Context: an optimization exercise on an open-source flow, tuned for small area. The choices shown serve that exercise and are no tape-out recipe. Where RTL was checked, it was by simulation tests only, not by an equivalence proof against the original. Not every run is shown, and edits may drop behaviour that the tests do not exercise. The RTL of run 3 was laid out without a check of its function. Power and IR drop assume default switching activity.

Run 1, power grid:
(2 px per um) Pins as bars on the die edge. Tap cells in gray.
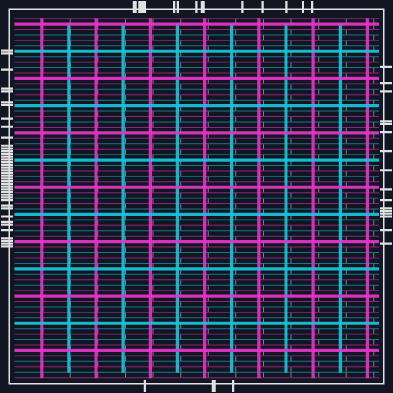
Run 1, placed cells, one color a class:
(2 px per um)
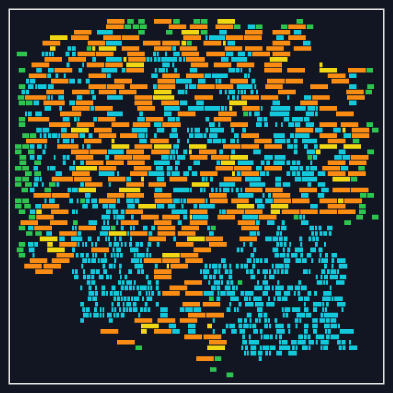
Run 1, clock network drawn from the DEF:
(3 px per um)
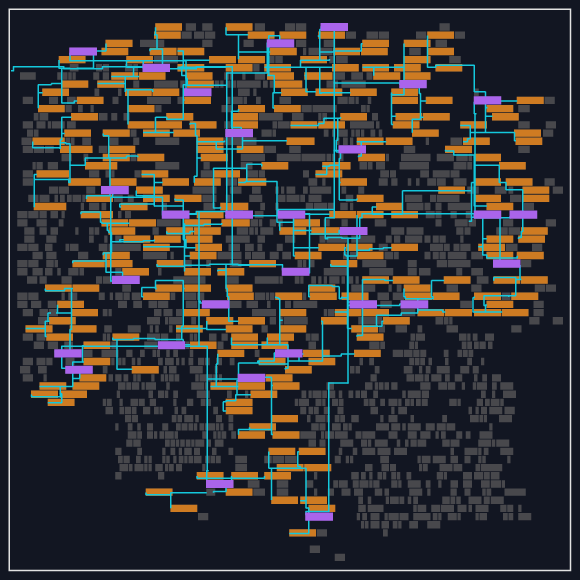
Run 1, wiring by layer:
(3 px per um)
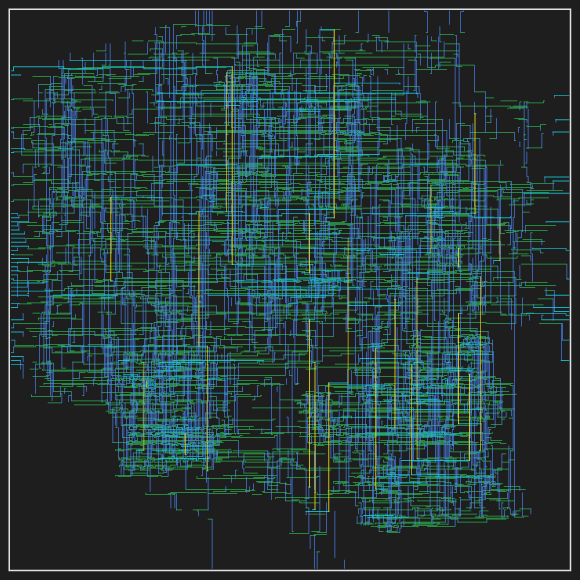
File: flow/config.mk
export PLATFORM = sky130hd
export DESIGN_NAME = CPU
export DESIGN_NICKNAME = CPU
export VERILOG_FILES = /design/flow/design.v
export SDC_FILE = /design/flow/constraint.sdc
export NUM_CORES = 4
export LEC_CHECK = 0
export CAP_MARGIN = 20
export CORE_MARGIN = 2
export CORE_UTILIZATION = 40
export SLEW_MARGIN = 20
File: flow/constraint.sdc
create_clock -name core_clock -period 8.0 [get_ports {CLK}]
set_input_delay 1.6000 -clock core_clock [delete_from_list [all_inputs] [get_ports {CLK}]]
set_output_delay 1.6000 -clock core_clock [all_outputs]
set_load 0.01 [all_outputs]
File: flow/design.v
module ALU (
    input wire                 reset,
    input wire signed [7:0]    a,
    input wire signed [7:0]    b,
    input wire [5:0]           alu_fun, 
    output reg signed [7:0]    alu_out,
    output wire [3:0]           flags
);
    reg zero, neg, cout, overflow;
    assign flags = { overflow, cout, neg, zero };
    always @(*) begin
        alu_out   = b;
        zero      = 'd0;
        neg       = 'd0;
        cout      = 'd0;
        overflow  = 'd0;
        if (~reset) begin
            alu_out   = 'd0;
            zero      = 'd0;
            neg       = 'd0;
            cout      = 'd0;
            overflow  = 'd0;
        end else begin
            case (alu_fun)
                'd2: begin  
                    { cout, alu_out } = a + b;
                    zero              = ~|alu_out;
                    neg               = alu_out[7];
                    overflow          = (a[7] == b[7]) && (alu_out[7] != a[7]);
                end
                'd3: begin  
                    { cout, alu_out } = a - b;
                    zero              = ~|alu_out;
                    neg               = alu_out[7];
                    overflow          = (a[7] != b[7]) && (alu_out[7] != a[7]);
                end
                'd5: begin  
                    alu_out           = a | b;
                    zero              = ~|alu_out;
                    neg               = alu_out[7];
                end
                'd6: begin  
                    alu_out           = { b[6:0], cout };
                    cout              = b[7];
                end
                'd7: begin  
                    alu_out           = { cout, b[7:1] };
                    cout              = b[0];
                end
                'd8: begin  
                    cout              = 'd1;
                end
                'd9: begin  
                    cout              = 'd0;
                end
                'd14: begin  
                    alu_out           = ~b;
                    zero              = ~|alu_out;
                    neg               = alu_out[7];
                end
                'd15: begin  
                    alu_out           = ~b + 1;
                    zero              = ~|alu_out;
                    neg               = alu_out[7];
                end
                'd16: begin  
                    alu_out           = b + 1;
                    zero              = ~|alu_out;
                    neg               = alu_out[7];
                end
                'd17: begin  
                    alu_out           = b - 1;
                    zero              = ~|alu_out;
                    neg               = alu_out[7];
                end
                default: begin
                    alu_out           = b;
                end
            endcase
        end
    end
endmodule
module CCR
(
    input wire CLK,
    input wire RST,
    input wire [ 3 :0 ] IN,
    input wire F_Save,
    input wire F_Restore,
output wire [ 3 : 0 ] OUT
);
reg [ 3 : 0 ] Current_Flags;
reg [ 3 : 0 ] Stacked_flags;
always@( posedge CLK or negedge RST )
    begin
        if( !RST )
            begin
                Current_Flags <= 4'b0;
                Stacked_flags <= 4'b0;
            end
        else
            begin
                if ( F_Save )
                    begin
                        Stacked_flags <= Current_Flags;  
                    end
                Current_Flags <= IN;  
            end
    end
assign OUT = F_Restore ? Stacked_flags : Current_Flags;  
endmodule 
module CU (
    input clk,
    input rst,  
    input wire [7:0] opcode,       
    input wire [3:0] flags,               
    input wire INTR_in,                 
	output reg [1:0] old_rb,  
	output reg [1:0] MUX_RDATA_Sel,
	output reg [1:0] MUX_DMEM_WD_Sel,
	output reg [1:0] MUX_DMEM_A_Sel,
	output reg MUX_OUT_Sel,
	output reg [1:0] PC_Sel,
	output reg [1:0] ADDR_Sel,
	output reg branch_taken_E,
	output reg is_2byte_D,
	output reg F_Save,
	output reg F_Restore,
	output reg SP_Sel,
	output reg RD2_Sel,
	output reg OUT_PORT_sel,
	output reg wr_en_dmem,  
	output reg rd_en,
	output reg wr_en_regf,  
	output reg is_ret,
	output reg [5:0] alu_control
);
	localparam  IDLE = 2'b00, SECOND_BYTE = 2'b01;
	reg [1:0] current_state, next_state;
	reg [7:0] storage;
	reg [3:0] instr_opcode ;
	reg [1:0] instr_ra  ;
	reg [1:0] instr_rb ;
	reg [1:0] instr_brx ;
	always @ (posedge clk or negedge rst)
		begin
			if(~rst)
			begin
				current_state <= IDLE ;
			end
			else
			begin
				current_state <= next_state ;
			end
		end
	always @ (posedge clk or negedge rst)
		begin
			if(~rst)
				storage <= 8'b00000000;
			else if ((current_state == IDLE) && ~INTR_in && (opcode[7:4] == 4'd12))
				storage <= opcode;
		end
	always @ (*)
		begin
			old_rb = 2'b00;
			MUX_RDATA_Sel = 2'b00;
			MUX_DMEM_WD_Sel = 2'b00;
			MUX_DMEM_A_Sel = 2'b00;
			MUX_OUT_Sel = 1'b0;
			PC_Sel = 2'b00;
			ADDR_Sel = 2'b00;
			branch_taken_E = 1'b0;
			is_2byte_D = 1'b0;
			F_Save = 1'b0;
			F_Restore = 1'b0;
			SP_Sel = 1'b0;
			RD2_Sel = 1'b0;
			OUT_PORT_sel = 1'b0;
			wr_en_dmem = 1'b0;
			rd_en = 1'b0;
			wr_en_regf = 1'b0;
			is_ret = 1'b0;
			alu_control = 6'b000000;
			next_state = IDLE;
			instr_opcode = opcode[7:4];
			instr_ra = opcode[3:2];
			instr_rb = opcode[1:0];
			instr_brx = opcode[3:2];
			case (current_state)
				IDLE   :  begin
								if (~rst)
									begin
										old_rb = 2'b00;
										MUX_RDATA_Sel =  2'b00; 
										MUX_DMEM_WD_Sel =  2'b00; 
										MUX_DMEM_A_Sel =  2'b00; 
										MUX_OUT_Sel = 0; 
										PC_Sel = 2'b01;  
										ADDR_Sel = 2'b00;
										wr_en_dmem = 0; 
										rd_en  = 0;
										wr_en_regf  = 0; 
										is_ret  = 0; 
										alu_control = 6'b000000;  
										branch_taken_E = 0;
										F_Save = 0;
										F_Restore = 0;
										SP_Sel = 0;
										RD2_Sel = 0;
										OUT_PORT_sel=1'b0;
									end
								else if (INTR_in)
									begin
										old_rb = 2'b00;
										MUX_RDATA_Sel =  2'b00;  
										MUX_DMEM_WD_Sel =  2'b11;  
										MUX_DMEM_A_Sel =  2'b01;   
										PC_Sel = 2'b10;  
										ADDR_Sel = 2'b10;  
										wr_en_dmem = 1; 
										rd_en  = 0;
										wr_en_regf  = 1; 
										is_ret  = 0; 
										alu_control = 6'b100000;  
										branch_taken_E = 0;
										F_Save = 1;
										SP_Sel = 0;  
									end
								else if (instr_opcode == 'd12)
									begin
									next_state = SECOND_BYTE; 
									is_2byte_D = 1'b1 ;  
										MUX_RDATA_Sel =  2'b00; 
										MUX_DMEM_WD_Sel =  2'b00; 
										MUX_DMEM_A_Sel =  2'b00; 
										MUX_OUT_Sel = 0; 
										PC_Sel = 2'b00;
										ADDR_Sel = 2'b00;
										wr_en_dmem = 0; 
										rd_en  = 0;
										wr_en_regf  = 0; 
										is_ret  = 0; 
										alu_control = 6'b000000; 
										branch_taken_E = 0;
										F_Save = 0;
										F_Restore = 0;
										SP_Sel = 0;
										RD2_Sel = 0;
										OUT_PORT_sel=1'b0;
									end
								else 
									begin
											case (instr_opcode)
												4'b0000: begin
													alu_control = 6'b000000;  
						                            PC_Sel = 2'b00;  
						                        end
												4'b0001: begin
													alu_control = 6'b000001;  
						                            ADDR_Sel = 2'b00;  
						                            MUX_RDATA_Sel = 2'b01;  
						                            wr_en_regf = 1'b1;
						                            PC_Sel = 2'b00;  
						                        end
												4'b0010: begin
						                            alu_control = 6'b000010;     
						                            MUX_OUT_Sel = 1'b1;          
						                            ADDR_Sel = 2'b00;            
						                            MUX_RDATA_Sel = 2'b10;  	 
						                            wr_en_regf = 1'b1;
						                            PC_Sel = 2'b00;	             
						                        end
												4'b0011: begin
						                            alu_control = 6'b000011;  
						                            MUX_OUT_Sel = 1'b1;		  
						                            ADDR_Sel = 2'b00;         
						                            MUX_RDATA_Sel = 2'b10;    
						                            wr_en_regf = 1'b1;
						                            PC_Sel = 2'b00;           
						                        end
												4'b0100: begin
						                            alu_control = 6'b000100;  
						                            MUX_OUT_Sel = 1'b1;       
						                            ADDR_Sel = 2'b00;		  
						                            MUX_RDATA_Sel = 2'b10;    
						                            wr_en_regf = 1'b1;
						                            PC_Sel = 2'b00;           
						                        end
												4'b0101: begin
						                            alu_control = 6'b000101;  
						                            MUX_OUT_Sel = 1'b1;       
						                            ADDR_Sel = 2'b00;		  
						                            MUX_RDATA_Sel = 2'b10;    
						                            wr_en_regf = 1'b1;
						                            PC_Sel = 2'b00;           
						                        end
												4'b0110: begin
						                            case (instr_ra)
						                                2'b00: begin  
						                                    alu_control = 6'b001010;  
						                                    MUX_OUT_Sel = 1'b1;       
						                                    ADDR_Sel = 2'b01;         
						                                    MUX_RDATA_Sel = 2'b10;    
						                                    wr_en_regf = 1'b1;
						                                end
						                                2'b01: begin  
						                                    alu_control = 6'b001011;   
						                                    MUX_OUT_Sel = 1'b1;        
						                                    ADDR_Sel = 2'b01;          
						                                    MUX_RDATA_Sel = 2'b10;     
						                                    wr_en_regf = 1'b1;
						                                end
						                                2'b10: begin  
						                                    alu_control = 6'b001000;   
						                                end
						                                2'b11: begin  
						                                    alu_control = 6'b001001;    
						                                end
						                            endcase
						                            PC_Sel = 2'b00;     
						                        end
												4'b0111: begin
						                            case (instr_ra)
						                                2'b00: begin  
						                                	alu_control = 6'b001010;  
						                                    MUX_DMEM_WD_Sel = 2'b01;  
						                                    MUX_DMEM_A_Sel = 2'b01;   
						                                    wr_en_dmem = 1'b1;
						                                    PC_Sel = 2'b00;
						                                end
						                                2'b01: begin  
						                                	alu_control = 6'b001011;  
						                                	SP_Sel = 1'b1;  
						                                    MUX_DMEM_A_Sel = 2'b10;  
						                                    MUX_OUT_Sel = 1'b0;  
						                                    rd_en = 1'b1;
						                                    wr_en_regf = 1'b1;
						                                    ADDR_Sel = 2'b01;  
						                                    PC_Sel = 2'b00;
						                                end
						                                2'b10: begin  
						                                    alu_control = 6'b001100;  
														    PC_Sel = 2'b00;       
														    OUT_PORT_sel=1'b1;
						                                end
						                                2'b11: begin  
						                                	alu_control = 6'b001101;  
						                                    wr_en_regf = 1'b1;
						                                    MUX_RDATA_Sel=2'b01;   
						                                    ADDR_Sel = 2'b01;      
						                                    PC_Sel = 2'b00;
						                                end
						                            endcase
						                        end
												4'b1000: begin
													case (instr_ra)
														2'b00: begin   
															alu_control = 6'b001110;
															wr_en_regf = 1'b1;
															ADDR_Sel = 2'b01;  
															MUX_OUT_Sel = 1;  
															MUX_RDATA_Sel = 2'b10;  
															wr_en_dmem = 0; 
															rd_en  = 0;
															RD2_Sel = 0;
														end
														2'b01: begin   
															alu_control = 6'b001111;
															wr_en_regf = 1'b1;
															ADDR_Sel = 2'b01;  
															MUX_OUT_Sel = 1;  
															MUX_RDATA_Sel = 2'b10;  
															wr_en_dmem = 0; 
															rd_en  = 0;	
															is_ret  = 0;
															RD2_Sel = 0; 							
														end
														2'b10: begin   
															alu_control = 6'b010000;
															wr_en_regf = 1'b1;
															ADDR_Sel = 2'b01;  
															MUX_OUT_Sel = 1;  
															MUX_RDATA_Sel = 2'b10;  
															wr_en_dmem = 0; 
															rd_en  = 0;		
															is_ret  = 0; 
															RD2_Sel = 0;		
														end
														2'b11: begin   
															alu_control = 6'b010001;
															wr_en_regf = 1'b1;
															ADDR_Sel = 2'b01;  
															MUX_OUT_Sel = 1;  
															MUX_RDATA_Sel = 2'b10;  
															wr_en_dmem = 0; 
															rd_en  = 0;		
															is_ret  = 0; 	
															RD2_Sel = 0;					
														end
													endcase
													PC_Sel = 2'b00;  
												end
												4'b1001: begin
						                            branch_taken_E = 1'b0;
						                            case (instr_brx)
						                                2'b00: begin  
						                                	alu_control = 6'b010010;  
						                                    if (flags[3] == 1'b1) begin    
						                                        alu_control = 6'b010111;  
						                                        MUX_OUT_Sel = 1'b1;  
						                                        PC_Sel = 2'b11;  
						                                        is_ret  = 1'b0; 
						                                        branch_taken_E = 1'b1;
						                                    end else PC_Sel = 2'b00;
						                                end
						                                2'b01: begin  
						                                	alu_control = 6'b010011;  
						                                    if (flags[2] == 1'b1) begin     
						                                        alu_control = 6'b010111;  
						                                        MUX_OUT_Sel = 1'b1;  
						                                        PC_Sel = 2'b11;  
						                                        is_ret  = 1'b0; 
						                                        branch_taken_E = 1'b1;
						                                    end else PC_Sel = 2'b00;
						                                end
						                                2'b10: begin  
						                                	alu_control = 6'b010100;  
						                                    if (flags[1] == 1'b1) begin     
						                                        alu_control = 6'b010111;  
						                                        MUX_OUT_Sel = 1'b1;  
						                                        PC_Sel = 2'b11;  
						                                        is_ret  = 1'b0; 
						                                        branch_taken_E = 1'b1;
						                                    end else PC_Sel = 2'b00;
						                                end
						                                2'b11: begin  
						                                	alu_control = 6'b010101;  
						                                    if (flags[0] == 1'b1) begin     
						                                        alu_control = 6'b010111;  
						                                        MUX_OUT_Sel = 1'b1;  
						                                        PC_Sel = 2'b11;  
						                                        is_ret  = 1'b0; 
						                                        branch_taken_E = 1'b1;
						                                    end else PC_Sel = 2'b00;
						                                end
						                            endcase
						                        end
												4'b1010: begin
						                            alu_control = 6'b010110;  
						                            if (flags[3] != 1'b0) begin
						                                PC_Sel = 2'b11;  
						                                branch_taken_E = 1'b1;
						                            end else begin
						                                PC_Sel = 2'b00;
						                            end
						                            MUX_RDATA_Sel=2'b10;
						                            MUX_OUT_Sel=1'b1;
						                            wr_en_regf = 1'b1;  
						                            ADDR_Sel = 2'b00;  
						                        end
												4'b1011: begin
													case (instr_brx)
														2'b00: begin   
															alu_control = 6'b010111;  
															MUX_OUT_Sel = 1;  
															PC_Sel = 2'b11;  
															is_ret  = 0; 
															branch_taken_E = 1;  
															wr_en_dmem = 0; 
															rd_en  = 0;
															wr_en_regf  = 0; 
															F_Save = 0;
															F_Restore = 0;
															RD2_Sel = 0;
														end
														2'b01: begin   
															alu_control = 6'b011000;  
															MUX_OUT_Sel = 1;   
															PC_Sel = 2'b11;  
															is_ret  = 0; 
															branch_taken_E = 1;  
															MUX_RDATA_Sel =  2'b00; 
															MUX_DMEM_A_Sel =  2'b01;   
															MUX_DMEM_WD_Sel =  2'b10;  
															ADDR_Sel = 2'b10;  
															wr_en_dmem = 1; 
															rd_en  = 0;
															wr_en_regf  = 1;
															SP_Sel = 0;  
															F_Save = 0;
															F_Restore = 0;
															RD2_Sel = 0;
														end
														2'b10: begin   
															MUX_RDATA_Sel =  2'b00;  
															MUX_DMEM_A_Sel =  2'b10;  
															MUX_OUT_Sel = 0;  
															PC_Sel = 2'b11;  
															ADDR_Sel = 2'b10;  
															wr_en_dmem = 0; 
															rd_en  = 1; 
															wr_en_regf  = 1; 
															is_ret  = 1;  
															alu_control = 6'b011001;  
															branch_taken_E = 0;
															F_Save = 0;
															F_Restore = 0;
															SP_Sel = 1;  
															RD2_Sel = 0; 
														end
														2'b11: begin   
															MUX_RDATA_Sel =  2'b00;  
															MUX_DMEM_A_Sel =  2'b10;  
															MUX_OUT_Sel = 0;  
															PC_Sel = 2'b11;  
															ADDR_Sel = 2'b10;  
															wr_en_dmem = 0; 
															rd_en  = 1; 
															wr_en_regf  = 1; 
															is_ret  = 1;  
															alu_control = 6'b011010;  
															branch_taken_E = 0;
															F_Save = 0;
															F_Restore = 1;  
															SP_Sel = 1;  
															RD2_Sel = 0;
														end
													endcase
												end
												4'b1101: begin
													MUX_RDATA_Sel =  2'b10;  
													MUX_DMEM_A_Sel =  2'b00;  
													MUX_OUT_Sel = 0;   
													PC_Sel = 2'b00;  
													ADDR_Sel = 2'b01;  
													wr_en_dmem = 0; 
													rd_en  = 1;
													wr_en_regf  = 1; 
													is_ret  = 0; 
													alu_control = 6'b011110;  
													branch_taken_E = 0;
													RD2_Sel = 0;
												end
												4'b1110: begin
													MUX_DMEM_WD_Sel =  2'b01;  
													MUX_DMEM_A_Sel =  2'b00;  
													PC_Sel = 2'b00;  
													wr_en_dmem = 1; 
													rd_en  = 0;
													wr_en_regf  = 0; 
													is_ret  = 0; 
													alu_control = 6'b011111;  
													branch_taken_E = 0;
													RD2_Sel = 0;
												end
												default: begin
													PC_Sel = 2'b00;
													wr_en_dmem = 0; 
													rd_en  = 0;
													wr_en_regf  = 0; 
													is_ret  = 0; 
													alu_control = 6'b000000;  
													RD2_Sel = 0;
												end
											endcase
									end
				end	
				SECOND_BYTE  :  begin
								instr_opcode = storage[7:4];
								instr_ra = storage[3:2];
								instr_rb = storage[1:0];
								next_state = IDLE;
								old_rb = storage[1:0];
								PC_Sel = 2'b00;  
								if (instr_ra == 2'b00) begin   
									MUX_RDATA_Sel =  2'b11;  
									MUX_OUT_Sel = 1;  
									ADDR_Sel = 2'b11;  
									wr_en_dmem = 0; 
									rd_en  = 0;
									wr_en_regf  = 1; 
									is_ret  = 0; 
									alu_control = 6'b011011;  
									branch_taken_E = 0;
									F_Save = 0;
									F_Restore = 0;
									RD2_Sel = 0;
								end else if (instr_ra == 2'b01) begin   
									MUX_RDATA_Sel =  2'b10;  
									MUX_DMEM_A_Sel =  2'b11;  
									MUX_OUT_Sel = 0;  
									ADDR_Sel = 2'b11;  
									wr_en_dmem = 0; 
									rd_en  = 1;
									wr_en_regf  = 1; 
									is_ret  = 0; 
									alu_control = 6'b011100;  
									branch_taken_E = 0;
									F_Save = 0;
									F_Restore = 0;
									RD2_Sel = 0;
								end else if (instr_ra == 2'b10) begin   
									MUX_DMEM_WD_Sel =  2'b01;  
									MUX_DMEM_A_Sel =  2'b11;  
									wr_en_dmem = 1; 
									rd_en  = 0;
									wr_en_regf  = 0; 
									is_ret  = 0; 
									alu_control = 6'b011101;  
									branch_taken_E = 0;
									F_Save = 0;
									F_Restore = 0;
									RD2_Sel = 1;  
								end
				end
				default : begin
							next_state = IDLE;
				end  
			endcase 
		end
endmodule
module EX_MEM_Reg (
    input wire clk, reset,
    input wire wr_en_regf,     
    input wire wr_en_dmem,     
    input wire rd_en,          
    input wire out_port_sel,   
    input wire is_ret,         
    input wire branch_taken_E, 
    input wire mux_out_sel,     
    input wire [1:0] mux_rdata_sel,   
    input wire [7:0] alu_out,    
    input wire [7:0] RD2,      
    input wire [1:0]  ADDER,      
    input wire [7:0]  IN_PORT,    
    input wire [1:0]  RA,         
    input wire [1:0]  RB,         
    input wire [7:0] instr_in,   
    input wire [7:0] MUX_DMEM_1, 
    input wire [7:0] MUX_DMEM_2, 
    output reg        wr_en_regf_M, wr_en_dmem_M, rd_en_M,
    output reg        out_port_sel_M, is_ret_M, branch_taken_M,
    output reg        mux_out_sel_M, 
    output reg [1:0]  mux_rdata_sel_M,
    output reg [7:0] alu_out_M,
    output reg [7:0] RD2_M,
    output reg [1:0]  rd_M,       
    output reg [7:0]  IN_PORT_M,
    output reg [1:0]  RA_M, RB_M,
    output reg [7:0] instr_M,
    output reg [7:0] mem_addr_M,  
    output reg [7:0] mem_wd_M     
);
    always @(posedge clk or negedge reset) begin
        if (~reset) begin
            wr_en_regf_M     <= 1'b0;
            wr_en_dmem_M     <= 1'b0;
            rd_en_M          <= 1'b0;
            out_port_sel_M   <= 1'b0;
            is_ret_M         <= 1'b0;
            branch_taken_M   <= 1'b0;
            mux_out_sel_M    <= 1'b0;
            mux_rdata_sel_M  <= 2'b0;
            alu_out_M        <= 8'b0;
            RD2_M            <= 8'b0;
            rd_M             <= 2'b0;
            IN_PORT_M        <= 8'b0;
            RA_M             <= 2'b0;
            RB_M             <= 2'b0;
            instr_M          <= 8'b0;
            mem_addr_M       <= 8'b0;
            mem_wd_M         <= 8'b0;
        end 
        else begin
            wr_en_regf_M     <= wr_en_regf;
            wr_en_dmem_M     <= wr_en_dmem;
            rd_en_M          <= rd_en;
            out_port_sel_M   <= out_port_sel;
            is_ret_M         <= is_ret;
            branch_taken_M   <= branch_taken_E;
            mux_out_sel_M    <= mux_out_sel;
            mux_rdata_sel_M  <= mux_rdata_sel;
            alu_out_M        <= alu_out;
            RD2_M            <= RD2;
            rd_M             <= ADDER;
            IN_PORT_M        <= IN_PORT;
            RA_M             <= RA;
            RB_M             <= RB;
            instr_M          <= instr_in;
            mem_addr_M       <= MUX_DMEM_1;
            mem_wd_M         <= MUX_DMEM_2;
        end
    end
endmodule
module Hazard_Unit (
    input wire [1:0] rs_E,       
    input wire [1:0] rt_E,       
    input wire [1:0] rd_M,       
    input wire reg_write_M,     
    input wire [1:0] rd_W,       
    input wire reg_write_W,      
    input wire [1:0] rs_D,       
    input wire [1:0] rt_D,       
    input wire is_2byte_D,
    input wire [1:0] rd_E,       
    input wire mem_read_E,       
    input wire branch_taken_E,    
    input wire is_ret_D,     
    input wire is_ret_E,      
    input wire is_ret_M,       
    output reg [1:0] forward_a_E, 
    output reg [1:0] forward_b_E,
    output reg stall_F,       
    output reg stall_D,       
    output reg flush_E,       
    output reg flush_D        
);
    always @(*) begin
        forward_a_E = 2'b00;  
        if (reg_write_M && (rd_M == rs_E)) begin
            forward_a_E = 2'b10;  
        end else if (reg_write_W && (rd_W == rs_E)) begin
            forward_a_E = 2'b01;  
        end
        forward_b_E = 2'b00;  
        if (reg_write_M && (rd_M == rt_E)) begin
            forward_b_E = 2'b10;
        end else if (reg_write_W && (rd_W == rt_E)) begin
            forward_b_E = 2'b01;
        end
        stall_F = 1'b1;      
        stall_D = 1'b1;      
        flush_E = 1'b0;      
        flush_D = 1'b0;      
        if (is_ret_D || is_ret_E || is_ret_M) begin
            stall_F = 1'b0;     
            flush_D = 1'b1;        
        end
        else if (branch_taken_E) begin
            flush_E = 1'b1;      
            flush_D = 1'b1;      
        end
        else if (is_2byte_D) begin 
        flush_E = 1'b1; 
         end
        else if (mem_read_E && ((rd_E == rs_D) || (rd_E == rt_D))) begin
            stall_F = 1'b0;      
            stall_D = 1'b0;      
            flush_E = 1'b1;      
        end
    end
endmodule
module ID_EX_Reg (
    input wire clk, reset,
    input wire flush_E,           
    input wire [5:0] alu_control, 
    input wire wr_en_regf,     
    input wire wr_en_dmem,     
    input wire rd_en,          
    input wire rd2_sel,    
    input wire mux_out_sel,      
    input wire [1:0] mux_dmem_a_sel,  
    input wire [1:0] mux_dmem_wd_sel,  
    input wire [1:0] mux_rdata_sel,   
    input wire f_save,         
    input wire f_restore,      
    input wire is_ret,         
    input wire branch_taken_E,  
    input wire out_port_sel, 
    input wire [7:0] RD1, 
    input wire [7:0] RD2, 
    input wire [7:0] imm,       
    input wire [7:0] pc_reg,    
    input wire [7:0] pc_plus_1, 
    input wire [1:0]  RA,        
    input wire [1:0]  RB,        
    input wire [1:0]  ADDER,        
    input wire [1:0]  old_rb,
    input wire [7:0] instr_in,  
    input wire [7:0]  sp,       
    input wire [7:0]  sp_plus_1_or_2,
    input wire [7:0]  IN_PORT,
    output reg [5:0]  alu_control_E,
    output reg        wr_en_regf_E, wr_en_dmem_E, rd_en_E,
    output reg        rd2_sel_E,mux_out_sel_E,
    output reg [1:0]  mux_dmem_a_sel_E,mux_dmem_wd_sel_E, mux_rdata_sel_E,
    output reg        f_save_E, f_restore_E, is_ret_E,
    output reg        branch_taken_E_out, out_port_sel_E,
    output reg [7:0] RD1_E, RD2_E, imm_E,
    output reg [7:0] pc_reg_E, pc_plus_1_E,
    output reg [1:0]  RA_E, RB_E, ADDER_E,
    output reg [1:0]  old_rb_E,
    output reg [7:0] instr_out,
    output reg [7:0] sp_E, sp_plus_1_or_2_E,
    output reg [7:0]  IN_PORT_E
);
    always @(posedge clk or negedge reset) begin
        if (~reset) begin
            alu_control_E      <= 6'b0;
            wr_en_regf_E       <= 1'b0;
            wr_en_dmem_E       <= 1'b0;
            rd_en_E            <= 1'b0;
            rd2_sel_E          <= 1'b0;
            mux_out_sel_E      <= 1'b0;
            mux_dmem_a_sel_E   <= 2'b0;
            mux_dmem_wd_sel_E  <= 2'b0;
            mux_rdata_sel_E    <= 2'b0;
            f_save_E           <= 1'b0;
            f_restore_E        <= 1'b0;
            is_ret_E           <= 1'b0;
            branch_taken_E_out <= 1'b0;
            out_port_sel_E     <= 1'b0;
            RD1_E              <= 8'b0;
            RD2_E              <= 8'b0;
            imm_E              <= 8'b0;
            pc_reg_E           <= 8'b0;
            pc_plus_1_E        <= 8'b0;
            RA_E               <= 2'b0;
            RB_E               <= 2'b0;
            ADDER_E            <= 2'b0;
            old_rb_E           <= 2'b0;
            instr_out       <= 8'b0;
            sp_E               <= 8'b0;
            sp_plus_1_or_2_E   <= 8'b0;
            IN_PORT_E          <= 8'b0;
        end
        else if (flush_E) begin
            alu_control_E      <= 6'b0;
            wr_en_regf_E       <= 1'b0;
            wr_en_dmem_E       <= 1'b0;
            rd_en_E            <= 1'b0;
            rd2_sel_E          <= 1'b0;
            mux_out_sel_E      <= 1'b0;
            mux_dmem_a_sel_E   <= 2'b0;
            mux_dmem_wd_sel_E  <= 2'b0;
            mux_rdata_sel_E    <= 2'b0;
            f_save_E           <= 1'b0;
            f_restore_E        <= 1'b0;
            is_ret_E           <= 1'b0;
            branch_taken_E_out <= 1'b0;
            out_port_sel_E     <= 1'b0;
            RD1_E              <= 8'b0;
            RD2_E              <= 8'b0;
            imm_E              <= 8'b0;
            pc_reg_E           <= 8'b0;
            pc_plus_1_E        <= 8'b0;
            RA_E               <= 2'b0;
            RB_E               <= 2'b0;
            ADDER_E            <= 2'b0;
            old_rb_E           <= 2'b0;
            instr_out       <= 8'b0;
            sp_E               <= 8'b0;
            sp_plus_1_or_2_E   <= 8'b0;
            IN_PORT_E          <= 8'b0;
        end 
        else begin
            alu_control_E      <= alu_control;
            wr_en_regf_E       <= wr_en_regf;
            wr_en_dmem_E       <= wr_en_dmem;
            rd_en_E            <= rd_en;
            rd2_sel_E          <= rd2_sel;
            mux_out_sel_E      <= mux_out_sel;
            mux_dmem_a_sel_E   <= mux_dmem_a_sel;
            mux_dmem_wd_sel_E  <= mux_dmem_wd_sel;
            mux_rdata_sel_E    <= mux_rdata_sel;
            f_save_E           <= f_save;
            f_restore_E        <= f_restore;
            is_ret_E           <= is_ret;
            branch_taken_E_out <= branch_taken_E;
            out_port_sel_E     <= out_port_sel;
            RD1_E              <= RD1;
            RD2_E              <= RD2;
            imm_E              <= imm;
            pc_reg_E           <= pc_reg;
            pc_plus_1_E        <= pc_plus_1;
            RA_E               <= RA;
            RB_E               <= RB;
            ADDER_E            <= ADDER;
            old_rb_E           <= old_rb;
            instr_out        <= instr_in;
            sp_E               <= sp;
            sp_plus_1_or_2_E   <= sp_plus_1_or_2;
            IN_PORT_E          <= IN_PORT;
        end
    end
endmodule
module IF_ID_Reg (
    input wire clk,
    input wire reset,
    input wire stall_D,    
    input wire flush_D,    
    input wire [7:0] instr_in,       
    input wire [7:0] pc_reg_in,      
    input wire [7:0] pc_plus_1_in,   
    output reg [7:0] instr_out,
    output reg [7:0] pc_reg_out,
    output reg [7:0] pc_plus_1_out
);
    always @(posedge clk or negedge reset) begin
        if (~reset) begin
            instr_out      <= 8'h00;
            pc_reg_out     <= 8'h00;
            pc_plus_1_out  <= 8'h00;
        end 
        else if (flush_D) begin
            instr_out      <= 8'h00; 
            pc_reg_out     <= 8'h00;
            pc_plus_1_out  <= 8'h00;
        end 
        else if (stall_D) begin
            instr_out      <= instr_in;
            pc_reg_out     <= pc_reg_in;
            pc_plus_1_out  <= pc_plus_1_in;
        end
    end
endmodule
module MEM_WB_Reg (
    input wire clk, reset,
    input wire wr_en_regf_M,     
    input wire mux_out_sel_M,    
    input wire [1:0] mux_rdata_sel_M,  
    input wire out_port_sel_M,   
    input wire branch_taken_E,   
    input wire rd_en_M,          
    input wire [1:0] ADDER,      
    input wire [7:0] read_data_M,  
    input wire [7:0] alu_out_M,    
    input wire [7:0]  IN_PORT_M,    
    input wire [7:0] instr_M,      
    input wire [7:0] RD2_M,        
    output reg        wr_en_regf_W, mux_out_sel_W,
    output reg [1:0]  mux_rdata_sel_W,
    output reg        out_port_sel_W, branch_taken_W, rd_en_W,
    output reg [1:0]  ADDER_W,
    output reg [7:0] read_data_W, alu_out_W, instr_W, RD2_W,
    output reg [7:0]  IN_PORT_W
);
    always @(posedge clk or negedge reset) begin
        if (~reset) begin
            wr_en_regf_W    <= 1'b0;
            mux_out_sel_W   <= 1'b0;
            mux_rdata_sel_W <= 2'b0;
            out_port_sel_W  <= 1'b0;
            branch_taken_W  <= 1'b0;
            rd_en_W         <= 1'b0;
            ADDER_W         <= 2'b0;
            read_data_W     <= 8'b0;
            alu_out_W       <= 8'b0;
            IN_PORT_W       <= 8'b0;
            instr_W         <= 8'b0;
            RD2_W           <= 8'b0;
        end 
        else begin
            wr_en_regf_W    <= wr_en_regf_M;
            mux_out_sel_W   <= mux_out_sel_M;
            mux_rdata_sel_W <= mux_rdata_sel_M;
            out_port_sel_W  <= out_port_sel_M;
            branch_taken_W  <= branch_taken_E;
            rd_en_W         <= rd_en_M;
            ADDER_W         <= ADDER;
            read_data_W     <= read_data_M;
            alu_out_W       <= alu_out_M;
            IN_PORT_W       <= IN_PORT_M;
            instr_W         <= instr_M;
            RD2_W           <= RD2_M;
        end
    end
endmodule
module Register_file( 
    input clk,
    input rst,
    input [1:0] RA,        
    input [1:0] RB,        
    input [1:0] ADDER,        
    input [7:0] RDATA,
    input wr_en,
    output [7:0] RD1,
    output [7:0] RD2,
    output [7:0] SP
    );
    reg [7:0] R [0:3];
    always @(posedge clk or negedge rst) begin
        if (~rst) begin
            R[0] <= 8'd0;
            R[1] <= 8'd0;
            R[2] <= 8'd0;
            R[3] <= 8'd255;     
        end else if (wr_en) begin
            R[ADDER] <= RDATA;
        end
    end
    assign RD1 = R[RA];
    assign RD2 = R[RB];
    assign SP = R[3];
endmodule
module Register_en
(
 input wire CLK,
 input wire RST,
 input wire [ 7 : 0 ] in,
 input wire en,
output reg [ 7 : 0 ] out
);
always@( posedge CLK or negedge RST )
    begin
        if( !RST )
            begin
                out <= 0;
            end
        else if ( en )
            begin
                out <= in;
            end
    end
endmodule
module adder (
    input wire [7:0] a,       
    input wire [7:0] b,       
    output wire [7:0] sum    
);
    assign sum = a + b;
endmodule
module mux_2x1 (
    input wire [ 7 : 0 ] i0,     
    input wire [ 7 : 0 ] i1,     
    input wire s,      
    output wire [ 7 : 0 ] out     
);
    assign out = s ? i1 : i0;
endmodule
module mux_4x1 (
    input wire [ 7 : 0 ] i0,     
    input wire [ 7 : 0 ] i1,     
    input wire [ 7 : 0 ] i2,     
    input wire [ 7 : 0 ] i3,     
    input wire s0,     
    input wire s1,     
    output reg [ 7 : 0 ] out     
);
    always @(*) begin
        case ({s1, s0})
            2'b00: out = i0;  
            2'b01: out = i1;  
            2'b10: out = i2;  
            2'b11: out = i3;  
            default: out = 1'b0;
        endcase
    end
endmodule
module mux_4x1_2bits (
    input wire [ 1 : 0 ] i0,     
    input wire [ 1 : 0 ] i1,     
    input wire [ 1 : 0 ] i2,     
    input wire [ 1 : 0 ] i3,     
    input wire s0,     
    input wire s1,     
    output reg [ 1 : 0 ] out     
);
    always @(*) begin
        case ({s1, s0})
            2'b00: out = i0;  
            2'b01: out = i1;  
            2'b10: out = i2;  
            2'b11: out = i3;  
            default: out = 1'b0;
        endcase
    end
endmodule
module pc ( 
    input clk,
	input enable , 
    input [7:0] pc_in,
    output reg [7:0] pc_out
);
	always @(posedge clk ) 
		begin
            if(enable)
				pc_out <= pc_in;
        end
endmodule
module CPU 
(
    input wire CLK,
    input wire RST,
    input wire [ 7 : 0 ] INPUT,
    input wire INTR_in,
    output wire [ 7 : 0 ] imem_addr,
    input wire [ 7 : 0 ] imem_data,
    input wire [ 7 : 0 ] imem_m0,
    input wire [ 7 : 0 ] imem_m1,
    output wire [ 7 : 0 ] dmem_addr,
    output wire [ 7 : 0 ] dmem_wdata,
    output wire dmem_we,
    output wire dmem_re,
    input wire [ 7 : 0 ] dmem_rdata,
    output wire [ 7 : 0 ] OUTPUT
);
wire [ 7 : 0 ] PC_P_one_internal;  
wire [ 7 : 0 ] M0_internal ;  
wire [ 7 : 0 ] M1_internal;  
wire [ 7 : 0 ] MUX_OUT_OUTPUT_internal;  
wire [ 1 : 0 ] PC_Sel_internal;  
wire [ 7 : 0 ] pc_in_internal;  
wire stall_F_internal;  
wire [ 7 : 0 ] pc_out_internal;  
wire [ 7 : 0 ] RD_IM_internal;  
wire [ 7 : 0 ] pc_out_internal_FD_Stage_output;  
wire [ 7 : 0 ] PC_P_one_internal_FD_Stage_output;  
wire stall_D_internal;  
wire flush_D_internal;  
wire [ 7 : 0 ] RD_IM_internal_FD_Stage_output;
wire [ 3 : 0 ] CCR_OUT_internal;  
wire [ 1 : 0 ] old_rb_internal;  
wire [ 1 : 0 ] MUX_RDATA_Sel_internal;  
wire [ 1 : 0 ] MUX_DMEM_WD_Sel_internal;  
wire [ 1 : 0 ] MUX_DMEM_A_Sel_internal;  
wire MUX_OUT_Sel_internal;  
wire [ 1 : 0 ] ADDR_Sel_internal;  
wire branch_taken_E_internal;  
wire is_2byte_D_internal;  
wire F_Save_internal;  
wire F_Restore_internal;  
wire SP_Sel_internal;  
wire RD2_Sel_internal;  
wire OUT_PORT_sel_internal;  
wire wr_en_dmem_internal;  
wire rd_en_internal;  
wire wr_en_regf_internal;  
wire is_ret_internal;  
wire [ 5 : 0 ] alu_control_internal;  
wire [ 1 : 0 ] ADDER_internal_Regf_Addr_MUX;  
wire [ 7 : 0 ] SP_INC_DEC_internal;  
wire [ 7 : 0 ] RD_IM_internal_MWB_Stage_output;  
wire [ 7 : 0 ] RDATA_internal;  
wire [ 1 : 0 ] MUX_RDATA_Sel_internal_MWB_Stage_output;  
wire [ 7 : 0 ] MUX_SP_OUTPUT_internal;  
wire [ 7 : 0 ] SP_internal;  
wire [ 1 : 0 ] ADDER_internal_MWB_Stage_output;  
wire wr_en_regf_internal_WMB_Stage_output;  
wire [ 7 : 0 ] RD1_internal;  
wire [ 7 : 0 ] RD2_internal;  
wire flush_E_internal;  
wire [ 5 : 0 ] alu_control_internal_DEX_Stage_output;  
wire wr_en_regf_internal_DEX_Stage_output;
wire wr_en_dmem_internal_DEX_Stage_output;
wire rd_en_internal_DEX_Stage_output;
wire RD2_Sel_internal_DEX_Stage_output;
wire [ 7 : 0 ] INPUT_DEX_Stage_output;
wire MUX_OUT_Sel_internal_DEX_Stage_output;
wire [ 1 : 0 ] MUX_DMEM_A_Sel_internal_DEX_Stage_output;
wire [ 1 : 0 ] MUX_DMEM_WD_Sel_internal_DEX_Stage_output;
wire [ 1 : 0 ] MUX_RDATA_Sel_internal_DEX_Stage_output;
wire F_Save_internal_DEX_Stage_output;
wire F_Restore_internal_DEX_Stage_output;
wire branch_taken_E_internal_DEX_Stage_output;
wire OUT_PORT_sel_internal_DEX_Stage_output;
wire [ 7 : 0 ] RD1_internal_DEX_Stage_output;
wire [ 7 : 0 ] RD2_internal_DEX_Stage_output;
wire [ 7 : 0 ] IMM_internal_DEX_Stage_output;
wire [ 7 : 0 ] pc_out_internal_DEX_Stage_output;
wire [ 7 : 0 ] PC_P_one_internal_DEX_Stage_output;
wire [ 1 : 0 ] RA_internal_DEX_Stage_output;
wire [ 1 : 0 ] RB_internal_DEX_Stage_output;
wire [ 1 : 0 ] ADDER_internal_Regf_Addr_MUX_DEX_Stage_output;
wire [ 1 : 0 ] old_rb_internal_DEX_Stage_output;
wire [ 7 : 0 ] INSTR_internal_DEX_Stage_output;
wire [ 7 : 0 ] SP_internal_DEX_Stage_output;
wire [ 7 : 0 ] SP_INC_DEC_internal_DEX_Stage_output;
wire [ 7 : 0 ] MUX_RD2_output;
wire [ 7 : 0 ] ALU_OUT_internal;
wire [ 7 : 0 ] MUX1_ALU_output;
wire [ 7 : 0 ] MUX2_ALU_output;
wire [ 3 : 0 ] Flag_internal; 
wire [ 7 : 0 ] MUX_DMEM_A_out;
wire [ 7 : 0 ] MUX_DMEM_WD_out;
wire wr_en_regf_internal_EXM_Stage_output;
wire rd_en_internal_EXM_Stage_output;
wire OUT_PORT_sel_internal_EXM_Stage_output;
wire is_ret_internal_EXM_Stage_output;
wire branch_taken_E_internal_EXM_Stage_output;
wire MUX_OUT_Sel_internal_EXM_Stage_output;
wire [ 1 : 0 ] MUX_RDATA_Sel_internal_EXM_Stage_output;
wire [ 7 : 0 ] ALU_OUT_internal_EXM_Stage_output;
wire [ 7 : 0 ] RD2_internal_EXM_Stage_output;
wire [ 7 : 0 ] INPUT_EXM_Stage_output;
wire [ 1 : 0 ] RA_internal_EXM_Stage_output;
wire [ 1 : 0 ] RB_internal_EXM_Stage_output;
wire [ 7 : 0 ] INSTR_internal_EXM_Stage_output;
wire [ 7 : 0 ] MUX_DMEM_A_out_EXM_Stage_output;
wire [ 7 : 0 ] MUX_DMEM_WD_out_EXM_Stage_output;
wire [ 1 : 0 ] ADDER_internal_Regf_Addr_MUX_EXM_Stage_output;
wire [ 7 : 0 ] RD_DM_internal;
wire MUX_OUT_Sel_internal_MWB_Stage_output;
wire OUT_PORT_sel_internal_MWB_Stage_output;
wire rd_en_internal_MWB_Stage_output;
wire [ 1 : 0 ] ADDER_internal_Regf_Addr_MUX_MWB_Stage_output;
wire [ 7 : 0 ] RD_DM_internal_MWB_Stage_output;
wire [ 7 : 0 ] ALU_OUT_internal_MWB_Stage_output;
wire [ 7 : 0 ] INSTR_internal_MWB_Stage_output;
wire [ 7 : 0 ] RD2_internal_MWB_Stage_output;
wire [ 7 : 0 ] INPUT_MWB_Stage_output;
assign ADDER_internal_MWB_Stage_output = ADDER_internal_Regf_Addr_MUX_MWB_Stage_output;
assign RD_IM_internal_MWB_Stage_output = INSTR_internal_MWB_Stage_output;
wire [ 1 : 0 ] forward_a_E_internal;
wire [ 1 : 0 ] forward_b_E_internal;
mux_4x1 MUX_PC 
(
.i0( PC_P_one_internal ),    
.i1( M0_internal ),   
.i2( M1_internal ),   
.i3( MUX_OUT_OUTPUT_internal ),    
.s0( PC_Sel_internal[0] ),
.s1( PC_Sel_internal[1] ),
.out( pc_in_internal )
);
pc PC
(
.clk( CLK ),
.enable( stall_F_internal ), 
.pc_in( pc_in_internal ),
.pc_out( pc_out_internal )
);
adder PC_adder
(
.a( pc_out_internal ),
.b( 8'b00000001 ),     
.sum( PC_P_one_internal ) 
);
assign imem_addr = pc_out_internal;
assign RD_IM_internal = imem_data;
assign M0_internal = imem_m0;
assign M1_internal = imem_m1;
IF_ID_Reg Fetch_Decode_Register
(
.clk( CLK ),
.reset( RST ),
.stall_D( stall_D_internal ),   
.flush_D( flush_D_internal ),  
.instr_in( RD_IM_internal ),     
.pc_reg_in( pc_out_internal ),     
.pc_plus_1_in( PC_P_one_internal ), 
.instr_out( RD_IM_internal_FD_Stage_output ),
.pc_reg_out( pc_out_internal_FD_Stage_output ),
.pc_plus_1_out( PC_P_one_internal_FD_Stage_output )
);
CU Control_unit 
(
.clk( CLK ),
.rst( RST ), 
.opcode( RD_IM_internal_FD_Stage_output ),      
.flags( CCR_OUT_internal ),             
.INTR_in( INTR_in ), 
.old_rb( old_rb_internal ),
.MUX_RDATA_Sel( MUX_RDATA_Sel_internal ),
.MUX_DMEM_WD_Sel( MUX_DMEM_WD_Sel_internal ),
.MUX_DMEM_A_Sel( MUX_DMEM_A_Sel_internal ),
.MUX_OUT_Sel( MUX_OUT_Sel_internal ),
.PC_Sel( PC_Sel_internal ),
.ADDR_Sel( ADDR_Sel_internal ),
.branch_taken_E( branch_taken_E_internal ),
.is_2byte_D( is_2byte_D_internal ),
.F_Save( F_Save_internal ),
.F_Restore( F_Restore_internal ),
.SP_Sel( SP_Sel_internal ),
.RD2_Sel(RD2_Sel_internal),
.OUT_PORT_sel( OUT_PORT_sel_internal ),
.wr_en_dmem( wr_en_dmem_internal ),
.rd_en( rd_en_internal ),
.wr_en_regf( wr_en_regf_internal ),
.is_ret( is_ret_internal ),
.alu_control( alu_control_internal )
);
mux_4x1_2bits Regf_Addr_MUX
(
.i0( RD_IM_internal_FD_Stage_output [ 1 : 0 ] ),    
.i1( RD_IM_internal_FD_Stage_output [ 2 : 1 ] ),   
.i2( 2'd3 ),   
.i3( old_rb_internal ),    
.s0( ADDR_Sel_internal[ 0 ] ),
.s1( ADDR_Sel_internal[ 1 ] ),
.out( ADDER_internal_Regf_Addr_MUX )
);
mux_4x1 MUX_RDATA
(
.i0( SP_INC_DEC_internal ),    
.i1( INPUT ),   
.i2( MUX_OUT_OUTPUT_internal ),   
.i3( RD_IM_internal_MWB_Stage_output ),    
.s0( MUX_RDATA_Sel_internal_MWB_Stage_output [ 0 ] ),
.s1( MUX_RDATA_Sel_internal_MWB_Stage_output[ 1 ] ),
.out( RDATA_internal )
);
 mux_2x1 MUS_SP
 (
.i0( 8'hff ),    
.i1( 8'h01 ),   
.s( SP_Sel_internal ),    
.out( MUX_SP_OUTPUT_internal )    
);
adder SP_ADD_SUB 
(
.a( SP_internal ),
.b( MUX_SP_OUTPUT_internal ),     
.sum( SP_INC_DEC_internal ) 
);
Register_file Reg_file 
(
.clk( CLK ),
.rst( RST ),
.RA( RD_IM_internal_FD_Stage_output [ 3 : 2 ] ),      
.RB( RD_IM_internal_FD_Stage_output [ 1 : 0 ] ),      
.ADDER( ADDER_internal_MWB_Stage_output ),      
.RDATA( RDATA_internal ),
.wr_en( wr_en_regf_internal_WMB_Stage_output ),
.RD1( RD1_internal ),
.RD2( RD2_internal ),
.SP( SP_internal )
);
ID_EX_Reg Decode_Execute_Register 
(
.clk( CLK ),
.reset( RST ),
.flush_E( flush_E_internal ),          
.alu_control( alu_control_internal ), 
.wr_en_regf( wr_en_regf_internal ),     
.wr_en_dmem( wr_en_dmem_internal ),     
.rd_en( rd_en_internal ),          
.rd2_sel( RD2_Sel_internal ),        
.mux_out_sel( MUX_OUT_Sel_internal ),    
.mux_dmem_a_sel( MUX_DMEM_A_Sel_internal ), 
.mux_dmem_wd_sel( MUX_DMEM_WD_Sel_internal ),
.mux_rdata_sel( MUX_RDATA_Sel_internal ),  
.f_save( F_Save_internal ),         
.f_restore( F_Restore_internal ),      
.is_ret( is_ret_internal ),         
.branch_taken_E( branch_taken_E_internal ),  
.out_port_sel( OUT_PORT_sel_internal ), 
.RD1( RD1_internal ), 
.RD2( RD2_internal ), 
.imm( RD_IM_internal_FD_Stage_output ),       
.pc_reg( pc_out_internal_FD_Stage_output ),    
.pc_plus_1( PC_P_one_internal_FD_Stage_output ), 
.RA( RD_IM_internal_FD_Stage_output [ 3 : 2 ] ),        
.RB( RD_IM_internal_FD_Stage_output [ 1 : 0 ] ),        
.ADDER( ADDER_internal_Regf_Addr_MUX ),        
.old_rb( old_rb_internal ),
.instr_in( RD_IM_internal_FD_Stage_output ),  
.sp( SP_internal ),       
.sp_plus_1_or_2( SP_INC_DEC_internal ),
.IN_PORT( INPUT ),
.alu_control_E( alu_control_internal_DEX_Stage_output ),
.wr_en_regf_E( wr_en_regf_internal_DEX_Stage_output ),
.wr_en_dmem_E( wr_en_dmem_internal_DEX_Stage_output ), 
.rd_en_E( rd_en_internal_DEX_Stage_output ),
.rd2_sel_E( RD2_Sel_internal_DEX_Stage_output ),
.mux_out_sel_E( MUX_OUT_Sel_internal_DEX_Stage_output ),
.mux_dmem_a_sel_E( MUX_DMEM_A_Sel_internal_DEX_Stage_output ),
.mux_dmem_wd_sel_E( MUX_DMEM_WD_Sel_internal_DEX_Stage_output ),
.mux_rdata_sel_E( MUX_RDATA_Sel_internal_DEX_Stage_output ),
.f_save_E( F_Save_internal_DEX_Stage_output ),
.f_restore_E( F_Restore_internal_DEX_Stage_output ), 
.is_ret_E( is_ret_internal_DEX_Stage_output ),
.branch_taken_E_out( branch_taken_E_internal_DEX_Stage_output ), 
.out_port_sel_E( OUT_PORT_sel_internal_DEX_Stage_output ),
.RD1_E( RD1_internal_DEX_Stage_output ), 
.RD2_E( RD2_internal_DEX_Stage_output ), 
.imm_E( IMM_internal_DEX_Stage_output ),
.pc_reg_E( pc_out_internal_DEX_Stage_output ),
.pc_plus_1_E( PC_P_one_internal_DEX_Stage_output ),
.RA_E( RA_internal_DEX_Stage_output ), 
.RB_E( RB_internal_DEX_Stage_output ), 
.ADDER_E( ADDER_internal_Regf_Addr_MUX_DEX_Stage_output ),
.old_rb_E( old_rb_internal_DEX_Stage_output ),
.instr_out( INSTR_internal_DEX_Stage_output ),
.sp_E( SP_internal_DEX_Stage_output ), 
.sp_plus_1_or_2_E( SP_INC_DEC_internal_DEX_Stage_output ),
.IN_PORT_E( INPUT_DEX_Stage_output )
);
mux_2x1 MUX_RD2
(
.i0( RD2_internal_DEX_Stage_output ),    
.i1( { 6'b0 , old_rb_internal_DEX_Stage_output } ),   
.s( RD2_Sel_internal_DEX_Stage_output ),    
.out( MUX_RD2_output )    
);
mux_4x1 MUX1_ALU 
(
.i0( RD1_internal_DEX_Stage_output ),    
.i1( MUX_OUT_OUTPUT_internal ),   
.i2( ALU_OUT_internal_EXM_Stage_output ),   
.i3( 8'b0 ),    
.s0( forward_a_E_internal [ 0 ] ),
.s1( forward_a_E_internal [ 1 ] ),
.out( MUX1_ALU_output )
);
mux_4x1 MUX2_ALU
(
.i0( MUX_RD2_output ),    
.i1(  MUX_OUT_OUTPUT_internal  ),   
.i2( ALU_OUT_internal_EXM_Stage_output  ),   
.i3( 8'b0 ),    
.s0( forward_b_E_internal [ 0 ] ),
.s1( forward_b_E_internal [ 1 ] ),
.out( MUX2_ALU_output )
);
ALU ALU1
(
.reset( RST ),
.a( MUX1_ALU_output ),
.b( MUX2_ALU_output ),
.alu_fun( alu_control_internal_DEX_Stage_output ), 
.alu_out( ALU_OUT_internal ),
.flags( Flag_internal )
);
CCR CCR1
(
.CLK( CLK ),
.RST( RST ),
.IN( Flag_internal ),
.F_Save( F_Save_internal_DEX_Stage_output ),
.F_Restore( F_Restore_internal_DEX_Stage_output ),
.OUT( CCR_OUT_internal )
);
mux_4x1 MUX_DMEM_A
(
.i0( ALU_OUT_internal ),    
.i1( SP_internal_DEX_Stage_output ),   
.i2( SP_INC_DEC_internal_DEX_Stage_output ),   
.i3( IMM_internal_DEX_Stage_output ),    
.s0( MUX_DMEM_A_Sel_internal_DEX_Stage_output [ 0 ] ),
.s1( MUX_DMEM_A_Sel_internal_DEX_Stage_output [ 1 ] ),
.out( MUX_DMEM_A_out )
);
mux_4x1 MUX_DMEM_WD
(
.i0( IMM_internal_DEX_Stage_output ),    
.i1( RD2_internal_DEX_Stage_output ),   
.i2( PC_P_one_internal_DEX_Stage_output ),   
.i3( pc_out_internal_DEX_Stage_output ),    
.s0( MUX_DMEM_WD_Sel_internal_DEX_Stage_output[ 0 ] ),
.s1( MUX_DMEM_WD_Sel_internal_DEX_Stage_output[ 1 ] ),
.out( MUX_DMEM_WD_out )
);
EX_MEM_Reg EXecute_Memory_Register
 (
.clk( CLK ), 
.reset( RST ),
.wr_en_regf( wr_en_regf_internal_DEX_Stage_output ),     
.wr_en_dmem( wr_en_dmem_internal_DEX_Stage_output ),     
.rd_en( rd_en_internal_DEX_Stage_output ),          
.out_port_sel( OUT_PORT_sel_internal_DEX_Stage_output ),   
.is_ret( is_ret_internal_DEX_Stage_output ),         
.branch_taken_E( branch_taken_E_internal_DEX_Stage_output ), 
.mux_out_sel( MUX_OUT_Sel_internal_DEX_Stage_output ),   
.mux_rdata_sel( MUX_RDATA_Sel_internal_DEX_Stage_output ),  
.alu_out( ALU_OUT_internal ),    
.RD2( RD2_internal_DEX_Stage_output ),      
.ADDER( ADDER_internal_Regf_Addr_MUX_DEX_Stage_output ),      
.IN_PORT( INPUT_DEX_Stage_output ),    
.RA( RA_internal_DEX_Stage_output ),         
.RB( RB_internal_DEX_Stage_output ),         
.instr_in( INSTR_internal_DEX_Stage_output ),   
.MUX_DMEM_1(MUX_DMEM_A_out ),
.MUX_DMEM_2(MUX_DMEM_WD_out ), 
.wr_en_regf_M( wr_en_regf_internal_EXM_Stage_output ), 
.wr_en_dmem_M( wr_en_dmem_internal_EXM_Stage_output ) , 
.rd_en_M( rd_en_internal_EXM_Stage_output ),
.out_port_sel_M( OUT_PORT_sel_internal_EXM_Stage_output ), 
.is_ret_M( is_ret_internal_EXM_Stage_output ), 
.branch_taken_M( branch_taken_E_internal_EXM_Stage_output ),
.mux_out_sel_M( MUX_OUT_Sel_internal_EXM_Stage_output ), 
.mux_rdata_sel_M( MUX_RDATA_Sel_internal_EXM_Stage_output ),
.alu_out_M( ALU_OUT_internal_EXM_Stage_output ),
.RD2_M( RD2_internal_EXM_Stage_output ),
.rd_M( ADDER_internal_Regf_Addr_MUX_EXM_Stage_output ),       
.IN_PORT_M( INPUT_EXM_Stage_output ),
.RA_M( RA_internal_EXM_Stage_output ), 
.RB_M( RB_internal_EXM_Stage_output ),
.instr_M( INSTR_internal_EXM_Stage_output ),
.mem_addr_M( MUX_DMEM_A_out_EXM_Stage_output ), 
.mem_wd_M( MUX_DMEM_WD_out_EXM_Stage_output )    
);
assign dmem_addr = MUX_DMEM_A_out_EXM_Stage_output;
assign dmem_wdata = MUX_DMEM_WD_out_EXM_Stage_output;
assign dmem_we = wr_en_dmem_internal_EXM_Stage_output;
assign dmem_re = rd_en_internal_EXM_Stage_output;
assign RD_DM_internal = dmem_rdata;
 MEM_WB_Reg Memory_WriteBack_Register
 (
.clk( CLK ), 
.reset( RST ),
.wr_en_regf_M( wr_en_regf_internal_EXM_Stage_output ),    
.mux_out_sel_M( MUX_OUT_Sel_internal_EXM_Stage_output ),   
.mux_rdata_sel_M( MUX_RDATA_Sel_internal_EXM_Stage_output ), 
.out_port_sel_M( OUT_PORT_sel_internal_EXM_Stage_output ),  
.branch_taken_E( branch_taken_E_internal_EXM_Stage_output ),  
.rd_en_M( rd_en_internal_EXM_Stage_output ),         
.ADDER( ADDER_internal_Regf_Addr_MUX_EXM_Stage_output ),    
.read_data_M( RD_DM_internal ), 
.alu_out_M( ALU_OUT_internal_EXM_Stage_output ),   
.IN_PORT_M( INPUT_EXM_Stage_output ),   
.instr_M( INSTR_internal_EXM_Stage_output ),     
.RD2_M( RD2_internal_EXM_Stage_output ),      
.wr_en_regf_W( wr_en_regf_internal_WMB_Stage_output ), 
.mux_out_sel_W( MUX_OUT_Sel_internal_MWB_Stage_output ),
.mux_rdata_sel_W(MUX_RDATA_Sel_internal_MWB_Stage_output),
.out_port_sel_W(OUT_PORT_sel_internal_MWB_Stage_output),
.branch_taken_W(branch_taken_E_internal_MWB_Stage_output), 
.rd_en_W( rd_en_internal_MWB_Stage_output ),
.ADDER_W( ADDER_internal_Regf_Addr_MUX_MWB_Stage_output ),
.read_data_W( RD_DM_internal_MWB_Stage_output ), 
.alu_out_W( ALU_OUT_internal_MWB_Stage_output ), 
.instr_W( INSTR_internal_MWB_Stage_output ), 
.RD2_W( RD2_internal_MWB_Stage_output ),
.IN_PORT_W( INPUT_MWB_Stage_output )
);
Register_en output_Registered
(
.CLK( CLK ),
.RST( RST ),
.in( RD2_internal_MWB_Stage_output ),
.en( OUT_PORT_sel_internal_MWB_Stage_output ),
.out( OUTPUT )
);
mux_2x1 MUX_RD_IM
 (
.i0( RD_DM_internal_MWB_Stage_output ),    
.i1( ALU_OUT_internal_MWB_Stage_output ),   
.s( MUX_OUT_Sel_internal_MWB_Stage_output ),    
.out( MUX_OUT_OUTPUT_internal )    
);
Hazard_Unit HU
(
.rs_E( RA_internal_DEX_Stage_output ),       
.rt_E( RB_internal_DEX_Stage_output ),       
.rd_M(ADDER_internal_Regf_Addr_MUX_EXM_Stage_output),       
.reg_write_M( wr_en_regf_internal_EXM_Stage_output ),     
.rd_W( ADDER_internal_Regf_Addr_MUX_MWB_Stage_output ),       
.reg_write_W( wr_en_regf_internal_WMB_Stage_output ),      
.rs_D( RD_IM_internal_FD_Stage_output[ 3 : 2 ] ),       
.rt_D( RD_IM_internal_FD_Stage_output[ 1 : 0 ] ),       
.is_2byte_D( is_2byte_D_internal ),
.rd_E( ADDER_internal_Regf_Addr_MUX_DEX_Stage_output ),       
.mem_read_E( rd_en_internal_MWB_Stage_output ),       
.branch_taken_E( branch_taken_E_internal_MWB_Stage_output ),   
.is_ret_D( is_ret_internal ),     
.is_ret_E( is_ret_internal_DEX_Stage_output ),      
.is_ret_M( is_ret_internal_EXM_Stage_output ),       
.forward_a_E( forward_a_E_internal ), 
.forward_b_E( forward_b_E_internal ),
.stall_F( stall_F_internal ),     
.stall_D( stall_D_internal ),      
.flush_E( flush_E_internal ),      
.flush_D( flush_D_internal )    
);
endmodule 
File: flow/run.sh
#!/bin/bash
# synth_recipe.tcl (not shown) runs the flow's synth.tcl, then flattens the netlist and writes it again
# the make line also repeats each setting of config.mk as NAME=value (left out here)
make -C /OpenROAD-flow-scripts/flow DESIGN_CONFIG=/design/flow/config.mk WORK_HOME=/design/flow/orfs CLKGATE_MAP_FILE= SYNTH_SCRIPT=/design/flow/synth_recipe.tcl finish
==> results.toml, run 1 <==
[floorplanning]
floorplan.die_area_mm2 = 0.0348
n_tap_cell = 442
die_outline_width_um = 187
floorplan.die.height_um = 187
starting_density_of_the_core = 0.408
ioPinCount = 77
core_area_mm2 = 0.0327

[sta]
final_max_slew_viol_count = 0
finalSetupTns_ns = 0
timing.final.crit_period_ns = 5.33
achievable-frequency_mhz = 188
final.setup.worst_slack_ns = 2.67
final_skew_ns = 0.0140
setup_viol_count_final = 0
rsz0062_at_grt = "no"
timing.max_slew.rel_slack = 0.325
finalHoldWorstSlack_ns = 0.345
timing.final.hold_violations = 0
fin_crit_sh = 0.667

[placed_design]
dpl.cell_count = 1661
gp_congestion = 0.910
dpl.hpwl_um = 27100
place.port_buffers = 76
placement.setup.worst_slack_ns = 2.14
placed_area_mm2 = 0.0144

[routing]
routed-wl-met3_um = 2170
top_signal_layer_used = "met4"
ant_nets = 0
drt_iter0_drc = 1055
route.met2.wl_um = 16800
met1Wirelength_um = 17400
post_drt_via_cell_ratio = 5.69
drtPass1Iterations = 7

[final_layout]
largest-register = "Reg_file.R"
largest_register_ff_count = 32
inverter_count_of_the_layout_excluding_clock_inverters = 45
multiInputGateArea_mm2 = 0.00634
final_util = 0.471
layout.cells.non_filler = 1716
portion_of_the_layout_cell_area_used_by_non_clock_buffers = 0.0551
final-clk-cell-share = 0.0632
most-common-layout-cells = "dfrtp_1 (242), nand2_1 (86), nor2_1 (83), clkdlybuf4s50_1 (75), a21oi_1 (70)"
antenna-diode-count = 1
comb.multi_input.count = 829
num-fill-cells = 3069
non_clock_buffer_count = 87
multi_input_combinational_area_share = 0.412
layout.cells.most_common = "dfrtp_1"
seqAreaFraction = 0.422
finish.net_count = 1340
layout-area-overhead-vs-synth_pct = 15.5
layout.cell_area.non_filler_mm2 = 0.0154
seq_cells = 258
n_clock_buffer = 31
layout.area.seq_mm2 = 0.00651

[global_route]
largest_net_degree_at_the_start_of_global_routing = 78
global_route.usage.met3 = 0.0299
global_route.usage.met2 = 0.330
grt_first_pass_wirelength_um = 58700
number_of_global_route_vias_before_repair = 9648
grt_antenna_before_repair = 3
overflow = 0
grt_use_met1 = 0.321
grt-busiest-layer = "met2"

[clock_network]
cts_htree_levels = 1
clk_latency_ns = 0.56
cts_clk_pin_slew_worst_paths_ns = 0.06
clock_sinks = 258
post-cts-setup-buffer-count = 0
cts_made_buffers = 29
clock_path_buffers = 3
holdBufCountCts = 0
cts_tree = "built"
clock-root-buffer = "clkbuf_16"

[critical_path]
crit_cells = 15
crit_path_start_kind = "input port"
slowest_stage = "or3_1"
timing.reg2reg.setup_slack_ns = 3.14
critical_path_buf_inv_count = 2
reg2regPathDepth = 14
critical_path.most_common_cell = "a21oi_1"
worstPathArrival_ns = 5.80
worstPathMaxFanout = 74
r2r_start = "Memory_WriteBack_Register.wr_en_regf_W"
kind_of_end_point_of_the_critical_path = "flop"
critical_path_class = "input port to flop"
worstPathRequired_ns = 8.47
critical_path.startpoint = "RST"
path_cells = "buf_8 > inv_1 > or3_1 > nor2_1 > nand2_1 > ha_1 > a21o_1 > a21oi_1 > o21bai_1 > a21oi_1 > o21bai_1 > a21oi_1 > xnor2_1 > mux4_2 > o21ai_0"
r2r_end = "EXecute_Memory_Register.mem_addr_M[7]"

[power_and_ir_drop]
power.density_mw_per_mm2 = 338
top_power_group = "registers"
seq_cell_power_mw = 1.94
leak_pwr_nw = 6.38
irDropWorstVdd_mv = 0.210
power_consumption_mw = 5.21
fraction_of_power_consumed_by_combinational_cells = 0.371
switchingPower_mw = 1.91
p_comb_mw = 1.93
p_clk_mw = 1.33
p_seq_frac = 0.373
clockPowerShare = 0.256
cellInternalPower_mw = 3.30
sw_frac_of_total = 0.366

[synthesis]
post_synthesis_share_of_cell_area_spent_on_and_or_nand_and_nor_gates = 0.137
async_reset_ff_frac = 0.969
synth_top_cell_by_area = "dfrtp_1"
synthesis.nets = 1298
synthAdderAreaFrac = 0.0458
yosys_warnings = 17
synth-compound-area-share = 0.138
ys_seq_area_frac = 0.488
synth.area.top_cells = "dfrtp_1 (45%), mux2_2 (5.1%), mux4_2 (5.1%)"
syn-mean-instance-area_um2 = 11.0
synth.cells.most_frequent = "dfrtp_1 (242), nand2_1 (86), nor2_1 (83)"
ys_ff_latch = 258
synth-main-ff-cell = "dfrtp_1"
post-synth-top-count-cell = "dfrtp_1"
yosys.area_share.xor_xnor = 0.0398
synthesis.area_mm2 = 0.0133
post_synth_num_cell_types = 86
yosysTopAreaCellShare = 0.454
synth_enable_flop_cells = 8
synth_top_family_by_area = "compound AO/OA/AOI/OAI gates"

[outcome]
run_status = "finished clean"

[job]
max_cap_viol_count = 0

[hold_path]
holdPathStages = 0
holdCritStartpoint = "EXecute_Memory_Register.mux_rdata_sel_M[0]"
worstHoldPathType = "flop to flop"
whs_endpoint = "Memory_WriteBack_Register.mux_rdata_sel_W[0]"
-- 'power grid' (at the start) --
color	net
cyan	VDD
magenta	VSS
tap cells	442
signal pins	77
met4 straps	13
rows	66

-- 'placed cells, one color a class' (at the start) --
color	class	cells	share of their area
cyan	all other logic	874	44%
orange	flip-flops	258	44%
yellow	clock drivers and dummy loads	54	6.6%
green	other buffers and delay cells	87	5.7%

-- 'clock network drawn from the DEF' (at the start) --
[cyan] clock wires | length: 3210 um
[purple] cells driving clock nets | count: 29
[orange] flip-flops | count: 258
routed clock nets	30

-- 'wiring by layer' (at the start) --
color	layer	wire length
blue	met2	16800 um
cyan	met3	2170 um
green	met1	17400 um
yellow	met4	928 um
Final Routed Wirelength: 37400 um
Avg WL per Cell: 21.8 um
count of vias placed by the detailed router: 9769

--- run 2 (changed files replaced; the others as in run 1) ---
==> flow/design.v <==
module CPU
(
    input wire CLK,
    input wire RST,
    input wire [ 7 : 0 ] INPUT,
    input wire INTR_in,
    output wire [ 7 : 0 ] imem_addr,
    input wire [ 7 : 0 ] imem_data,
    input wire [ 7 : 0 ] imem_m0,
    input wire [ 7 : 0 ] imem_m1,
    output wire [ 7 : 0 ] dmem_addr,
    output wire [ 7 : 0 ] dmem_wdata,
    output wire dmem_we,
    output wire dmem_re,
    input wire [ 7 : 0 ] dmem_rdata,
    output wire [ 7 : 0 ] OUTPUT
);
localparam OP_PASS = 4'd0, OP_ADD = 4'd1, OP_SUB = 4'd2, OP_OR  = 4'd3,
           OP_NOT  = 4'd4, OP_NEG = 4'd5, OP_INC = 4'd6, OP_DEC = 4'd7,
           OP_SETC = 4'd8;
localparam AS_INSTR = 2'd0, AS_SP = 2'd1, AS_SP1 = 2'd2;
reg [7:0] pc;                  
reg [7:0] ir_d, pc_d;          
reg       sb;                  
reg [7:0] r0, r1, r2, r3;      
reg [7:0] ea, eb, ec;          
reg [1:0] ra_e, rb_e;
reg       wr_e, we_e, re_e, mo_e, ret_e, br_e, out_e;
reg [3:0] op_e;
reg [1:0] rd_e;
reg [1:0] rs_e;                
reg       apre_e;              
reg       wsel_e;              
reg [7:0] alu_m, addr_m, wd_m;
reg       wr_m, we_m, re_m, mo_m, ret_m, br_m, out_m;
reg [1:0] rs_m, rd_m;
reg [7:0] mo_w, aux_w;
reg       wr_w, out_w, br_w, re_w;
reg [1:0] rs_w, rd_w;
reg [3:0] flg;                 
reg [7:0] outr;
wire [3:0] opc = ir_d[7:4];
wire [1:0] fa  = ir_d[3:2];
wire [1:0] fb  = ir_d[1:0];
reg       d_wr, d_we, d_re, d_mo, d_ret, d_br, d_out, d_apre, d_wsel, d_call;
reg       d_2b, d_intr, d_jmp, d_spinc;
reg [1:0] d_rs, d_rd, d_as;
reg [3:0] d_op;
always @(*) begin
    d_wr = 1'b0; d_we = 1'b0; d_re = 1'b0; d_mo = 1'b0; d_ret = 1'b0;
    d_br = 1'b0; d_out = 1'b0; d_apre = 1'b0; d_wsel = 1'b0; d_call = 1'b0;
    d_2b = 1'b0; d_intr = 1'b0; d_jmp = 1'b0; d_spinc = 1'b0;
    d_rs = 2'b00; d_rd = fb; d_as = AS_INSTR; d_op = OP_PASS;
    if (!sb) begin
        if (INTR_in) begin
            d_intr = 1'b1; d_wr = 1'b1; d_we = 1'b1; d_wsel = 1'b1;
            d_apre = 1'b1; d_as = AS_SP; d_rd = 2'd3;
        end else begin
            case (opc)
                4'd1: begin d_rs = 2'b01; d_wr = 1'b1; end
                4'd2: begin d_op = OP_ADD; d_mo = 1'b1; d_rs = 2'b10; d_wr = 1'b1; end
                4'd3: begin d_op = OP_SUB; d_mo = 1'b1; d_rs = 2'b10; d_wr = 1'b1; end
                4'd4: begin d_mo = 1'b1; d_rs = 2'b10; d_wr = 1'b1; end
                4'd5: begin d_op = OP_OR; d_mo = 1'b1; d_rs = 2'b10; d_wr = 1'b1; end
                4'd6: begin
                    case (fa)
                        2'd0, 2'd1: begin d_mo = 1'b1; d_rd = ir_d[2:1]; d_rs = 2'b10; d_wr = 1'b1; end
                        2'd2: d_op = OP_SETC;
                        default: ;
                    endcase
                end
                4'd7: begin
                    case (fa)
                        2'd0: begin d_apre = 1'b1; d_as = AS_SP; d_we = 1'b1; end
                        2'd1: begin d_spinc = 1'b1; d_apre = 1'b1; d_as = AS_SP1; d_re = 1'b1;
                                    d_wr = 1'b1; d_rd = ir_d[2:1]; end
                        2'd2: d_out = 1'b1;
                        default: begin d_wr = 1'b1; d_rs = 2'b01; d_rd = ir_d[2:1]; end
                    endcase
                end
                4'd8: begin
                    case (fa)
                        2'd0: d_op = OP_NOT;
                        2'd1: d_op = OP_NEG;
                        2'd2: d_op = OP_INC;
                        default: d_op = OP_DEC;
                    endcase
                    d_wr = 1'b1; d_rd = ir_d[2:1]; d_mo = 1'b1; d_rs = 2'b10;
                end
                4'd9: begin
                    if (flg[~fa]) begin d_mo = 1'b1; d_jmp = 1'b1; d_br = 1'b1; end
                end
                4'd10: begin
                    d_rs = 2'b10; d_mo = 1'b1; d_wr = 1'b1;
                    if (flg[3]) begin d_jmp = 1'b1; d_br = 1'b1; end
                end
                4'd11: begin
                    case (fa)
                        2'd0: begin d_mo = 1'b1; d_jmp = 1'b1; d_br = 1'b1; end
                        2'd1: begin d_mo = 1'b1; d_jmp = 1'b1; d_br = 1'b1; d_apre = 1'b1;
                                    d_as = AS_SP; d_wsel = 1'b1; d_call = 1'b1; d_rd = 2'd3;
                                    d_we = 1'b1; d_wr = 1'b1; end
                        default: begin d_apre = 1'b1; d_as = AS_SP1; d_rd = 2'd3; d_re = 1'b1;
                                    d_wr = 1'b1; d_ret = 1'b1; d_spinc = 1'b1; end
                    endcase
                end
                4'd12: d_2b = 1'b1;
                4'd13: begin d_rs = 2'b10; d_rd = ir_d[2:1]; d_re = 1'b1; d_wr = 1'b1; end
                4'd14: d_we = 1'b1;
                default: ;
            endcase
        end
    end else begin
        case (ec[3:2])
            2'd0: begin d_rs = 2'b11; d_mo = 1'b1; d_rd = ec[1:0]; d_wr = 1'b1; end
            2'd1: begin d_rs = 2'b10; d_apre = 1'b1; d_rd = ec[1:0]; d_re = 1'b1; d_wr = 1'b1; end
            2'd2: begin d_apre = 1'b1; d_we = 1'b1; end
            default: ;
        endcase
    end
end
wire ret_h   = d_ret | ret_e | ret_m;
wire lu      = re_w & ((rd_e == fa) | (rd_e == fb));
wire lu_stall = ~br_w & ~d_2b & lu;
wire pc_hold = ret_h | lu_stall;
wire flush_d = ret_h | br_w;
wire hold_d  = ~ret_h & lu_stall;
wire flush_e = ~ret_h & (br_w | d_2b | lu);
reg [7:0] rd1, rd2;
always @(*) begin
    case (fa) 2'd0: rd1 = r0; 2'd1: rd1 = r1; 2'd2: rd1 = r2; default: rd1 = r3; endcase
    case (fb) 2'd0: rd2 = r0; 2'd1: rd2 = r1; 2'd2: rd2 = r2; default: rd2 = r3; endcase
end
wire [7:0] spid = d_spinc ? r3 + 8'd1 : r3 - 8'd1;
wire [7:0] pc_inc = pc + 8'd1;
always @(posedge CLK) begin
    if (!RST)
        pc <= imem_m0;
    else if (!pc_hold)
        pc <= d_intr ? imem_m1 : d_jmp ? mo_w : pc_inc;
end
assign imem_addr = pc;
always @(posedge CLK or negedge RST) begin
    if (!RST) begin
        ir_d <= 8'h00; pc_d <= 8'h00; sb <= 1'b0;
    end else begin
        sb <= d_2b;
        if (flush_d) begin
            ir_d <= 8'h00; pc_d <= 8'h00;
        end else if (!hold_d) begin
            ir_d <= imem_data; pc_d <= pc;
        end
    end
end
always @(posedge CLK or negedge RST) begin
    if (!RST) begin
        wr_e <= 1'b0; we_e <= 1'b0; re_e <= 1'b0; mo_e <= 1'b0; ret_e <= 1'b0;
        br_e <= 1'b0; out_e <= 1'b0; op_e <= OP_PASS; rd_e <= 2'd0;
    end else if (flush_e) begin
        wr_e <= 1'b0; we_e <= 1'b0; re_e <= 1'b0; mo_e <= 1'b0; ret_e <= 1'b0;
        br_e <= 1'b0; out_e <= 1'b0; op_e <= OP_PASS; rd_e <= 2'd0;
    end else begin
        wr_e <= d_wr; we_e <= d_we; re_e <= d_re; mo_e <= d_mo; ret_e <= d_ret;
        br_e <= d_br; out_e <= d_out; op_e <= d_op; rd_e <= d_rd;
    end
end
always @(posedge CLK) begin
    ea <= d_wsel ? pc_d + {7'd0, d_call} : rd1;
    eb <= rd2;
    ec <= (d_as == AS_SP) ? r3 : (d_as == AS_SP1) ? spid : ir_d;
    ra_e <= fa; rb_e <= fb;
    rs_e <= d_rs; apre_e <= d_apre; wsel_e <= d_wsel;
end
wire fa_m = wr_m & (rd_m == ra_e);
wire fa_w = wr_w & (rd_w == ra_e);
wire fb_m = wr_m & (rd_m == rb_e);
wire fb_w = wr_w & (rd_w == rb_e);
wire [7:0] A = fa_m ? alu_m : fa_w ? mo_w : ea;
wire [7:0] B = fb_m ? alu_m : fb_w ? mo_w : eb;
reg        use_a, inv_b, cin, dec, is_or, zn, cv, setc;
always @(*) begin
    use_a = 1'b0; inv_b = 1'b0; cin = 1'b0; dec = 1'b0; is_or = 1'b0;
    zn = 1'b1; cv = 1'b0; setc = 1'b0;
    case (op_e)
        OP_ADD:  begin use_a = 1'b1; cv = 1'b1; end
        OP_SUB:  begin use_a = 1'b1; inv_b = 1'b1; cin = 1'b1; cv = 1'b1; end
        OP_OR:   is_or = 1'b1;
        OP_NOT:  inv_b = 1'b1;
        OP_NEG:  begin inv_b = 1'b1; cin = 1'b1; end
        OP_INC:  cin = 1'b1;
        OP_DEC:  dec = 1'b1;
        OP_SETC: begin zn = 1'b0; setc = 1'b1; end
        default: zn = 1'b0;
    endcase
end
wire [7:0] P = use_a ? A : {8{dec}};
wire [7:0] Q = inv_b ? ~B : B;
wire [8:0] S = {P[7], P} + {Q[7], Q} + {8'd0, cin};
wire [7:0] alu = is_or ? (A | B) : S[7:0];
wire       f_z = zn & ~|alu;
wire       f_n = zn & alu[7];
wire       f_v = cv & (P[7] == Q[7]) & (S[7] != P[7]);
wire       f_c = (cv & S[8]) | setc;
wire [7:0] addr_e = apre_e ? ec : alu;
wire [7:0] wd_e   = wsel_e ? ea : (rs_e == 2'b11) ? ec : eb;
always @(posedge CLK) flg <= {f_v, f_c, f_n, f_z};
always @(posedge CLK or negedge RST) begin
    if (!RST) begin
        wr_m <= 1'b0; we_m <= 1'b0; re_m <= 1'b0; mo_m <= 1'b0; ret_m <= 1'b0;
        br_m <= 1'b0; out_m <= 1'b0;
    end else begin
        wr_m <= wr_e; we_m <= we_e; re_m <= re_e; mo_m <= mo_e; ret_m <= ret_e;
        br_m <= br_e; out_m <= out_e;
    end
end
always @(posedge CLK) begin
    alu_m <= alu; addr_m <= addr_e; wd_m <= wd_e; rs_m <= rs_e; rd_m <= rd_e;
end
assign dmem_addr  = addr_m;
assign dmem_wdata = wd_m;
assign dmem_we    = we_m;
assign dmem_re    = re_m;
always @(posedge CLK or negedge RST) begin
    if (!RST) begin
        wr_w <= 1'b0; out_w <= 1'b0; br_w <= 1'b0; re_w <= 1'b0;
    end else begin
        wr_w <= wr_m; out_w <= out_m; br_w <= br_m; re_w <= re_m;
    end
end
always @(posedge CLK) begin
    mo_w <= mo_m ? alu_m : dmem_rdata;
    aux_w <= wd_m; rs_w <= rs_m; rd_w <= rd_m;
end
reg [7:0] wdata;
always @(*) begin
    case (rs_w)
        2'b00: wdata = spid;
        2'b01: wdata = INPUT;
        2'b10: wdata = mo_w;
        default: wdata = aux_w;
    endcase
end
always @(posedge CLK or negedge RST) begin
    if (!RST) begin
        r0 <= 8'd0; r1 <= 8'd0; r2 <= 8'd0; r3 <= 8'd255;
    end else if (wr_w) begin
        case (rd_w)
            2'd0: r0 <= wdata;
            2'd1: r1 <= wdata;
            2'd2: r2 <= wdata;
            default: r3 <= wdata;
        endcase
    end
end
always @(posedge CLK or negedge RST) begin
    if (!RST) outr <= 8'd0;
    else if (out_w) outr <= aux_w;
end
assign OUTPUT = outr;
endmodule
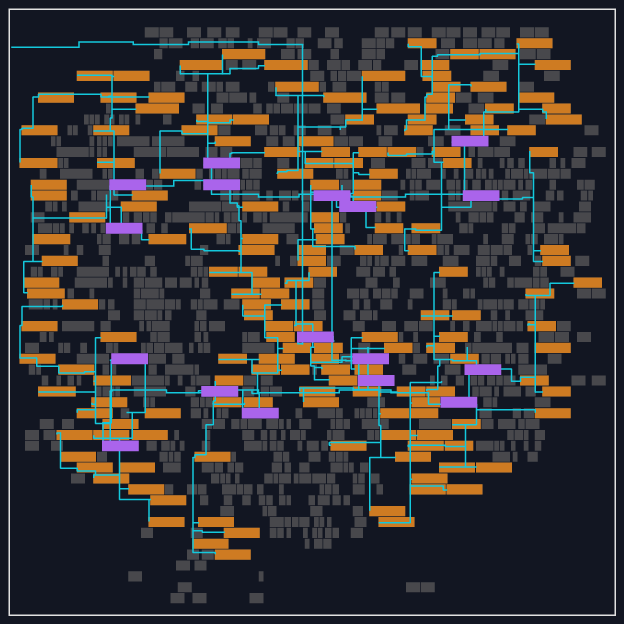
Run 2: clock network drawn from the DEF
(4 px per um)
[cyan] clock wires | length: 2070 um
[orange] flip-flops | count: 173
[purple] cells driving clock nets | count: 17
routed clock nets	18
clock insertion delay at the later pin of the skew report: 0.43 ns
power in the clock group: 0.796 mW
Final Skew: 0.0141 ns

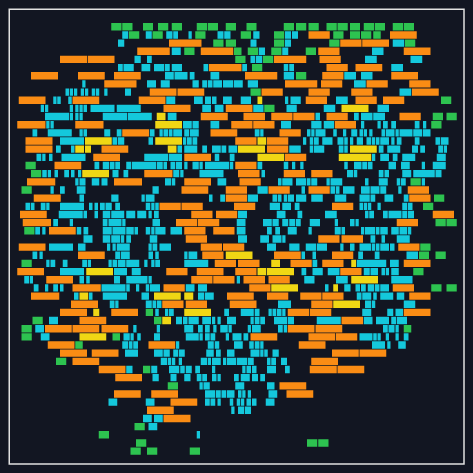
Run 2: placed cells, one color a class
(3 px per um)
color	class	cells	share of their area
orange	flip-flops	173	40%
cyan	all other logic	657	46%
green	other buffers and delay cells	83	8.3%
yellow	clock drivers and dummy loads	32	5.7%

==> results.toml, run 2 <==
[outcome]
run_status = "finished clean"

[synthesis]
synth_top_family_by_area = "simple AND/OR/NAND/NOR gates"
synthesis.nets = 951
post_synth_num_cell_types = 70
synth-main-ff-cell = "dfxtp_1"
synthesis.area_mm2 = 0.00866
post-synth-top-count-cell = "nand2_1"
yosys_warnings = 1
synth.cells.most_frequent = "nand2_1 (119), dfxtp_1 (84), o21ai_0 (80)"
synth.area.top_cells = "dfrtp_1 (21%), dfxtp_1 (19%), mux4_2 (5.2%)"
yosys.area_share.xor_xnor = 0.0435

[power_and_ir_drop]
seq_cell_power_mw = 1.46
p_comb_mw = 1.39
top_power_group = "registers"
cellInternalPower_mw = 2.24
switchingPower_mw = 1.40
sw_frac_of_total = 0.385
clockPowerShare = 0.218

[clock_network]
cts_made_buffers = 17
clock_sinks = 173
cts_tree = "built"
cts_htree_levels = 4
clock-root-buffer = "clkbuf_16"
post-cts-setup-buffer-count = 0

[global_route]
grt_antenna_before_repair = 1
global_route.usage.met2 = 0.341
grt_use_met1 = 0.330
grt_first_pass_wirelength_um = 38200
largest_net_degree_at_the_start_of_global_routing = 76
overflow = 0
global_route.usage.met3 = 0.0455

[routing]
top_signal_layer_used = "met4"
drt_iter0_drc = 593
postRouteWirelength_um = 25000
met1Wirelength_um = 11700
drtPass1Iterations = 5
routed-wl-met3_um = 1580
route.met2.wl_um = 11300

[critical_path]
critical_path_buf_inv_count = 1
crit_path_start_kind = "input port"
path_cells = "clkdlybuf4s50_1 > nor2_1 > nand2b_1 > ha_1 > a21o_1 > a21oi_1 > o21ai_0 > o41ai_1 > xnor2_1 > or3_1 > a31oi_1"
critical_path_class = "input port to flop"
worstPathRequired_ns = 8.34
slowest_stage = "o41ai_1"
reg2regPathDepth = 15
crit_cells = 11
timing.reg2reg.setup_slack_ns = 3.43

[final_layout]
layout.area.seq_mm2 = 0.00396
seq_cells = 173
layout.cells.non_filler = 1220
comb.multi_input.count = 632
seqAreaFraction = 0.390
multiInputGateArea_mm2 = 0.00438
final_util = 0.480
antenna-diode-count = 0
finish.net_count = 1000
num-fill-cells = 1967
layout.cells.most_common = "nand2_1"

[sta]
timing.final.crit_period_ns = 4.84
final.setup.worst_slack_ns = 3.16
timing.max_slew.rel_slack = 0.314
achievable-frequency_mhz = 206
setup_viol_count_final = 0

[floorplanning]
die_outline_width_um = 151
starting_density_of_the_core = 0.409
ioPinCount = 77
n_tap_cell = 275

[placed_design]
dpl.cell_count = 1188
gp_congestion = 0.905
placed_area_mm2 = 0.00959

[job]
max_cap_viol_count = 0

[hold_path]
worstHoldPathType = "flop to flop"
holdPathStages = 0
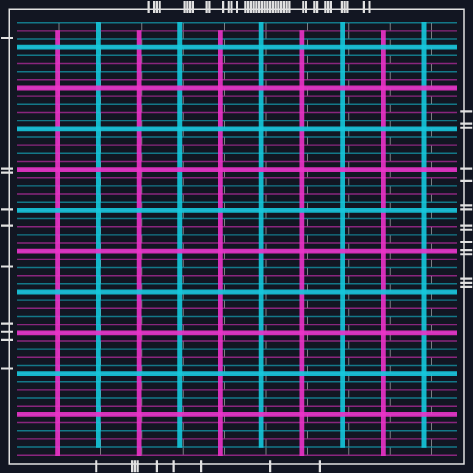
Run 2: power grid
(3 px per um) Pins as bars on the die edge. Tap cells in gray.
color	net
cyan	VDD
magenta	VSS
tap cells	275
met4 straps	10
met5 straps	10
signal pins	77
rows	53

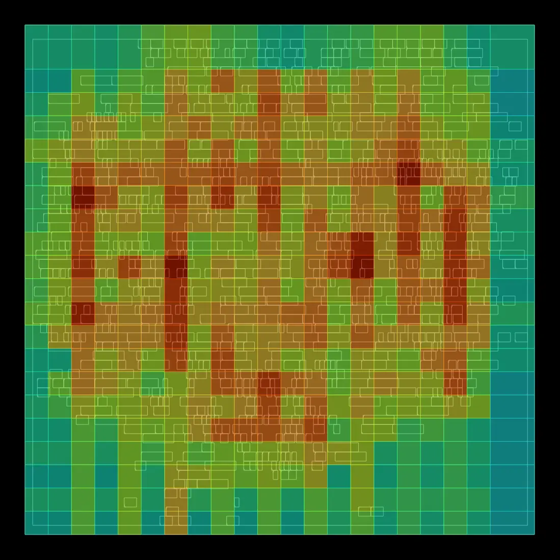
Run 2: congestion heat map
Avg WL per Cell: 20.5 um
total routing resource utilization after global routing: 0.226

==> run 3: a larger rewrite; changed files in full <==
removed: flow/run.sh
==> flow/design.v <==
module CPU
(
    input wire CLK,
    input wire RST,
    input wire [ 7 : 0 ] INPUT,
    input wire INTR_in,
    output wire [ 7 : 0 ] imem_addr,
    input wire [ 7 : 0 ] imem_data,
    input wire [ 7 : 0 ] imem_m0,
    input wire [ 7 : 0 ] imem_m1,
    output wire [ 7 : 0 ] dmem_addr,
    output wire [ 7 : 0 ] dmem_wdata,
    output wire dmem_we,
    output wire dmem_re,
    input wire [ 7 : 0 ] dmem_rdata,
    output wire [ 7 : 0 ] OUTPUT
);
localparam OP_PASS = 4'd0, OP_ADD = 4'd1, OP_SUB = 4'd2, OP_OR  = 4'd3,
           OP_NOT  = 4'd4, OP_NEG = 4'd5, OP_INC = 4'd6, OP_DEC = 4'd7,
           OP_SETC = 4'd8;
localparam AS_INSTR = 2'd0, AS_SP = 2'd1, AS_SP1 = 2'd2;
reg [7:0] pc;                  
reg [7:0] ir_d, pc_d;          
reg       sb;                  
reg [7:0] r0, r1, r2, r3;      
reg [7:0] ea, eb, ec;          
reg       wr_e, we_e, re_e, mo_e, br_e;
reg [3:0] op_e;
reg [1:0] rd_e;
reg [1:0] rs_e;                
reg       apre_e;              
reg [7:0] alu_m, addr_m, wd_m;
reg       wr_m, we_m, re_m, mo_m, br_m;
reg [1:0] rs_m, rd_m;
reg [7:0] mo_w, aux_w;
reg       wr_w, br_w, re_w;
reg [1:0] rs_w, rd_w;
reg [3:0] flg;                 
reg [7:0] outr;
wire [3:0] opc = ir_d[7:4];
wire [1:0] fa  = ir_d[3:2];
wire [1:0] fb  = ir_d[1:0];
reg       d_wr, d_we, d_re, d_mo, d_ret, d_br, d_apre, d_wsel, d_call, d_st;
reg       d_2b, d_intr, d_jmp, d_spinc;
reg [1:0] d_rs, d_rd, d_as;
reg [3:0] d_op;
always @(*) begin
    d_wr = 1'b0; d_we = 1'b0; d_re = 1'b0; d_mo = 1'b0; d_ret = 1'b0;
    d_br = 1'b0; d_apre = 1'b0; d_wsel = 1'b0; d_call = 1'b0; d_st = 1'b0;
    d_2b = 1'b0; d_intr = 1'b0; d_jmp = 1'b0; d_spinc = 1'b0;
    d_rs = 2'b00; d_rd = fb; d_as = AS_INSTR; d_op = OP_PASS;
    if (!sb) begin
        if (INTR_in) begin
            d_intr = 1'b1; d_wr = 1'b1; d_we = 1'b1; d_wsel = 1'b1;
            d_apre = 1'b1; d_as = AS_SP; d_rd = 2'd3;
        end else begin
            case (opc)
                4'd1: begin d_rs = 2'b01; d_wr = 1'b1; end
                4'd2: begin d_op = OP_ADD; d_mo = 1'b1; d_rs = 2'b10; d_wr = 1'b1; end
                4'd3: begin d_op = OP_SUB; d_mo = 1'b1; d_rs = 2'b10; d_wr = 1'b1; end
                4'd4: begin d_mo = 1'b1; d_rs = 2'b10; d_wr = 1'b1; end
                4'd5: begin d_op = OP_OR; d_mo = 1'b1; d_rs = 2'b10; d_wr = 1'b1; end
                4'd6: begin
                    case (fa)
                        2'd0, 2'd1: begin d_mo = 1'b1; d_rd = ir_d[2:1]; d_rs = 2'b10; d_wr = 1'b1; end
                        2'd2: d_op = OP_SETC;
                        default: ;
                    endcase
                end
                4'd7: begin
                    case (fa)
                        2'd0: begin d_apre = 1'b1; d_as = AS_SP; d_we = 1'b1; d_st = 1'b1; end
                        2'd1: begin d_spinc = 1'b1; d_apre = 1'b1; d_as = AS_SP1; d_re = 1'b1;
                                    d_wr = 1'b1; d_rd = ir_d[2:1]; end
                        2'd2: begin d_re = 1'b1; d_st = 1'b1; end
                        default: begin d_wr = 1'b1; d_rs = 2'b01; d_rd = ir_d[2:1]; end
                    endcase
                end
                4'd8: begin
                    case (fa)
                        2'd0: d_op = OP_NOT;
                        2'd1: d_op = OP_NEG;
                        2'd2: d_op = OP_INC;
                        default: d_op = OP_DEC;
                    endcase
                    d_wr = 1'b1; d_rd = ir_d[2:1]; d_mo = 1'b1; d_rs = 2'b10;
                end
                4'd9: begin
                    if (flg[~fa]) begin d_mo = 1'b1; d_jmp = 1'b1; d_br = 1'b1; end
                end
                4'd10: begin
                    d_rs = 2'b10; d_mo = 1'b1; d_wr = 1'b1;
                    if (flg[3]) begin d_jmp = 1'b1; d_br = 1'b1; end
                end
                4'd11: begin
                    case (fa)
                        2'd0: begin d_mo = 1'b1; d_jmp = 1'b1; d_br = 1'b1; end
                        2'd1: begin d_mo = 1'b1; d_jmp = 1'b1; d_br = 1'b1; d_apre = 1'b1;
                                    d_as = AS_SP; d_wsel = 1'b1; d_call = 1'b1; d_rd = 2'd3;
                                    d_we = 1'b1; d_wr = 1'b1; end
                        default: begin d_apre = 1'b1; d_as = AS_SP1; d_rd = 2'd3; d_re = 1'b1;
                                    d_we = 1'b1; d_wr = 1'b1; d_ret = 1'b1; d_spinc = 1'b1; end
                    endcase
                end
                4'd12: d_2b = 1'b1;
                4'd13: begin d_rs = 2'b10; d_rd = ir_d[2:1]; d_re = 1'b1; d_wr = 1'b1; end
                4'd14: begin d_we = 1'b1; d_st = 1'b1; end
                default: ;
            endcase
        end
    end else begin
        case (ec[3:2])
            2'd0: begin d_rs = 2'b11; d_mo = 1'b1; d_rd = ec[1:0]; d_wr = 1'b1; end
            2'd1: begin d_rs = 2'b10; d_apre = 1'b1; d_rd = ec[1:0]; d_re = 1'b1; d_wr = 1'b1; end
            2'd2: begin d_apre = 1'b1; d_we = 1'b1; d_st = 1'b1; end
            default: ;
        endcase
    end
end
wire ret_h   = d_ret | (we_e & re_e) | (we_m & re_m);
wire lu      = re_w & wr_w & ((rd_e == fa) | (rd_e == fb));
wire lu_stall = ~br_w & ~d_2b & lu;
wire pc_hold = ret_h | lu_stall;
wire flush_d = ret_h | br_w;
wire hold_d  = ~ret_h & lu_stall;
wire flush_e = ~ret_h & (br_w | d_2b | lu);
wire [1:0] xa = d_st ? fb : fa;
reg [7:0] rd1, rd2;
always @(*) begin
    case (xa) 2'd0: rd1 = r0; 2'd1: rd1 = r1; 2'd2: rd1 = r2; default: rd1 = r3; endcase
    case (fb) 2'd0: rd2 = r0; 2'd1: rd2 = r1; 2'd2: rd2 = r2; default: rd2 = r3; endcase
end
wire [7:0] spid = d_spinc ? r3 + 8'd1 : r3 - 8'd1;
wire [7:0] pc_inc = pc + 8'd1;
always @(posedge CLK) begin
    if (!RST)
        pc <= imem_m0;
    else if (!pc_hold)
        pc <= d_intr ? imem_m1 : d_jmp ? mo_w : pc_inc;
end
assign imem_addr = pc;
always @(posedge CLK or negedge RST) begin
    if (!RST) begin
        ir_d <= 8'h00; pc_d <= 8'h00; sb <= 1'b0;
    end else begin
        sb <= d_2b;
        if (flush_d) begin
            ir_d <= 8'h00; pc_d <= 8'h00;
        end else if (!hold_d) begin
            ir_d <= imem_data; pc_d <= pc;
        end
    end
end
always @(posedge CLK or negedge RST) begin
    if (!RST) begin
        wr_e <= 1'b0; we_e <= 1'b0; re_e <= 1'b0; mo_e <= 1'b0;
        br_e <= 1'b0; op_e <= OP_PASS; rd_e <= 2'd0;
    end else if (flush_e) begin
        wr_e <= 1'b0; we_e <= 1'b0; re_e <= 1'b0; mo_e <= 1'b0;
        br_e <= 1'b0; op_e <= OP_PASS; rd_e <= 2'd0;
    end else begin
        wr_e <= d_wr; we_e <= d_we; re_e <= d_re; mo_e <= d_mo;
        br_e <= d_br; op_e <= d_op; rd_e <= d_rd;
    end
end
wire [7:0] alu;
wire [7:0] mo_nx = mo_m ? alu_m : dmem_rdata;    
wire fa_m = ~d_st & wr_e & (rd_e == fa);
wire fa_w = ~d_st & wr_m & (rd_m == fa);
wire fb_m = wr_e & (rd_e == fb);
wire fb_w = wr_m & (rd_m == fb);
wire [7:0] fwd_a = fa_m ? alu : fa_w ? mo_nx : rd1;
wire [7:0] fwd_b = fb_m ? alu : fb_w ? mo_nx : rd2;
always @(posedge CLK) begin
    ea <= d_wsel ? pc_d + {7'd0, d_call} : fwd_a;
    eb <= fwd_b;
    ec <= (d_as == AS_SP) ? r3 : (d_as == AS_SP1) ? spid : ir_d;
    rs_e <= d_rs; apre_e <= d_apre;
end
wire [7:0] A = ea;
wire [7:0] B = eb;
reg        use_a, inv_b, cin, dec, is_or, zn, cv, setc;
always @(*) begin
    use_a = 1'b0; inv_b = 1'b0; cin = 1'b0; dec = 1'b0; is_or = 1'b0;
    zn = 1'b1; cv = 1'b0; setc = 1'b0;
    case (op_e)
        OP_ADD:  begin use_a = 1'b1; cv = 1'b1; end
        OP_SUB:  begin use_a = 1'b1; inv_b = 1'b1; cin = 1'b1; cv = 1'b1; end
        OP_OR:   is_or = 1'b1;
        OP_NOT:  inv_b = 1'b1;
        OP_NEG:  begin inv_b = 1'b1; cin = 1'b1; end
        OP_INC:  cin = 1'b1;
        OP_DEC:  dec = 1'b1;
        OP_SETC: begin zn = 1'b0; setc = 1'b1; end
        default: zn = 1'b0;
    endcase
end
wire [7:0] P = use_a ? A : {8{dec}};
wire [7:0] Q = inv_b ? ~B : B;
wire [8:0] S = {P[7], P} + {Q[7], Q} + {8'd0, cin};
assign alu = is_or ? (A | B) : S[7:0];
wire       f_z = zn & ~|alu;
wire       f_n = zn & alu[7];
wire       f_v = cv & (P[7] == Q[7]) & (S[7] != P[7]);
wire       f_c = (cv & S[8]) | setc;
wire [7:0] addr_e = apre_e ? ec : alu;
wire [7:0] wd_e   = (rs_e == 2'b11) ? ec : ea;
always @(posedge CLK) flg <= {f_v, f_c, f_n, f_z};
always @(posedge CLK or negedge RST) begin
    if (!RST) begin
        wr_m <= 1'b0; we_m <= 1'b0; re_m <= 1'b0; mo_m <= 1'b0; br_m <= 1'b0;
    end else begin
        wr_m <= wr_e; we_m <= we_e; re_m <= re_e; mo_m <= mo_e; br_m <= br_e;
    end
end
always @(posedge CLK) begin
    alu_m <= alu; addr_m <= addr_e; wd_m <= wd_e; rs_m <= rs_e; rd_m <= rd_e;
end
assign dmem_addr  = addr_m;
assign dmem_wdata = wd_m;
assign dmem_we    = we_m & ~re_m;
assign dmem_re    = re_m & wr_m;
always @(posedge CLK or negedge RST) begin
    if (!RST) begin
        wr_w <= 1'b0; br_w <= 1'b0; re_w <= 1'b0;
    end else begin
        wr_w <= wr_m; br_w <= br_m; re_w <= re_m;
    end
end
always @(posedge CLK) begin
    mo_w <= mo_nx;
    aux_w <= wd_m; rs_w <= rs_m; rd_w <= rd_m;
end
reg [7:0] wdata;
always @(*) begin
    case (rs_w)
        2'b00: wdata = spid;
        2'b01: wdata = INPUT;
        2'b10: wdata = mo_w;
        default: wdata = aux_w;
    endcase
end
always @(posedge CLK or negedge RST) begin
    if (!RST) begin
        r0 <= 8'd0; r1 <= 8'd0; r2 <= 8'd0; r3 <= 8'd255;
    end else if (wr_w) begin
        case (rd_w)
            2'd0: r0 <= wdata;
            2'd1: r1 <= wdata;
            2'd2: r2 <= wdata;
            default: r3 <= wdata;
        endcase
    end
end
always @(posedge CLK or negedge RST) begin
    if (!RST) outr <= 8'd0;
    else if (re_w & ~wr_w) outr <= aux_w;
end
assign OUTPUT = outr;
endmodule
==> flow/flow/run.sh <==
#!/bin/bash
# Own layout flow. Same as the standard flow (standard.sh) except:
#  - synthesis: the standard synthesis script, with only the ABC mapping
#    script replaced by an area-oriented one (flow/area.abc). Registers are
#    mapped before ABC, so they keep the standard names and cell types.
#  - port buffers use sky130_fd_sc_hd__buf_1 (every port still gets one);
#  - clock-tree synthesis uses clkbuf_8 buffers and no dummy loads.
# Each tool's full output stays in orfs/logs/; make's output goes to make.log.
set -euo pipefail
W=$(pwd)
# synthesis script: synth_recipe.tcl with ORFS's synth.tcl swapped for a copy
# whose only change is the ABC script
sed "s|log_cmd abc {\*}\$abc_args|log_cmd abc -script $W/flow/area.abc {*}[lrange \$abc_args 2 end]|" \
  "$FLOW_HOME/scripts/synth.tcl" > "$W/synth_area.tcl"
grep -q "flow/area.abc" "$W/synth_area.tcl"
sed "s|source \$::env(SCRIPTS_DIR)/synth.tcl|source $W/synth_area.tcl|" synth_recipe.tcl > "$W/own_synth.tcl"
grep -q "synth_area.tcl" "$W/own_synth.tcl"
bash standard.sh \
  "SYNTH_SCRIPT=$W/own_synth.tcl" \
  'BUFFER_PORTS_ARGS=-buffer_cell sky130_fd_sc_hd__buf_1' \
  'CTS_ARGS=-sink_clustering_enable -repair_clock_nets -dont_use_dummy_load -buf_list sky130_fd_sc_hd__clkbuf_8' \
  finish > make.log 2>&1
==> flow/flow/area.abc <==
&get -n
&st
&dch
&nf -R 1000 -p -C 32 -F 8
&put
topo
dnsize -c
==> flow/standard.sh <==
#!/bin/bash
# synth_recipe.tcl (not shown) runs the flow's synth.tcl, then flattens the netlist and writes it again
# the make line also repeats each setting of config.mk as NAME=value (left out here)
make -C /OpenROAD-flow-scripts/flow DESIGN_CONFIG=/design/flow/config.mk WORK_HOME=/design/flow/orfs CLKGATE_MAP_FILE= SYNTH_SCRIPT=/design/flow/synth_recipe.tcl "${@:-finish}"
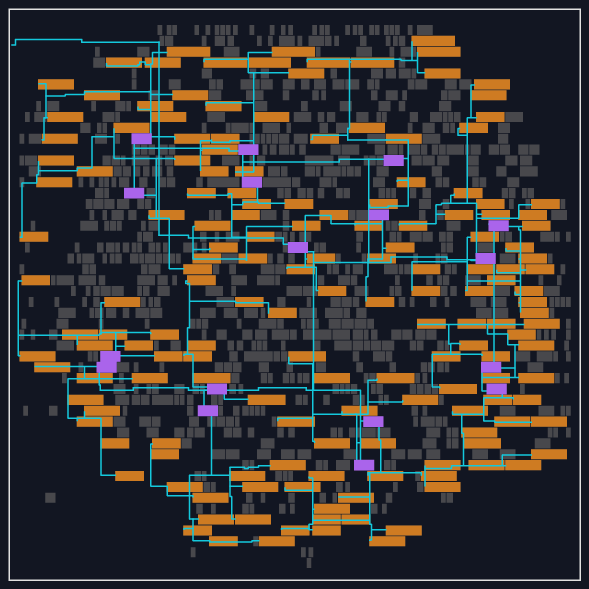
Run 3: clock network drawn from the DEF
(4 px per um)
[purple] cells driving clock nets | count: 17
[cyan] clock wires | length: 2000 um
[orange] flip-flops | count: 163
flops lie	widely spread
routed clock nets	18

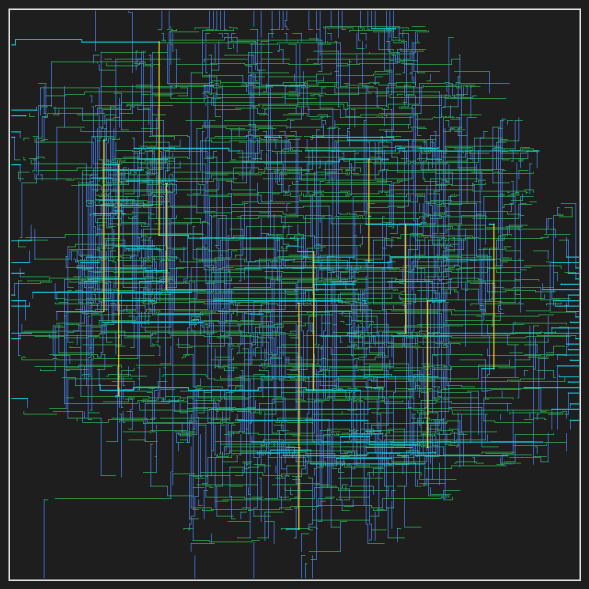
Run 3: wiring by layer
(4 px per um)
color	layer	wire length
green	met1	10600 um
cyan	met3	1450 um
blue	met2	9770 um
yellow	met4	392 um
total routing resource utilization after global routing: 0.227
Avg WL per Cell: 19.9 um
count of vias placed by the detailed router: 6303

==> results.toml, run 3 <==
[outcome]
run_status = "finished clean"

[routing]
routed-wl-met3_um = 1450
postRouteWirelength_um = 22200
post_drt_via_cell_ratio = 5.63
drtPass1Iterations = 7
ant_nets = 0
drt_iter0_drc = 630
top_signal_layer_used = "met4"
met1Wirelength_um = 10600
route.met2.wl_um = 9770

[hold_path]
holdCritStartpoint = "rs_m[1]"
worstHoldPathType = "flop to flop"
holdPathStages = 0
whs_endpoint = "rs_w[1]"

[sta]
fin_crit_sh = 0.601
rsz0062_at_grt = "no"
achievable-frequency_mhz = 208
finalHoldWorstSlack_ns = 0.332
timing.max_slew.rel_slack = 0.341
tightest_pin_transition_ns = 0.985
timing.final.crit_period_ns = 4.80
final.setup.worst_slack_ns = 3.20
setup_viol_count_final = 0
finalSetupTns_ns = 0
timing.final.hold_violations = 0
final_skew_ns = 0.0208

[power_and_ir_drop]
fraction_of_power_consumed_by_combinational_cells = 0.418
power_consumption_mw = 3.30
power.density_mw_per_mm2 = 386
leak_pwr_nw = 3.54
irDropWorstVdd_mv = 0.145
p_clk_mw = 0.454
switchingPower_mw = 1.40
p_seq_frac = 0.444
seq_cell_power_mw = 1.46
p_comb_mw = 1.38
clockPowerShare = 0.138
top_power_group = "registers"
cellInternalPower_mw = 1.89
sw_frac_of_total = 0.426

[final_layout]
seq_cells = 163
comb.multi_input.count = 597
multiInputGateArea_mm2 = 0.00385
multi_input_combinational_area_share = 0.450
largest_class = "multi-input combinational cells"
layout.cells.most_common = "nand2_1"
inverter_count_of_the_layout_excluding_clock_inverters = 22
layout-drive-gt1-share = 0.0441
final-clk-cell-share = 0.0273
antenna-diode-count = 0
finish.net_count = 963
final_util = 0.456
portion_of_the_layout_cell_area_used_by_non_clock_buffers = 0.0426
seqAreaFraction = 0.436
layout.cells.non_filler = 1119
layout.cell_area.non_filler_mm2 = 0.00856
num-fill-cells = 1832
n_clock_buffer = 17
layout-area-overhead-vs-synth_pct = 11.8
layout.area.seq_mm2 = 0.00373
non_clock_buffer_count = 86

[clock_network]
clk_latency_ns = 0.46
cts_tree = "built"
cts_clk_pin_slew_worst_paths_ns = 0.08
clock-root-buffer = "clkbuf_8"
cts_made_buffers = 17
cts_htree_levels = 4
post-cts-setup-buffer-count = 0
clock_sinks = 163
holdBufCountCts = 0

[floorplanning]
die_outline_width_um = 142
floorplan.die_area_mm2 = 0.0203
n_tap_cell = 234
std_cell_rows = 50
core_area_mm2 = 0.0188
ioPinCount = 77
starting_density_of_the_core = 0.408

[synthesis]
post_synth_num_cell_types = 48
synth_top_cell_by_area = "dfrtp_1"
yosys.area_share.xor_xnor = 0.0446
synth-main-ff-cell = "dfxtp_1"
post-synth-top-count-cell = "nand2_1"
synth_top_family_by_area = "compound AO/OA/AOI/OAI gates"
yosys_warnings = 1
yosysTopAreaCellShare = 0.222
synth.cells.most_frequent = "nand2_1 (100), o21ai_0 (92), dfxtp_1 (79)"
synth.area.top_cells = "dfrtp_1 (22%), dfxtp_1 (21%), o21ai_0 (6.0%)"
synthesis.area_mm2 = 0.00766
synth.mux.area_fraction = 0.0561
post_synthesis_share_of_cell_area_spent_on_and_or_nand_and_nor_gates = 0.127
synth_enable_flop_cells = 8
synthesis.instances = 782
synth-compound-area-share = 0.217
synthesis.nets = 858
async_reset_ff_frac = 0.466
ys_seq_area_frac = 0.488

[critical_path]
worstPathMaxFanout = 11
timing.reg2reg.setup_slack_ns = 3.20
cp-endpoint = "r2[7]"
path_cells = "clkinv_1 > ha_1 > nor2_1 > nand2_1 > nor2_1 > a31oi_1 > ha_1 > a21oi_1 > nand2_1 > a21o_1 > a21o_1 > a21o_1 > a21oi_1 > xnor2_1 > o21ai_0 > a21oi_1 > o21ai_0"
slowest_stage = "dfrtp_1"
worstPathRequired_ns = 8.30
crit_cells = 17
critical_path_buf_inv_count = 1
reg2regPathDepth = 17
r2r_end = "r2[7]"
crit_path_start_kind = "flop"
critical_path_class = "flop to flop"
crit_path_leading_delay_family = "compound AO/OA/AOI/OAI gates"

[placed_design]
dpl.hpwl_um = 16900
placed_area_mm2 = 0.00832
dpl.cell_count = 1102
gp_congestion = 0.937

[job]
max_cap_viol_count = 0

[global_route]
grt-busiest-layer = "met2"
grt_antenna_before_repair = 0
grt_first_pass_wirelength_um = 34600
number_of_global_route_vias_before_repair = 6056
global_route.usage.met2 = 0.339
overflow = 0
largest_net_degree_at_the_start_of_global_routing = 60
global_route.usage.met3 = 0.0444
grt_use_met1 = 0.333
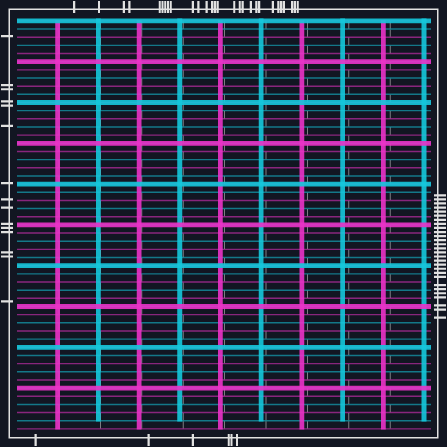
Run 3: power grid
(3 px per um) Pins as bars on the die edge. Tap cells in gray.
color	net
cyan	VDD
magenta	VSS
met4 straps	10
signal pins	77
met5 straps	10
met1 rails	51
tap cells	234

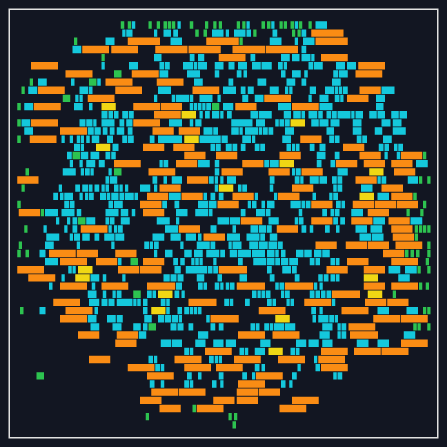
Run 3: placed cells, one color a class
(3 px per um)
color	class	cells	share of their area
green	other buffers and delay cells	86	4.4%
cyan	all other logic	619	48%
yellow	cells driving clock nets	17	2.8%
orange	flip-flops	163	45%

==> run 4: changes to the inputs <==
--- a/flow/design.v
+++ b/flow/design.v
@@ -20,4 +20,18 @@
            OP_SETC = 4'd8;
 localparam AS_INSTR = 2'd0, AS_SP = 2'd1, AS_SP1 = 2'd2;
+function [8:0] add8;
+    input [7:0] a, b;
+    input       c;
+    integer     i;
+    reg         k;
+    begin
+        k = c;
+        for (i = 0; i < 8; i = i + 1) begin
+            add8[i] = a[i] ^ b[i] ^ k;
+            k = (a[i] & b[i]) | (k & (a[i] ^ b[i]));
+        end
+        add8[8] = k;
+    end
+endfunction
 reg [7:0] pc;                  
 reg [7:0] ir_d, pc_d;          
@@ -131,6 +145,8 @@
     case (fb) 2'd0: rd2 = r0; 2'd1: rd2 = r1; 2'd2: rd2 = r2; default: rd2 = r3; endcase
 end
-wire [7:0] spid = d_spinc ? r3 + 8'd1 : r3 - 8'd1;
-wire [7:0] pc_inc = pc + 8'd1;
+wire [8:0] spid_c = add8(r3, {{7{~d_spinc}}, 1'b1}, 1'b0);
+wire [7:0] spid = spid_c[7:0];
+wire [8:0] pc_inc_c = add8(pc, 8'd0, 1'b1);
+wire [7:0] pc_inc = pc_inc_c[7:0];
 always @(posedge CLK) begin
     if (!RST)
@@ -172,6 +188,7 @@
 wire [7:0] fwd_a = fa_m ? alu : fa_w ? mo_nx : rd1;
 wire [7:0] fwd_b = fb_m ? alu : fb_w ? mo_nx : rd2;
-always @(posedge CLK) begin
-    ea <= d_wsel ? pc_d + {7'd0, d_call} : fwd_a;
+wire [8:0] pcw_c = add8(pc_d, 8'd0, d_call);
+always @(posedge CLK) begin
+    ea <= d_wsel ? pcw_c[7:0] : fwd_a;
     eb <= fwd_b;
     ec <= (d_as == AS_SP) ? r3 : (d_as == AS_SP1) ? spid : ir_d;
@@ -198,5 +215,6 @@
 wire [7:0] P = use_a ? A : {8{dec}};
 wire [7:0] Q = inv_b ? ~B : B;
-wire [8:0] S = {P[7], P} + {Q[7], Q} + {8'd0, cin};
+wire [8:0] Sc = add8(P, Q, cin);
+wire [8:0] S = {P[7] ^ Q[7] ^ Sc[8], Sc[7:0]};
 assign alu = is_or ? (A | B) : S[7:0];
 wire       f_z = zn & ~|alu;
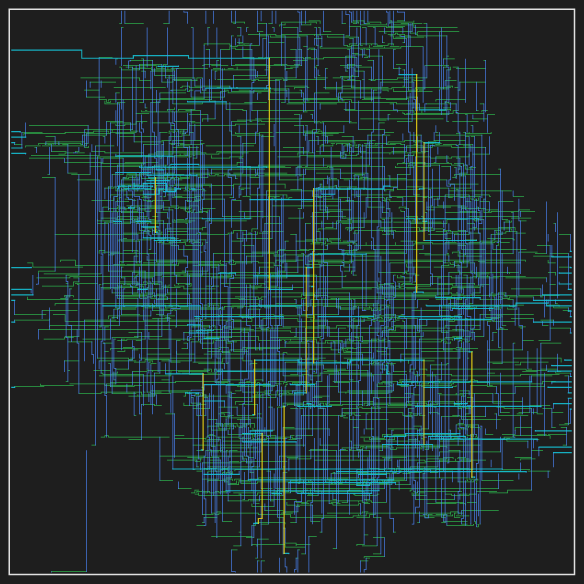
Run 4: wiring by layer
(4 px per um)
color	layer	wire length
cyan	met3	1250 um
green	met1	9720 um
blue	met2	10100 um
yellow	met4	370 um

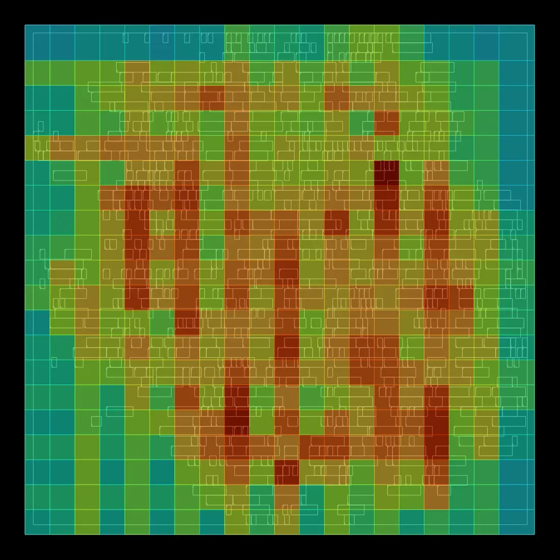
Run 4: congestion heat map
met2 Resource Use GR: 0.348
GR Util met3: 0.0462
total routing resource utilization after global routing: 0.220
met1 Usage GRT: 0.306
Avg WL per Cell: 20.1 um

==> results.toml, run 4 <==
[critical_path]
path_cells = "buf_1 > nor2_1 > nand3_1 > nand2_1 > clkinv_1 > fa_1 > fa_1 > fa_1 > clkinv_1 > fa_1 > clkinv_1 > fa_1 > clkinv_1 > fa_1 > xnor2_1 > xnor2_1 > a221oi_1 > o21ai_0"
r2r_end = "r2[7]"
cp-endpoint = "r2[7]"
critical_path_class = "input port to flop"
slowest_stage = "a221oi_1"
timing.reg2reg.setup_slack_ns = 2.46
crit_cells = 18

[hold_path]
holdCritStartpoint = "rs_m[1]"
worstHoldPathType = "flop to flop"
holdPathStages = 0

[final_layout]
multi_input_combinational_area_share = 0.439
non_clock_buffer_count = 81
num-fill-cells = 1814
n_clock_buffer = 17
finish.net_count = 918
portion_of_the_layout_cell_area_used_by_non_clock_buffers = 0.0391
final-clk-cell-share = 0.0280
layout.cell_area.non_filler_mm2 = 0.00836
layout.cells.non_filler = 1067
largest_class = "flip-flops and latches"
layout.cells.most_common = "nand2_1"
final_util = 0.450
seqAreaFraction = 0.447
seq_cells = 163
layout-area-overhead-vs-synth_pct = 11.4
comb.multi_input.count = 544

[floorplanning]
std_cell_rows = 50
n_tap_cell = 234
ioPinCount = 77
die_outline_width_um = 141

[synthesis]
synth-main-ff-cell = "dfxtp_1"
post_synth_num_cell_types = 49
synth.cells.most_frequent = "nand2_1 (103), dfxtp_1 (79), dfrtp_1 (68)"
yosys.area_share.xor_xnor = 0.0222
synth_enable_flop_cells = 8
async_reset_ff_frac = 0.466
yosys_warnings = 1
synth.area.top_cells = "dfrtp_1 (23%), dfxtp_1 (21%), nand2_1 (5.2%)"
synth-compound-area-share = 0.190
post_synthesis_share_of_cell_area_spent_on_and_or_nand_and_nor_gates = 0.139
synth.mux.area_fraction = 0.0566
synthesis.instances = 735

[power_and_ir_drop]
irDropWorstVdd_mv = 0.136
p_seq_frac = 0.466
power_consumption_mw = 3.12
cellInternalPower_mw = 1.82
power.density_mw_per_mm2 = 373
sw_frac_of_total = 0.416
p_comb_mw = 1.23

[routing]
met1Wirelength_um = 9720
drtPass1Iterations = 9
routed-wl-met3_um = 1250
top_signal_layer_used = "met4"
postRouteWirelength_um = 21400
ant_nets = 0
post_drt_via_cell_ratio = 5.81
route.met2.wl_um = 10100
drt_iter0_drc = 613

[sta]
tightest_pin_transition_ns = 1.03
timing.final.hold_violations = 0
fin_crit_sh = 0.718

[global_route]
number_of_global_route_vias_before_repair = 5830
overflow = 0
largest_net_degree_at_the_start_of_global_routing = 54
grt_antenna_before_repair = 0

[job]
max_cap_viol_count = 0

[clock_network]
cts_htree_levels = 4
cts_clk_pin_slew_worst_paths_ns = 0.08
cts_tree = "built"
cts_made_buffers = 17

[outcome]
run_status = "finished clean"
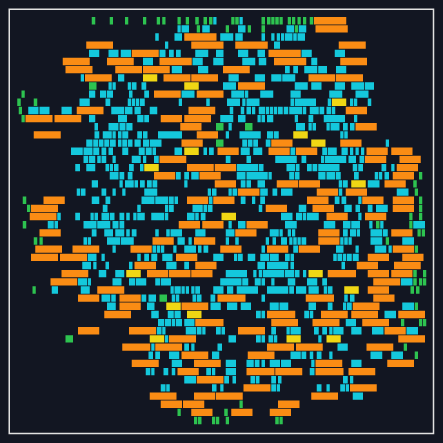
Run 4: placed cells, one color a class
(3 px per um)
color	class	cells	share of their area
orange	flip-flops	163	46%
yellow	cells driving clock nets	17	2.9%
cyan	all other logic	572	47%
green	other buffers and delay cells	81	4.0%

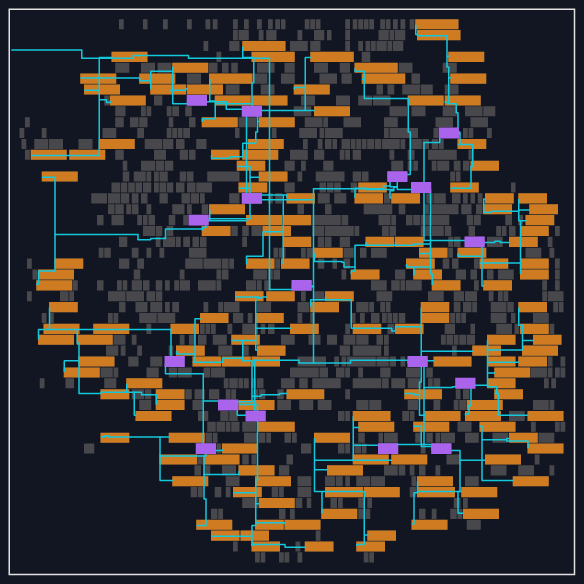
Run 4: clock network drawn from the DEF
(4 px per um)
power in the clock group: 0.443 mW
Final Skew: 0.0236 ns
clock insertion delay at the later pin of the skew report: 0.46 ns
proportion of power drawn by the clock network: 0.142

--- run 5: outline of the changes from run 4 ---
flow/design.v: 278 -> 289 lines; modules unchanged: 0
  CPU: edited, 278 -> 289 lines
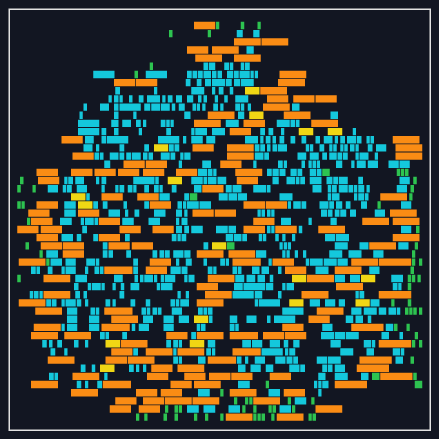
Run 5: placed cells, one color a class
(3 px per um)
color	class	cells	share of their area
green	other buffers and delay cells	80	4.0%
cyan	all other logic	576	48%
orange	flip-flops	156	45%
yellow	cells driving clock nets	17	2.9%
Final Instance Area: 0.00822 mm^2
Core Area: 0.0180 mm^2
final core occ: 0.456
fraction of area in registers: 0.435
std cell rows: 49

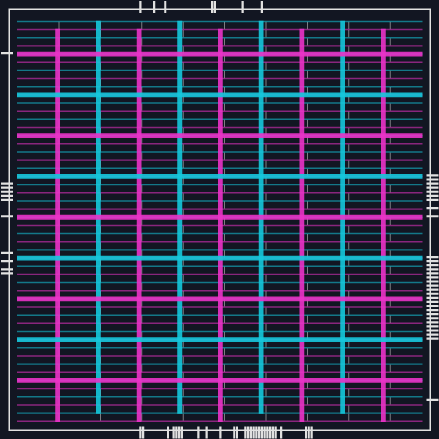
Run 5: power grid
(3 px per um) Pins as bars on the die edge. Tap cells in gray.
color	net
cyan	VDD
magenta	VSS
met5 straps	9
rows	49
signal pins	77
met4 straps	9
tap cells	229

==> results.toml, run 5 <==
[final_layout]
most-common-layout-cells = "nand2_1 (94), dfxtp_1 (76), buf_1 (75), dfrtp_1 (64)"
n_clock_buffer = 17
portion_of_the_layout_cell_area_used_by_non_clock_buffers = 0.0388
layout.cells.non_filler = 1058
multiInputGateArea_mm2 = 0.00372
seq_cells = 156
layout-drive-gt1-share = 0.0386
comb.multi_input.count = 553
antenna-diode-count = 0
layout.cells.most_common = "nand2_1"
num-fill-cells = 1785
layout-area-overhead-vs-synth_pct = 11.5
final-clk-cell-share = 0.0285
non_clock_buffer_count = 80
finish.net_count = 912
largest_class = "multi-input combinational cells"
multi_input_combinational_area_share = 0.453

[routing]
postRouteWirelength_um = 22500
drt_iter0_drc = 542
top_signal_layer_used = "met4"
ant_nets = 0
routed-wl-met3_um = 1580
drtPass1Iterations = 6
route.met2.wl_um = 10400
met1Wirelength_um = 10200
post_drt_via_cell_ratio = 5.87

[synthesis]
post_synthesis_share_of_cell_area_spent_on_and_or_nand_and_nor_gates = 0.138
yosys_warnings = 1
yosys.area_share.xor_xnor = 0.0249
synth-main-ff-cell = "dfxtp_1"
synth.area.top_cells = "dfrtp_1 (22%), dfxtp_1 (21%), nand2_1 (4.8%)"
post_synth_num_cell_types = 55
async_reset_ff_frac = 0.462
synth_enable_flop_cells = 8
synth.mux.area_fraction = 0.0577
synth-compound-area-share = 0.205
ys_seq_area_frac = 0.484
synthesis.instances = 732
synth.cells.most_frequent = "nand2_1 (94), dfxtp_1 (76), dfrtp_1 (64), nor2_1 (64), a21oi_1 (63)"

[sta]
timing.final.hold_violations = 0
tightest_pin_transition_ns = 0.909
final.setup.worst_slack_ns = 1.83
achievable-frequency_mhz = 162
fin_crit_sh = 0.771

[power_and_ir_drop]
seq_cell_power_mw = 1.64
power_consumption_mw = 4.22
power.density_mw_per_mm2 = 514
sw_frac_of_total = 0.478
cellInternalPower_mw = 2.20
irDropWorstVdd_mv = 0.228
p_comb_mw = 2.14
p_seq_frac = 0.389

[outcome]
run_status = "finished clean"

[critical_path]
critical_path_class = "input port to flop"
path_cells = "buf_1 > nor2_1 > nand3_1 > nand2_1 > clkinv_1 > fa_1 > fa_1 > fa_1 > clkinv_1 > fa_1 > clkinv_1 > fa_1 > fa_1 > a222oi_1 > a21boi_0 > o21ai_0"
critical_path.startpoint = "INTR_in"
cpPeakStageDelay_ns = 0.49
slowest_stage = "fa_1"
r2r_start = "ir_d[2]"
r2r_end = "r1[6]"
timing.reg2reg.setup_slack_ns = 2.23
crit_cells = 16
critical_path_buf_inv_count = 4
crit_path_start_kind = "input port"
cp-endpoint = "r1[6]"

[global_route]
grt_usage = 0.234
grt_antenna_before_repair = 0
overflow = 0
global_route.usage.met2 = 0.370
number_of_global_route_vias_before_repair = 5946
largest_net_degree_at_the_start_of_global_routing = 50

[hold_path]
worstHoldPathType = "flop to flop"
holdPathStages = 0
whs_endpoint = "aux_w[4]"
holdCritStartpoint = "wd_m[4]"

[clock_network]
cts_htree_levels = 4
cts_made_buffers = 17
clk_latency_ns = 0.46
cells_resized_by_post_cts_repair = 0
holdBufCountCts = 0
cts_clk_pin_slew_worst_paths_ns = 0.09
cts_tree = "built"

[floorplanning]
n_tap_cell = 229
ioPinCount = 77
die_outline_width_um = 140

[job]
max_cap_viol_count = 0

[placed_design]
placement.setup.worst_slack_ns = 1.43
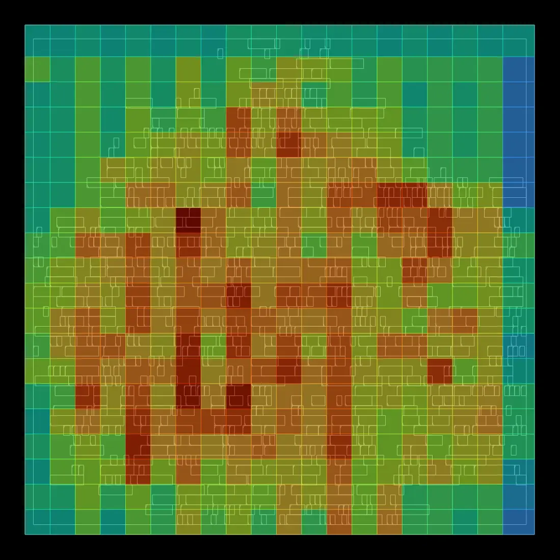
Run 5: congestion heat map
met1 Usage GRT: 0.333
Avg WL per Cell: 21.2 um
GR Util met3: 0.0440

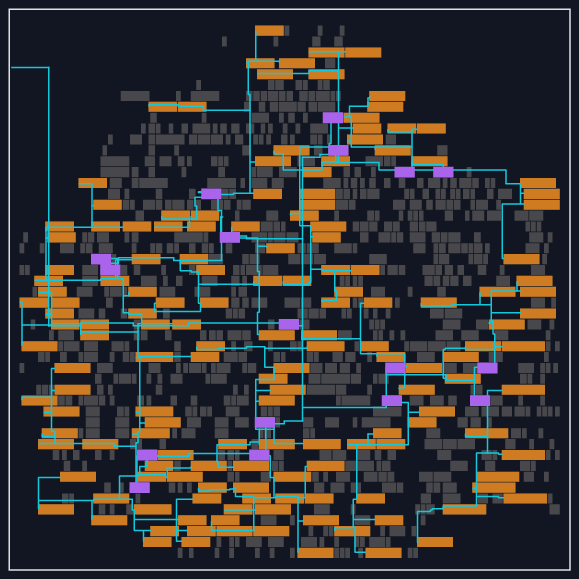
Run 5: clock network drawn from the DEF
(4 px per um)
[cyan] clock wires | length: 1860 um
[purple] cells driving clock nets | count: 17
[orange] flip-flops | count: 156
routed clock nets	18
Final Skew: 0.0386 ns
proportion of power drawn by the clock network: 0.104
power in the clock group: 0.441 mW

==> run 6: changes to the inputs <==
==> flow/flow/run.sh (replaced) <==
#!/bin/bash
# Own layout flow. Same as the standard flow (standard.sh) except:
#  - synthesis: the standard synthesis script (synth_recipe.tcl and ORFS's
#    synth.tcl) with only the ABC mapping script replaced. Several
#    area-oriented ABC scripts (flow/m*.abc) are tried and the one giving the
#    smallest cell area is used for the layout. Registers are mapped before
#    ABC, so they keep the standard names and cell types.
#  - port buffers use sky130_fd_sc_hd__buf_1 (every port still gets one);
#  - clock-tree synthesis uses clkbuf_8 buffers and no dummy loads.
# Each tool's full output stays in orfs/logs/ (and cand_*/logs/ for the
# trial syntheses); make's output goes to make*.log.
set -euo pipefail
W=$(pwd)
mk_synth() {  # $1: abc script -> $W/own_synth_<name>.tcl
  local n; n=$(basename "$1" .abc)
  sed "s|log_cmd abc {\*}\$abc_args|log_cmd abc -script $1 {*}[lrange \$abc_args 2 end]|" \
    "$FLOW_HOME/scripts/synth.tcl" > "$W/synth_$n.tcl"
  grep -q "$1" "$W/synth_$n.tcl"
  sed "s|source \$::env(SCRIPTS_DIR)/synth.tcl|source $W/synth_$n.tcl|" synth_recipe.tcl > "$W/own_synth_$n.tcl"
  grep -q "synth_$n.tcl" "$W/own_synth_$n.tcl"
}
best=""; best_area=""
for s in "$W"/flow/m*.abc; do
  n=$(basename "$s" .abc)
  mk_synth "$s"
  if make -C "$FLOW_HOME" DESIGN_CONFIG="$W/config.mk" WORK_HOME="$W/cand_$n" CLKGATE_MAP_FILE= \
       SYNTH_SCRIPT="$W/own_synth_$n.tcl" synth > "$W/make_cand_$n.log" 2>&1; then
    a=$(grep "Chip area for module" "$W/cand_$n/reports/$FLOW_PLATFORM/CPU/base/synth_stat.txt" | awk '{print $NF}')
    echo "$n $a" >> "$W/synth_candidates.txt"
    if [[ -z "$best" ]] || awk -v a="$a" -v b="$best_area" 'BEGIN{exit !(a < b)}'; then
      best=$n; best_area=$a
    fi
  fi
done
echo "chosen ${best:-standard} $best_area" >> "$W/synth_candidates.txt"
rm -rf "$W"/cand_*/objects "$W"/cand_*/results
synth_arg="SYNTH_SCRIPT=$W/synth_recipe.tcl"
if [[ -n "$best" ]]; then synth_arg="SYNTH_SCRIPT=$W/own_synth_$best.tcl"; fi
bash standard.sh \
  "$synth_arg" \
  'BUFFER_PORTS_ARGS=-buffer_cell sky130_fd_sc_hd__buf_1' \
  'CTS_ARGS=-sink_clustering_enable -repair_clock_nets -dont_use_dummy_load -buf_list sky130_fd_sc_hd__clkbuf_8' \
  finish > make.log 2>&1
==> flow/flow/m1.abc (new file) <==
&get -n
&st
&dch
&nf -R 1000 -p -C 32 -F 8
&put
topo
dnsize -c
==> flow/flow/m2.abc (new file) <==
&get -n
&st
&dch
&nf -R 1000 -p -C 32 -F 8
&put
strash
&get -n
&st
&dch
&nf -R 1000 -p -C 32 -F 8
&put
topo
dnsize -c
==> flow/flow/m3.abc (new file) <==
&get -n
&st
&dch
&nf -R 1000 -p -C 32 -F 8
&put
strash
&get -n
&st
&dch
&nf -R 1000 -p -C 32 -F 8
&put
strash
&get -n
&st
&dch
&nf -R 1000 -p -C 32 -F 8
&put
topo
dnsize -c
==> flow/flow/m4.abc (new file) <==
strash
ifraig
dc2
&get -n
&st
&dch
&nf -R 1000 -p -C 32 -F 8
&put
strash
&get -n
&st
&dch
&nf -R 1000 -p -C 32 -F 8
&put
topo
dnsize -c
removed: flow/flow/area.abc
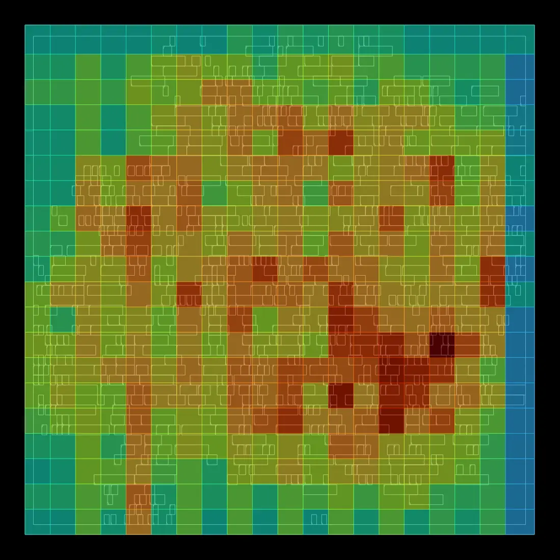
Run 6: congestion heat map
met2 Resource Use GR: 0.350
met1 Usage GRT: 0.324
final core occ: 0.456
GR Util met3: 0.0653
total routing resource utilization after global routing: 0.229

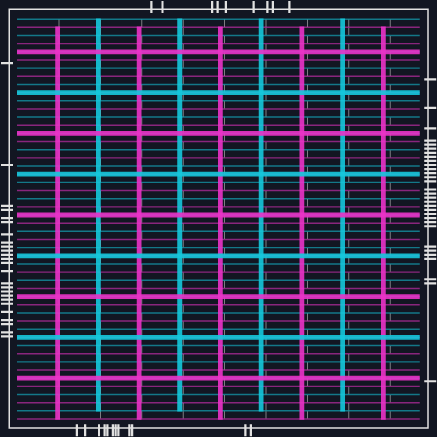
Run 6: power grid
(3 px per um) Pins as bars on the die edge. Tap cells in gray.
color	net
magenta	VSS
cyan	VDD
rows	49
signal pins	77
met4 straps	9
met1 rails	50
met5 straps	9
die outline width: 139 um
Core Area: 0.0179 mm^2

==> results.toml, run 6 <==
[final_layout]
largest_class = "multi-input combinational cells"
layout-drive-gt1-share = 0.0436
comb.multi_input.count = 550
most-common-layout-cells = "dfxtp_1 (76), buf_1 (75), nor2_1 (74), a21oi_1 (74), nand2_1 (73)"
layout.cells.most_common = "dfxtp_1"
num-fill-cells = 1795
portion_of_the_layout_cell_area_used_by_non_clock_buffers = 0.0418
inverter_count_of_the_layout_excluding_clock_inverters = 20
n_clock_buffer = 17
finish.net_count = 909
multiInputGateArea_mm2 = 0.00366
layout.area.seq_mm2 = 0.00357
multi_input_combinational_area_share = 0.448
non_clock_buffer_count = 83
layout.cells.non_filler = 1056
antenna-diode-count = 1
final-clk-cell-share = 0.0286
layout-area-overhead-vs-synth_pct = 12.0
seq_cells = 156

[sta]
final_max_slew_viol_count = 0
timing.final.crit_period_ns = 6.08
rsz0062_at_grt = "no"
setup_viol_count_final = 0
fin_crit_sh = 0.760
timing.final.hold_violations = 0
finalSetupTns_ns = 0
achievable-frequency_mhz = 165
finalHoldWorstSlack_ns = 0.301
timing.max_slew.rel_slack = 0.261
final.setup.worst_slack_ns = 1.92
tightest_pin_transition_ns = 1.10

[placed_design]
placement.setup.worst_slack_ns = 1.51
gp_congestion = 0.923
place.port_buffers = 76
dpl.hpwl_um = 16500
placed_area_mm2 = 0.00793
dpl.cell_count = 1038

[critical_path]
path_cells = "buf_1 > or2_0 > o31ai_1 > buf_4 > clkinv_1 > fa_1 > fa_1 > fa_1 > clkinv_1 > fa_1 > clkinv_1 > fa_1 > fa_1 > a222oi_1 > a21boi_0 > o21ai_0"
critical_path_class = "input port to flop"
slowest_stage = "fa_1"
crit_path_start_kind = "input port"
worstPathArrival_ns = 6.36
timing.reg2reg.setup_slack_ns = 2.20
kind_of_end_point_of_the_critical_path = "flop"
cpPeakStageDelay_ns = 0.50
critical_path.startpoint = "INTR_in"
critical_path.most_common_cell = "fa_1"
cp-endpoint = "r1[6]"
worstPathRequired_ns = 8.29
crit_cells = 16
reg2regPathDepth = 20
r2r_start = "k_e[1]"
r2r_end = "ea[7]"
worstPathMaxFanout = 11
critical_path_buf_inv_count = 5
crit_path_leading_delay_family = "adder cells"

[global_route]
grt_first_pass_wirelength_um = 34000
grt_antenna_before_repair = 2
grt-busiest-layer = "met2"
number_of_global_route_vias_before_repair = 5791
overflow = 0
largest_net_degree_at_the_start_of_global_routing = 59

[outcome]
run_status = "finished clean"

[power_and_ir_drop]
fraction_of_power_consumed_by_combinational_cells = 0.514
p_comb_mw = 2.18
p_seq_frac = 0.383
sw_frac_of_total = 0.477
seq_cell_power_mw = 1.62
switchingPower_mw = 2.03
cellInternalPower_mw = 2.22
leak_pwr_nw = 3.25
power_consumption_mw = 4.25
irDropWorstVdd_mv = 0.220
top_power_group = "combinational logic"
power.density_mw_per_mm2 = 520

[synthesis]
post-synth-top-count-cell = "dfxtp_1"
synth_enable_flop_cells = 8
synth_top_family_by_area = "compound AO/OA/AOI/OAI gates"
synth.mux.area_fraction = 0.0623
ys_ff_latch = 156
synthesis.instances = 726
synth.cells.most_frequent = "dfxtp_1 (76), nor2_1 (75), a21oi_1 (74)"
post_synthesis_share_of_cell_area_spent_on_and_or_nand_and_nor_gates = 0.136
yosysTopAreaCellShare = 0.220
synthesis.area_mm2 = 0.00730
yosys.area_share.xor_xnor = 0.0240
synthesis.nets = 807
async_reset_ff_frac = 0.462
yosys_warnings = 1
synth-main-ff-cell = "dfxtp_1"
synth_top_cell_by_area = "dfrtp_1"
ys_seq_area_frac = 0.490
syn-mean-instance-area_um2 = 10.0
synth-compound-area-share = 0.198
synth.area.top_cells = "dfrtp_1 (22%), dfxtp_1 (21%), a21oi_1 (5.1%)"
post_synth_num_cell_types = 48
synthAdderAreaFrac = 0.0796

[routing]
route.vias.total = 6055
top_signal_layer_used = "met5"
met1Wirelength_um = 9710
drc = 0
postRouteWirelength_um = 21900
post_drt_via_cell_ratio = 5.73
route.met2.wl_um = 9930
drtPass1Iterations = 6
avg_wl_per_cell_um = 20.7
drt_iter0_drc = 701
ant_nets = 0
routed-wl-met3_um = 1930

[clock_network]
cts_htree_levels = 4
cells_resized_by_post_cts_repair = 0
clock_sinks = 156
cts_tree = "built"
cts_made_buffers = 17
post-cts-setup-buffer-count = 0
cts_clk_pin_slew_worst_paths_ns = 0.09
clock_path_buffers = 2
holdBufCountCts = 0
clock-root-buffer = "clkbuf_8"

[floorplanning]
starting_density_of_the_core = 0.408
n_tap_cell = 229
floorplan.die_area_mm2 = 0.0193
std_cell_rows = 49
ioPinCount = 77

[hold_path]
whs_endpoint = "rs_w[0]"
worstHoldPathType = "flop to flop"
holdPathStages = 0
holdCritStartpoint = "rs_m[0]"

[job]
max_cap_viol_count = 0
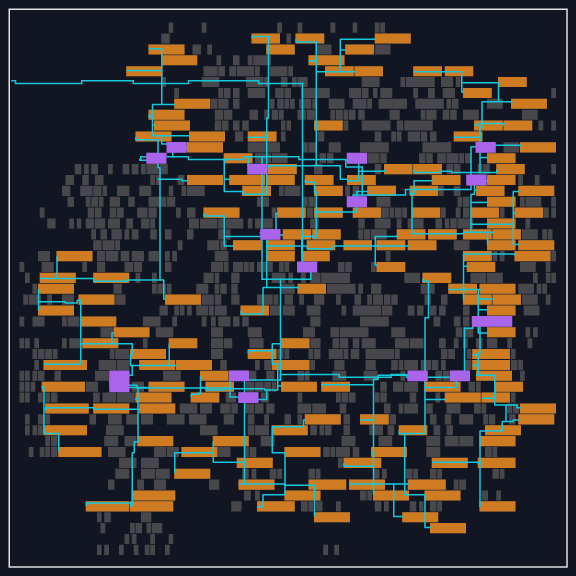
Run 6: clock network drawn from the DEF
(4 px per um)
[cyan] clock wires | length: 1840 um
[orange] flip-flops | count: 156
[purple] cells driving clock nets | count: 17
flops lie	widely spread
clock insertion delay at the later pin of the skew report: 0.45 ns
power in the clock group: 0.440 mW
proportion of power drawn by the clock network: 0.103
Final Skew: 0.0254 ns

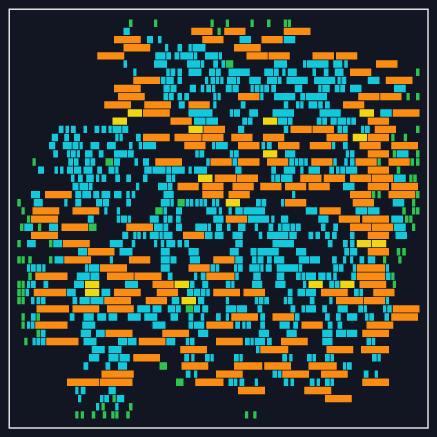
Run 6: placed cells, one color a class
(3 px per um)
fraction of area in registers: 0.437
Final Instance Area: 0.00817 mm^2

[port drivers added, routing unchanged]
How much do the figures lean on ideal ports? The routed layouts below were timed once more, with nothing changed but the port constraints. Step 1 (the two cells are an assumption about what drives the block):
set clk [get_ports {CLK}]
set_driving_cell -lib_cell sky130_fd_sc_hd__clkbuf_16 $clk
set_driving_cell -lib_cell sky130_fd_sc_hd__buf_2 [delete_from_list [all_inputs] $clk]
Step 2 moves the port delays by t, midway between the first and last clock arrival at a register: inputs arrive t later, outputs are due t later. That takes back most of the time a late clock gives input paths. Three values: ideal ports, drivers, drivers and shift; two values: the first two.
run	t (ns)	slack for setup (ns)	worst setup path after step 2	slew at the worst register clock pin (ns)	worst slew at a driven data input, ns
run 1	0.607	2.667 / 2.671 / 2.064	input to register	0.07 / 0.07	0.05
run 2	0.474	3.155 / 3.173 / 2.699	input to register	0.07 / 0.07	0.04
run 3	0.484	3.195 / 3.195 / 2.732	input to register	0.08 / 0.08	0.04
run 4	0.486	2.257 / 2.278 / 1.792	input to register	0.08 / 0.08	0.04
run 5	0.480	1.834 / 1.846 / 1.367	input to register	0.09 / 0.09	0.04
run 6	0.477	1.923 / 1.939 / 1.462	input to register	0.09 / 0.09	0.08
After both steps setup and hold are still met in every run listed. For run 1, which loses most, drivers alone change the setup slack by +0.004 ns; drivers and shift together by -0.603 ns.
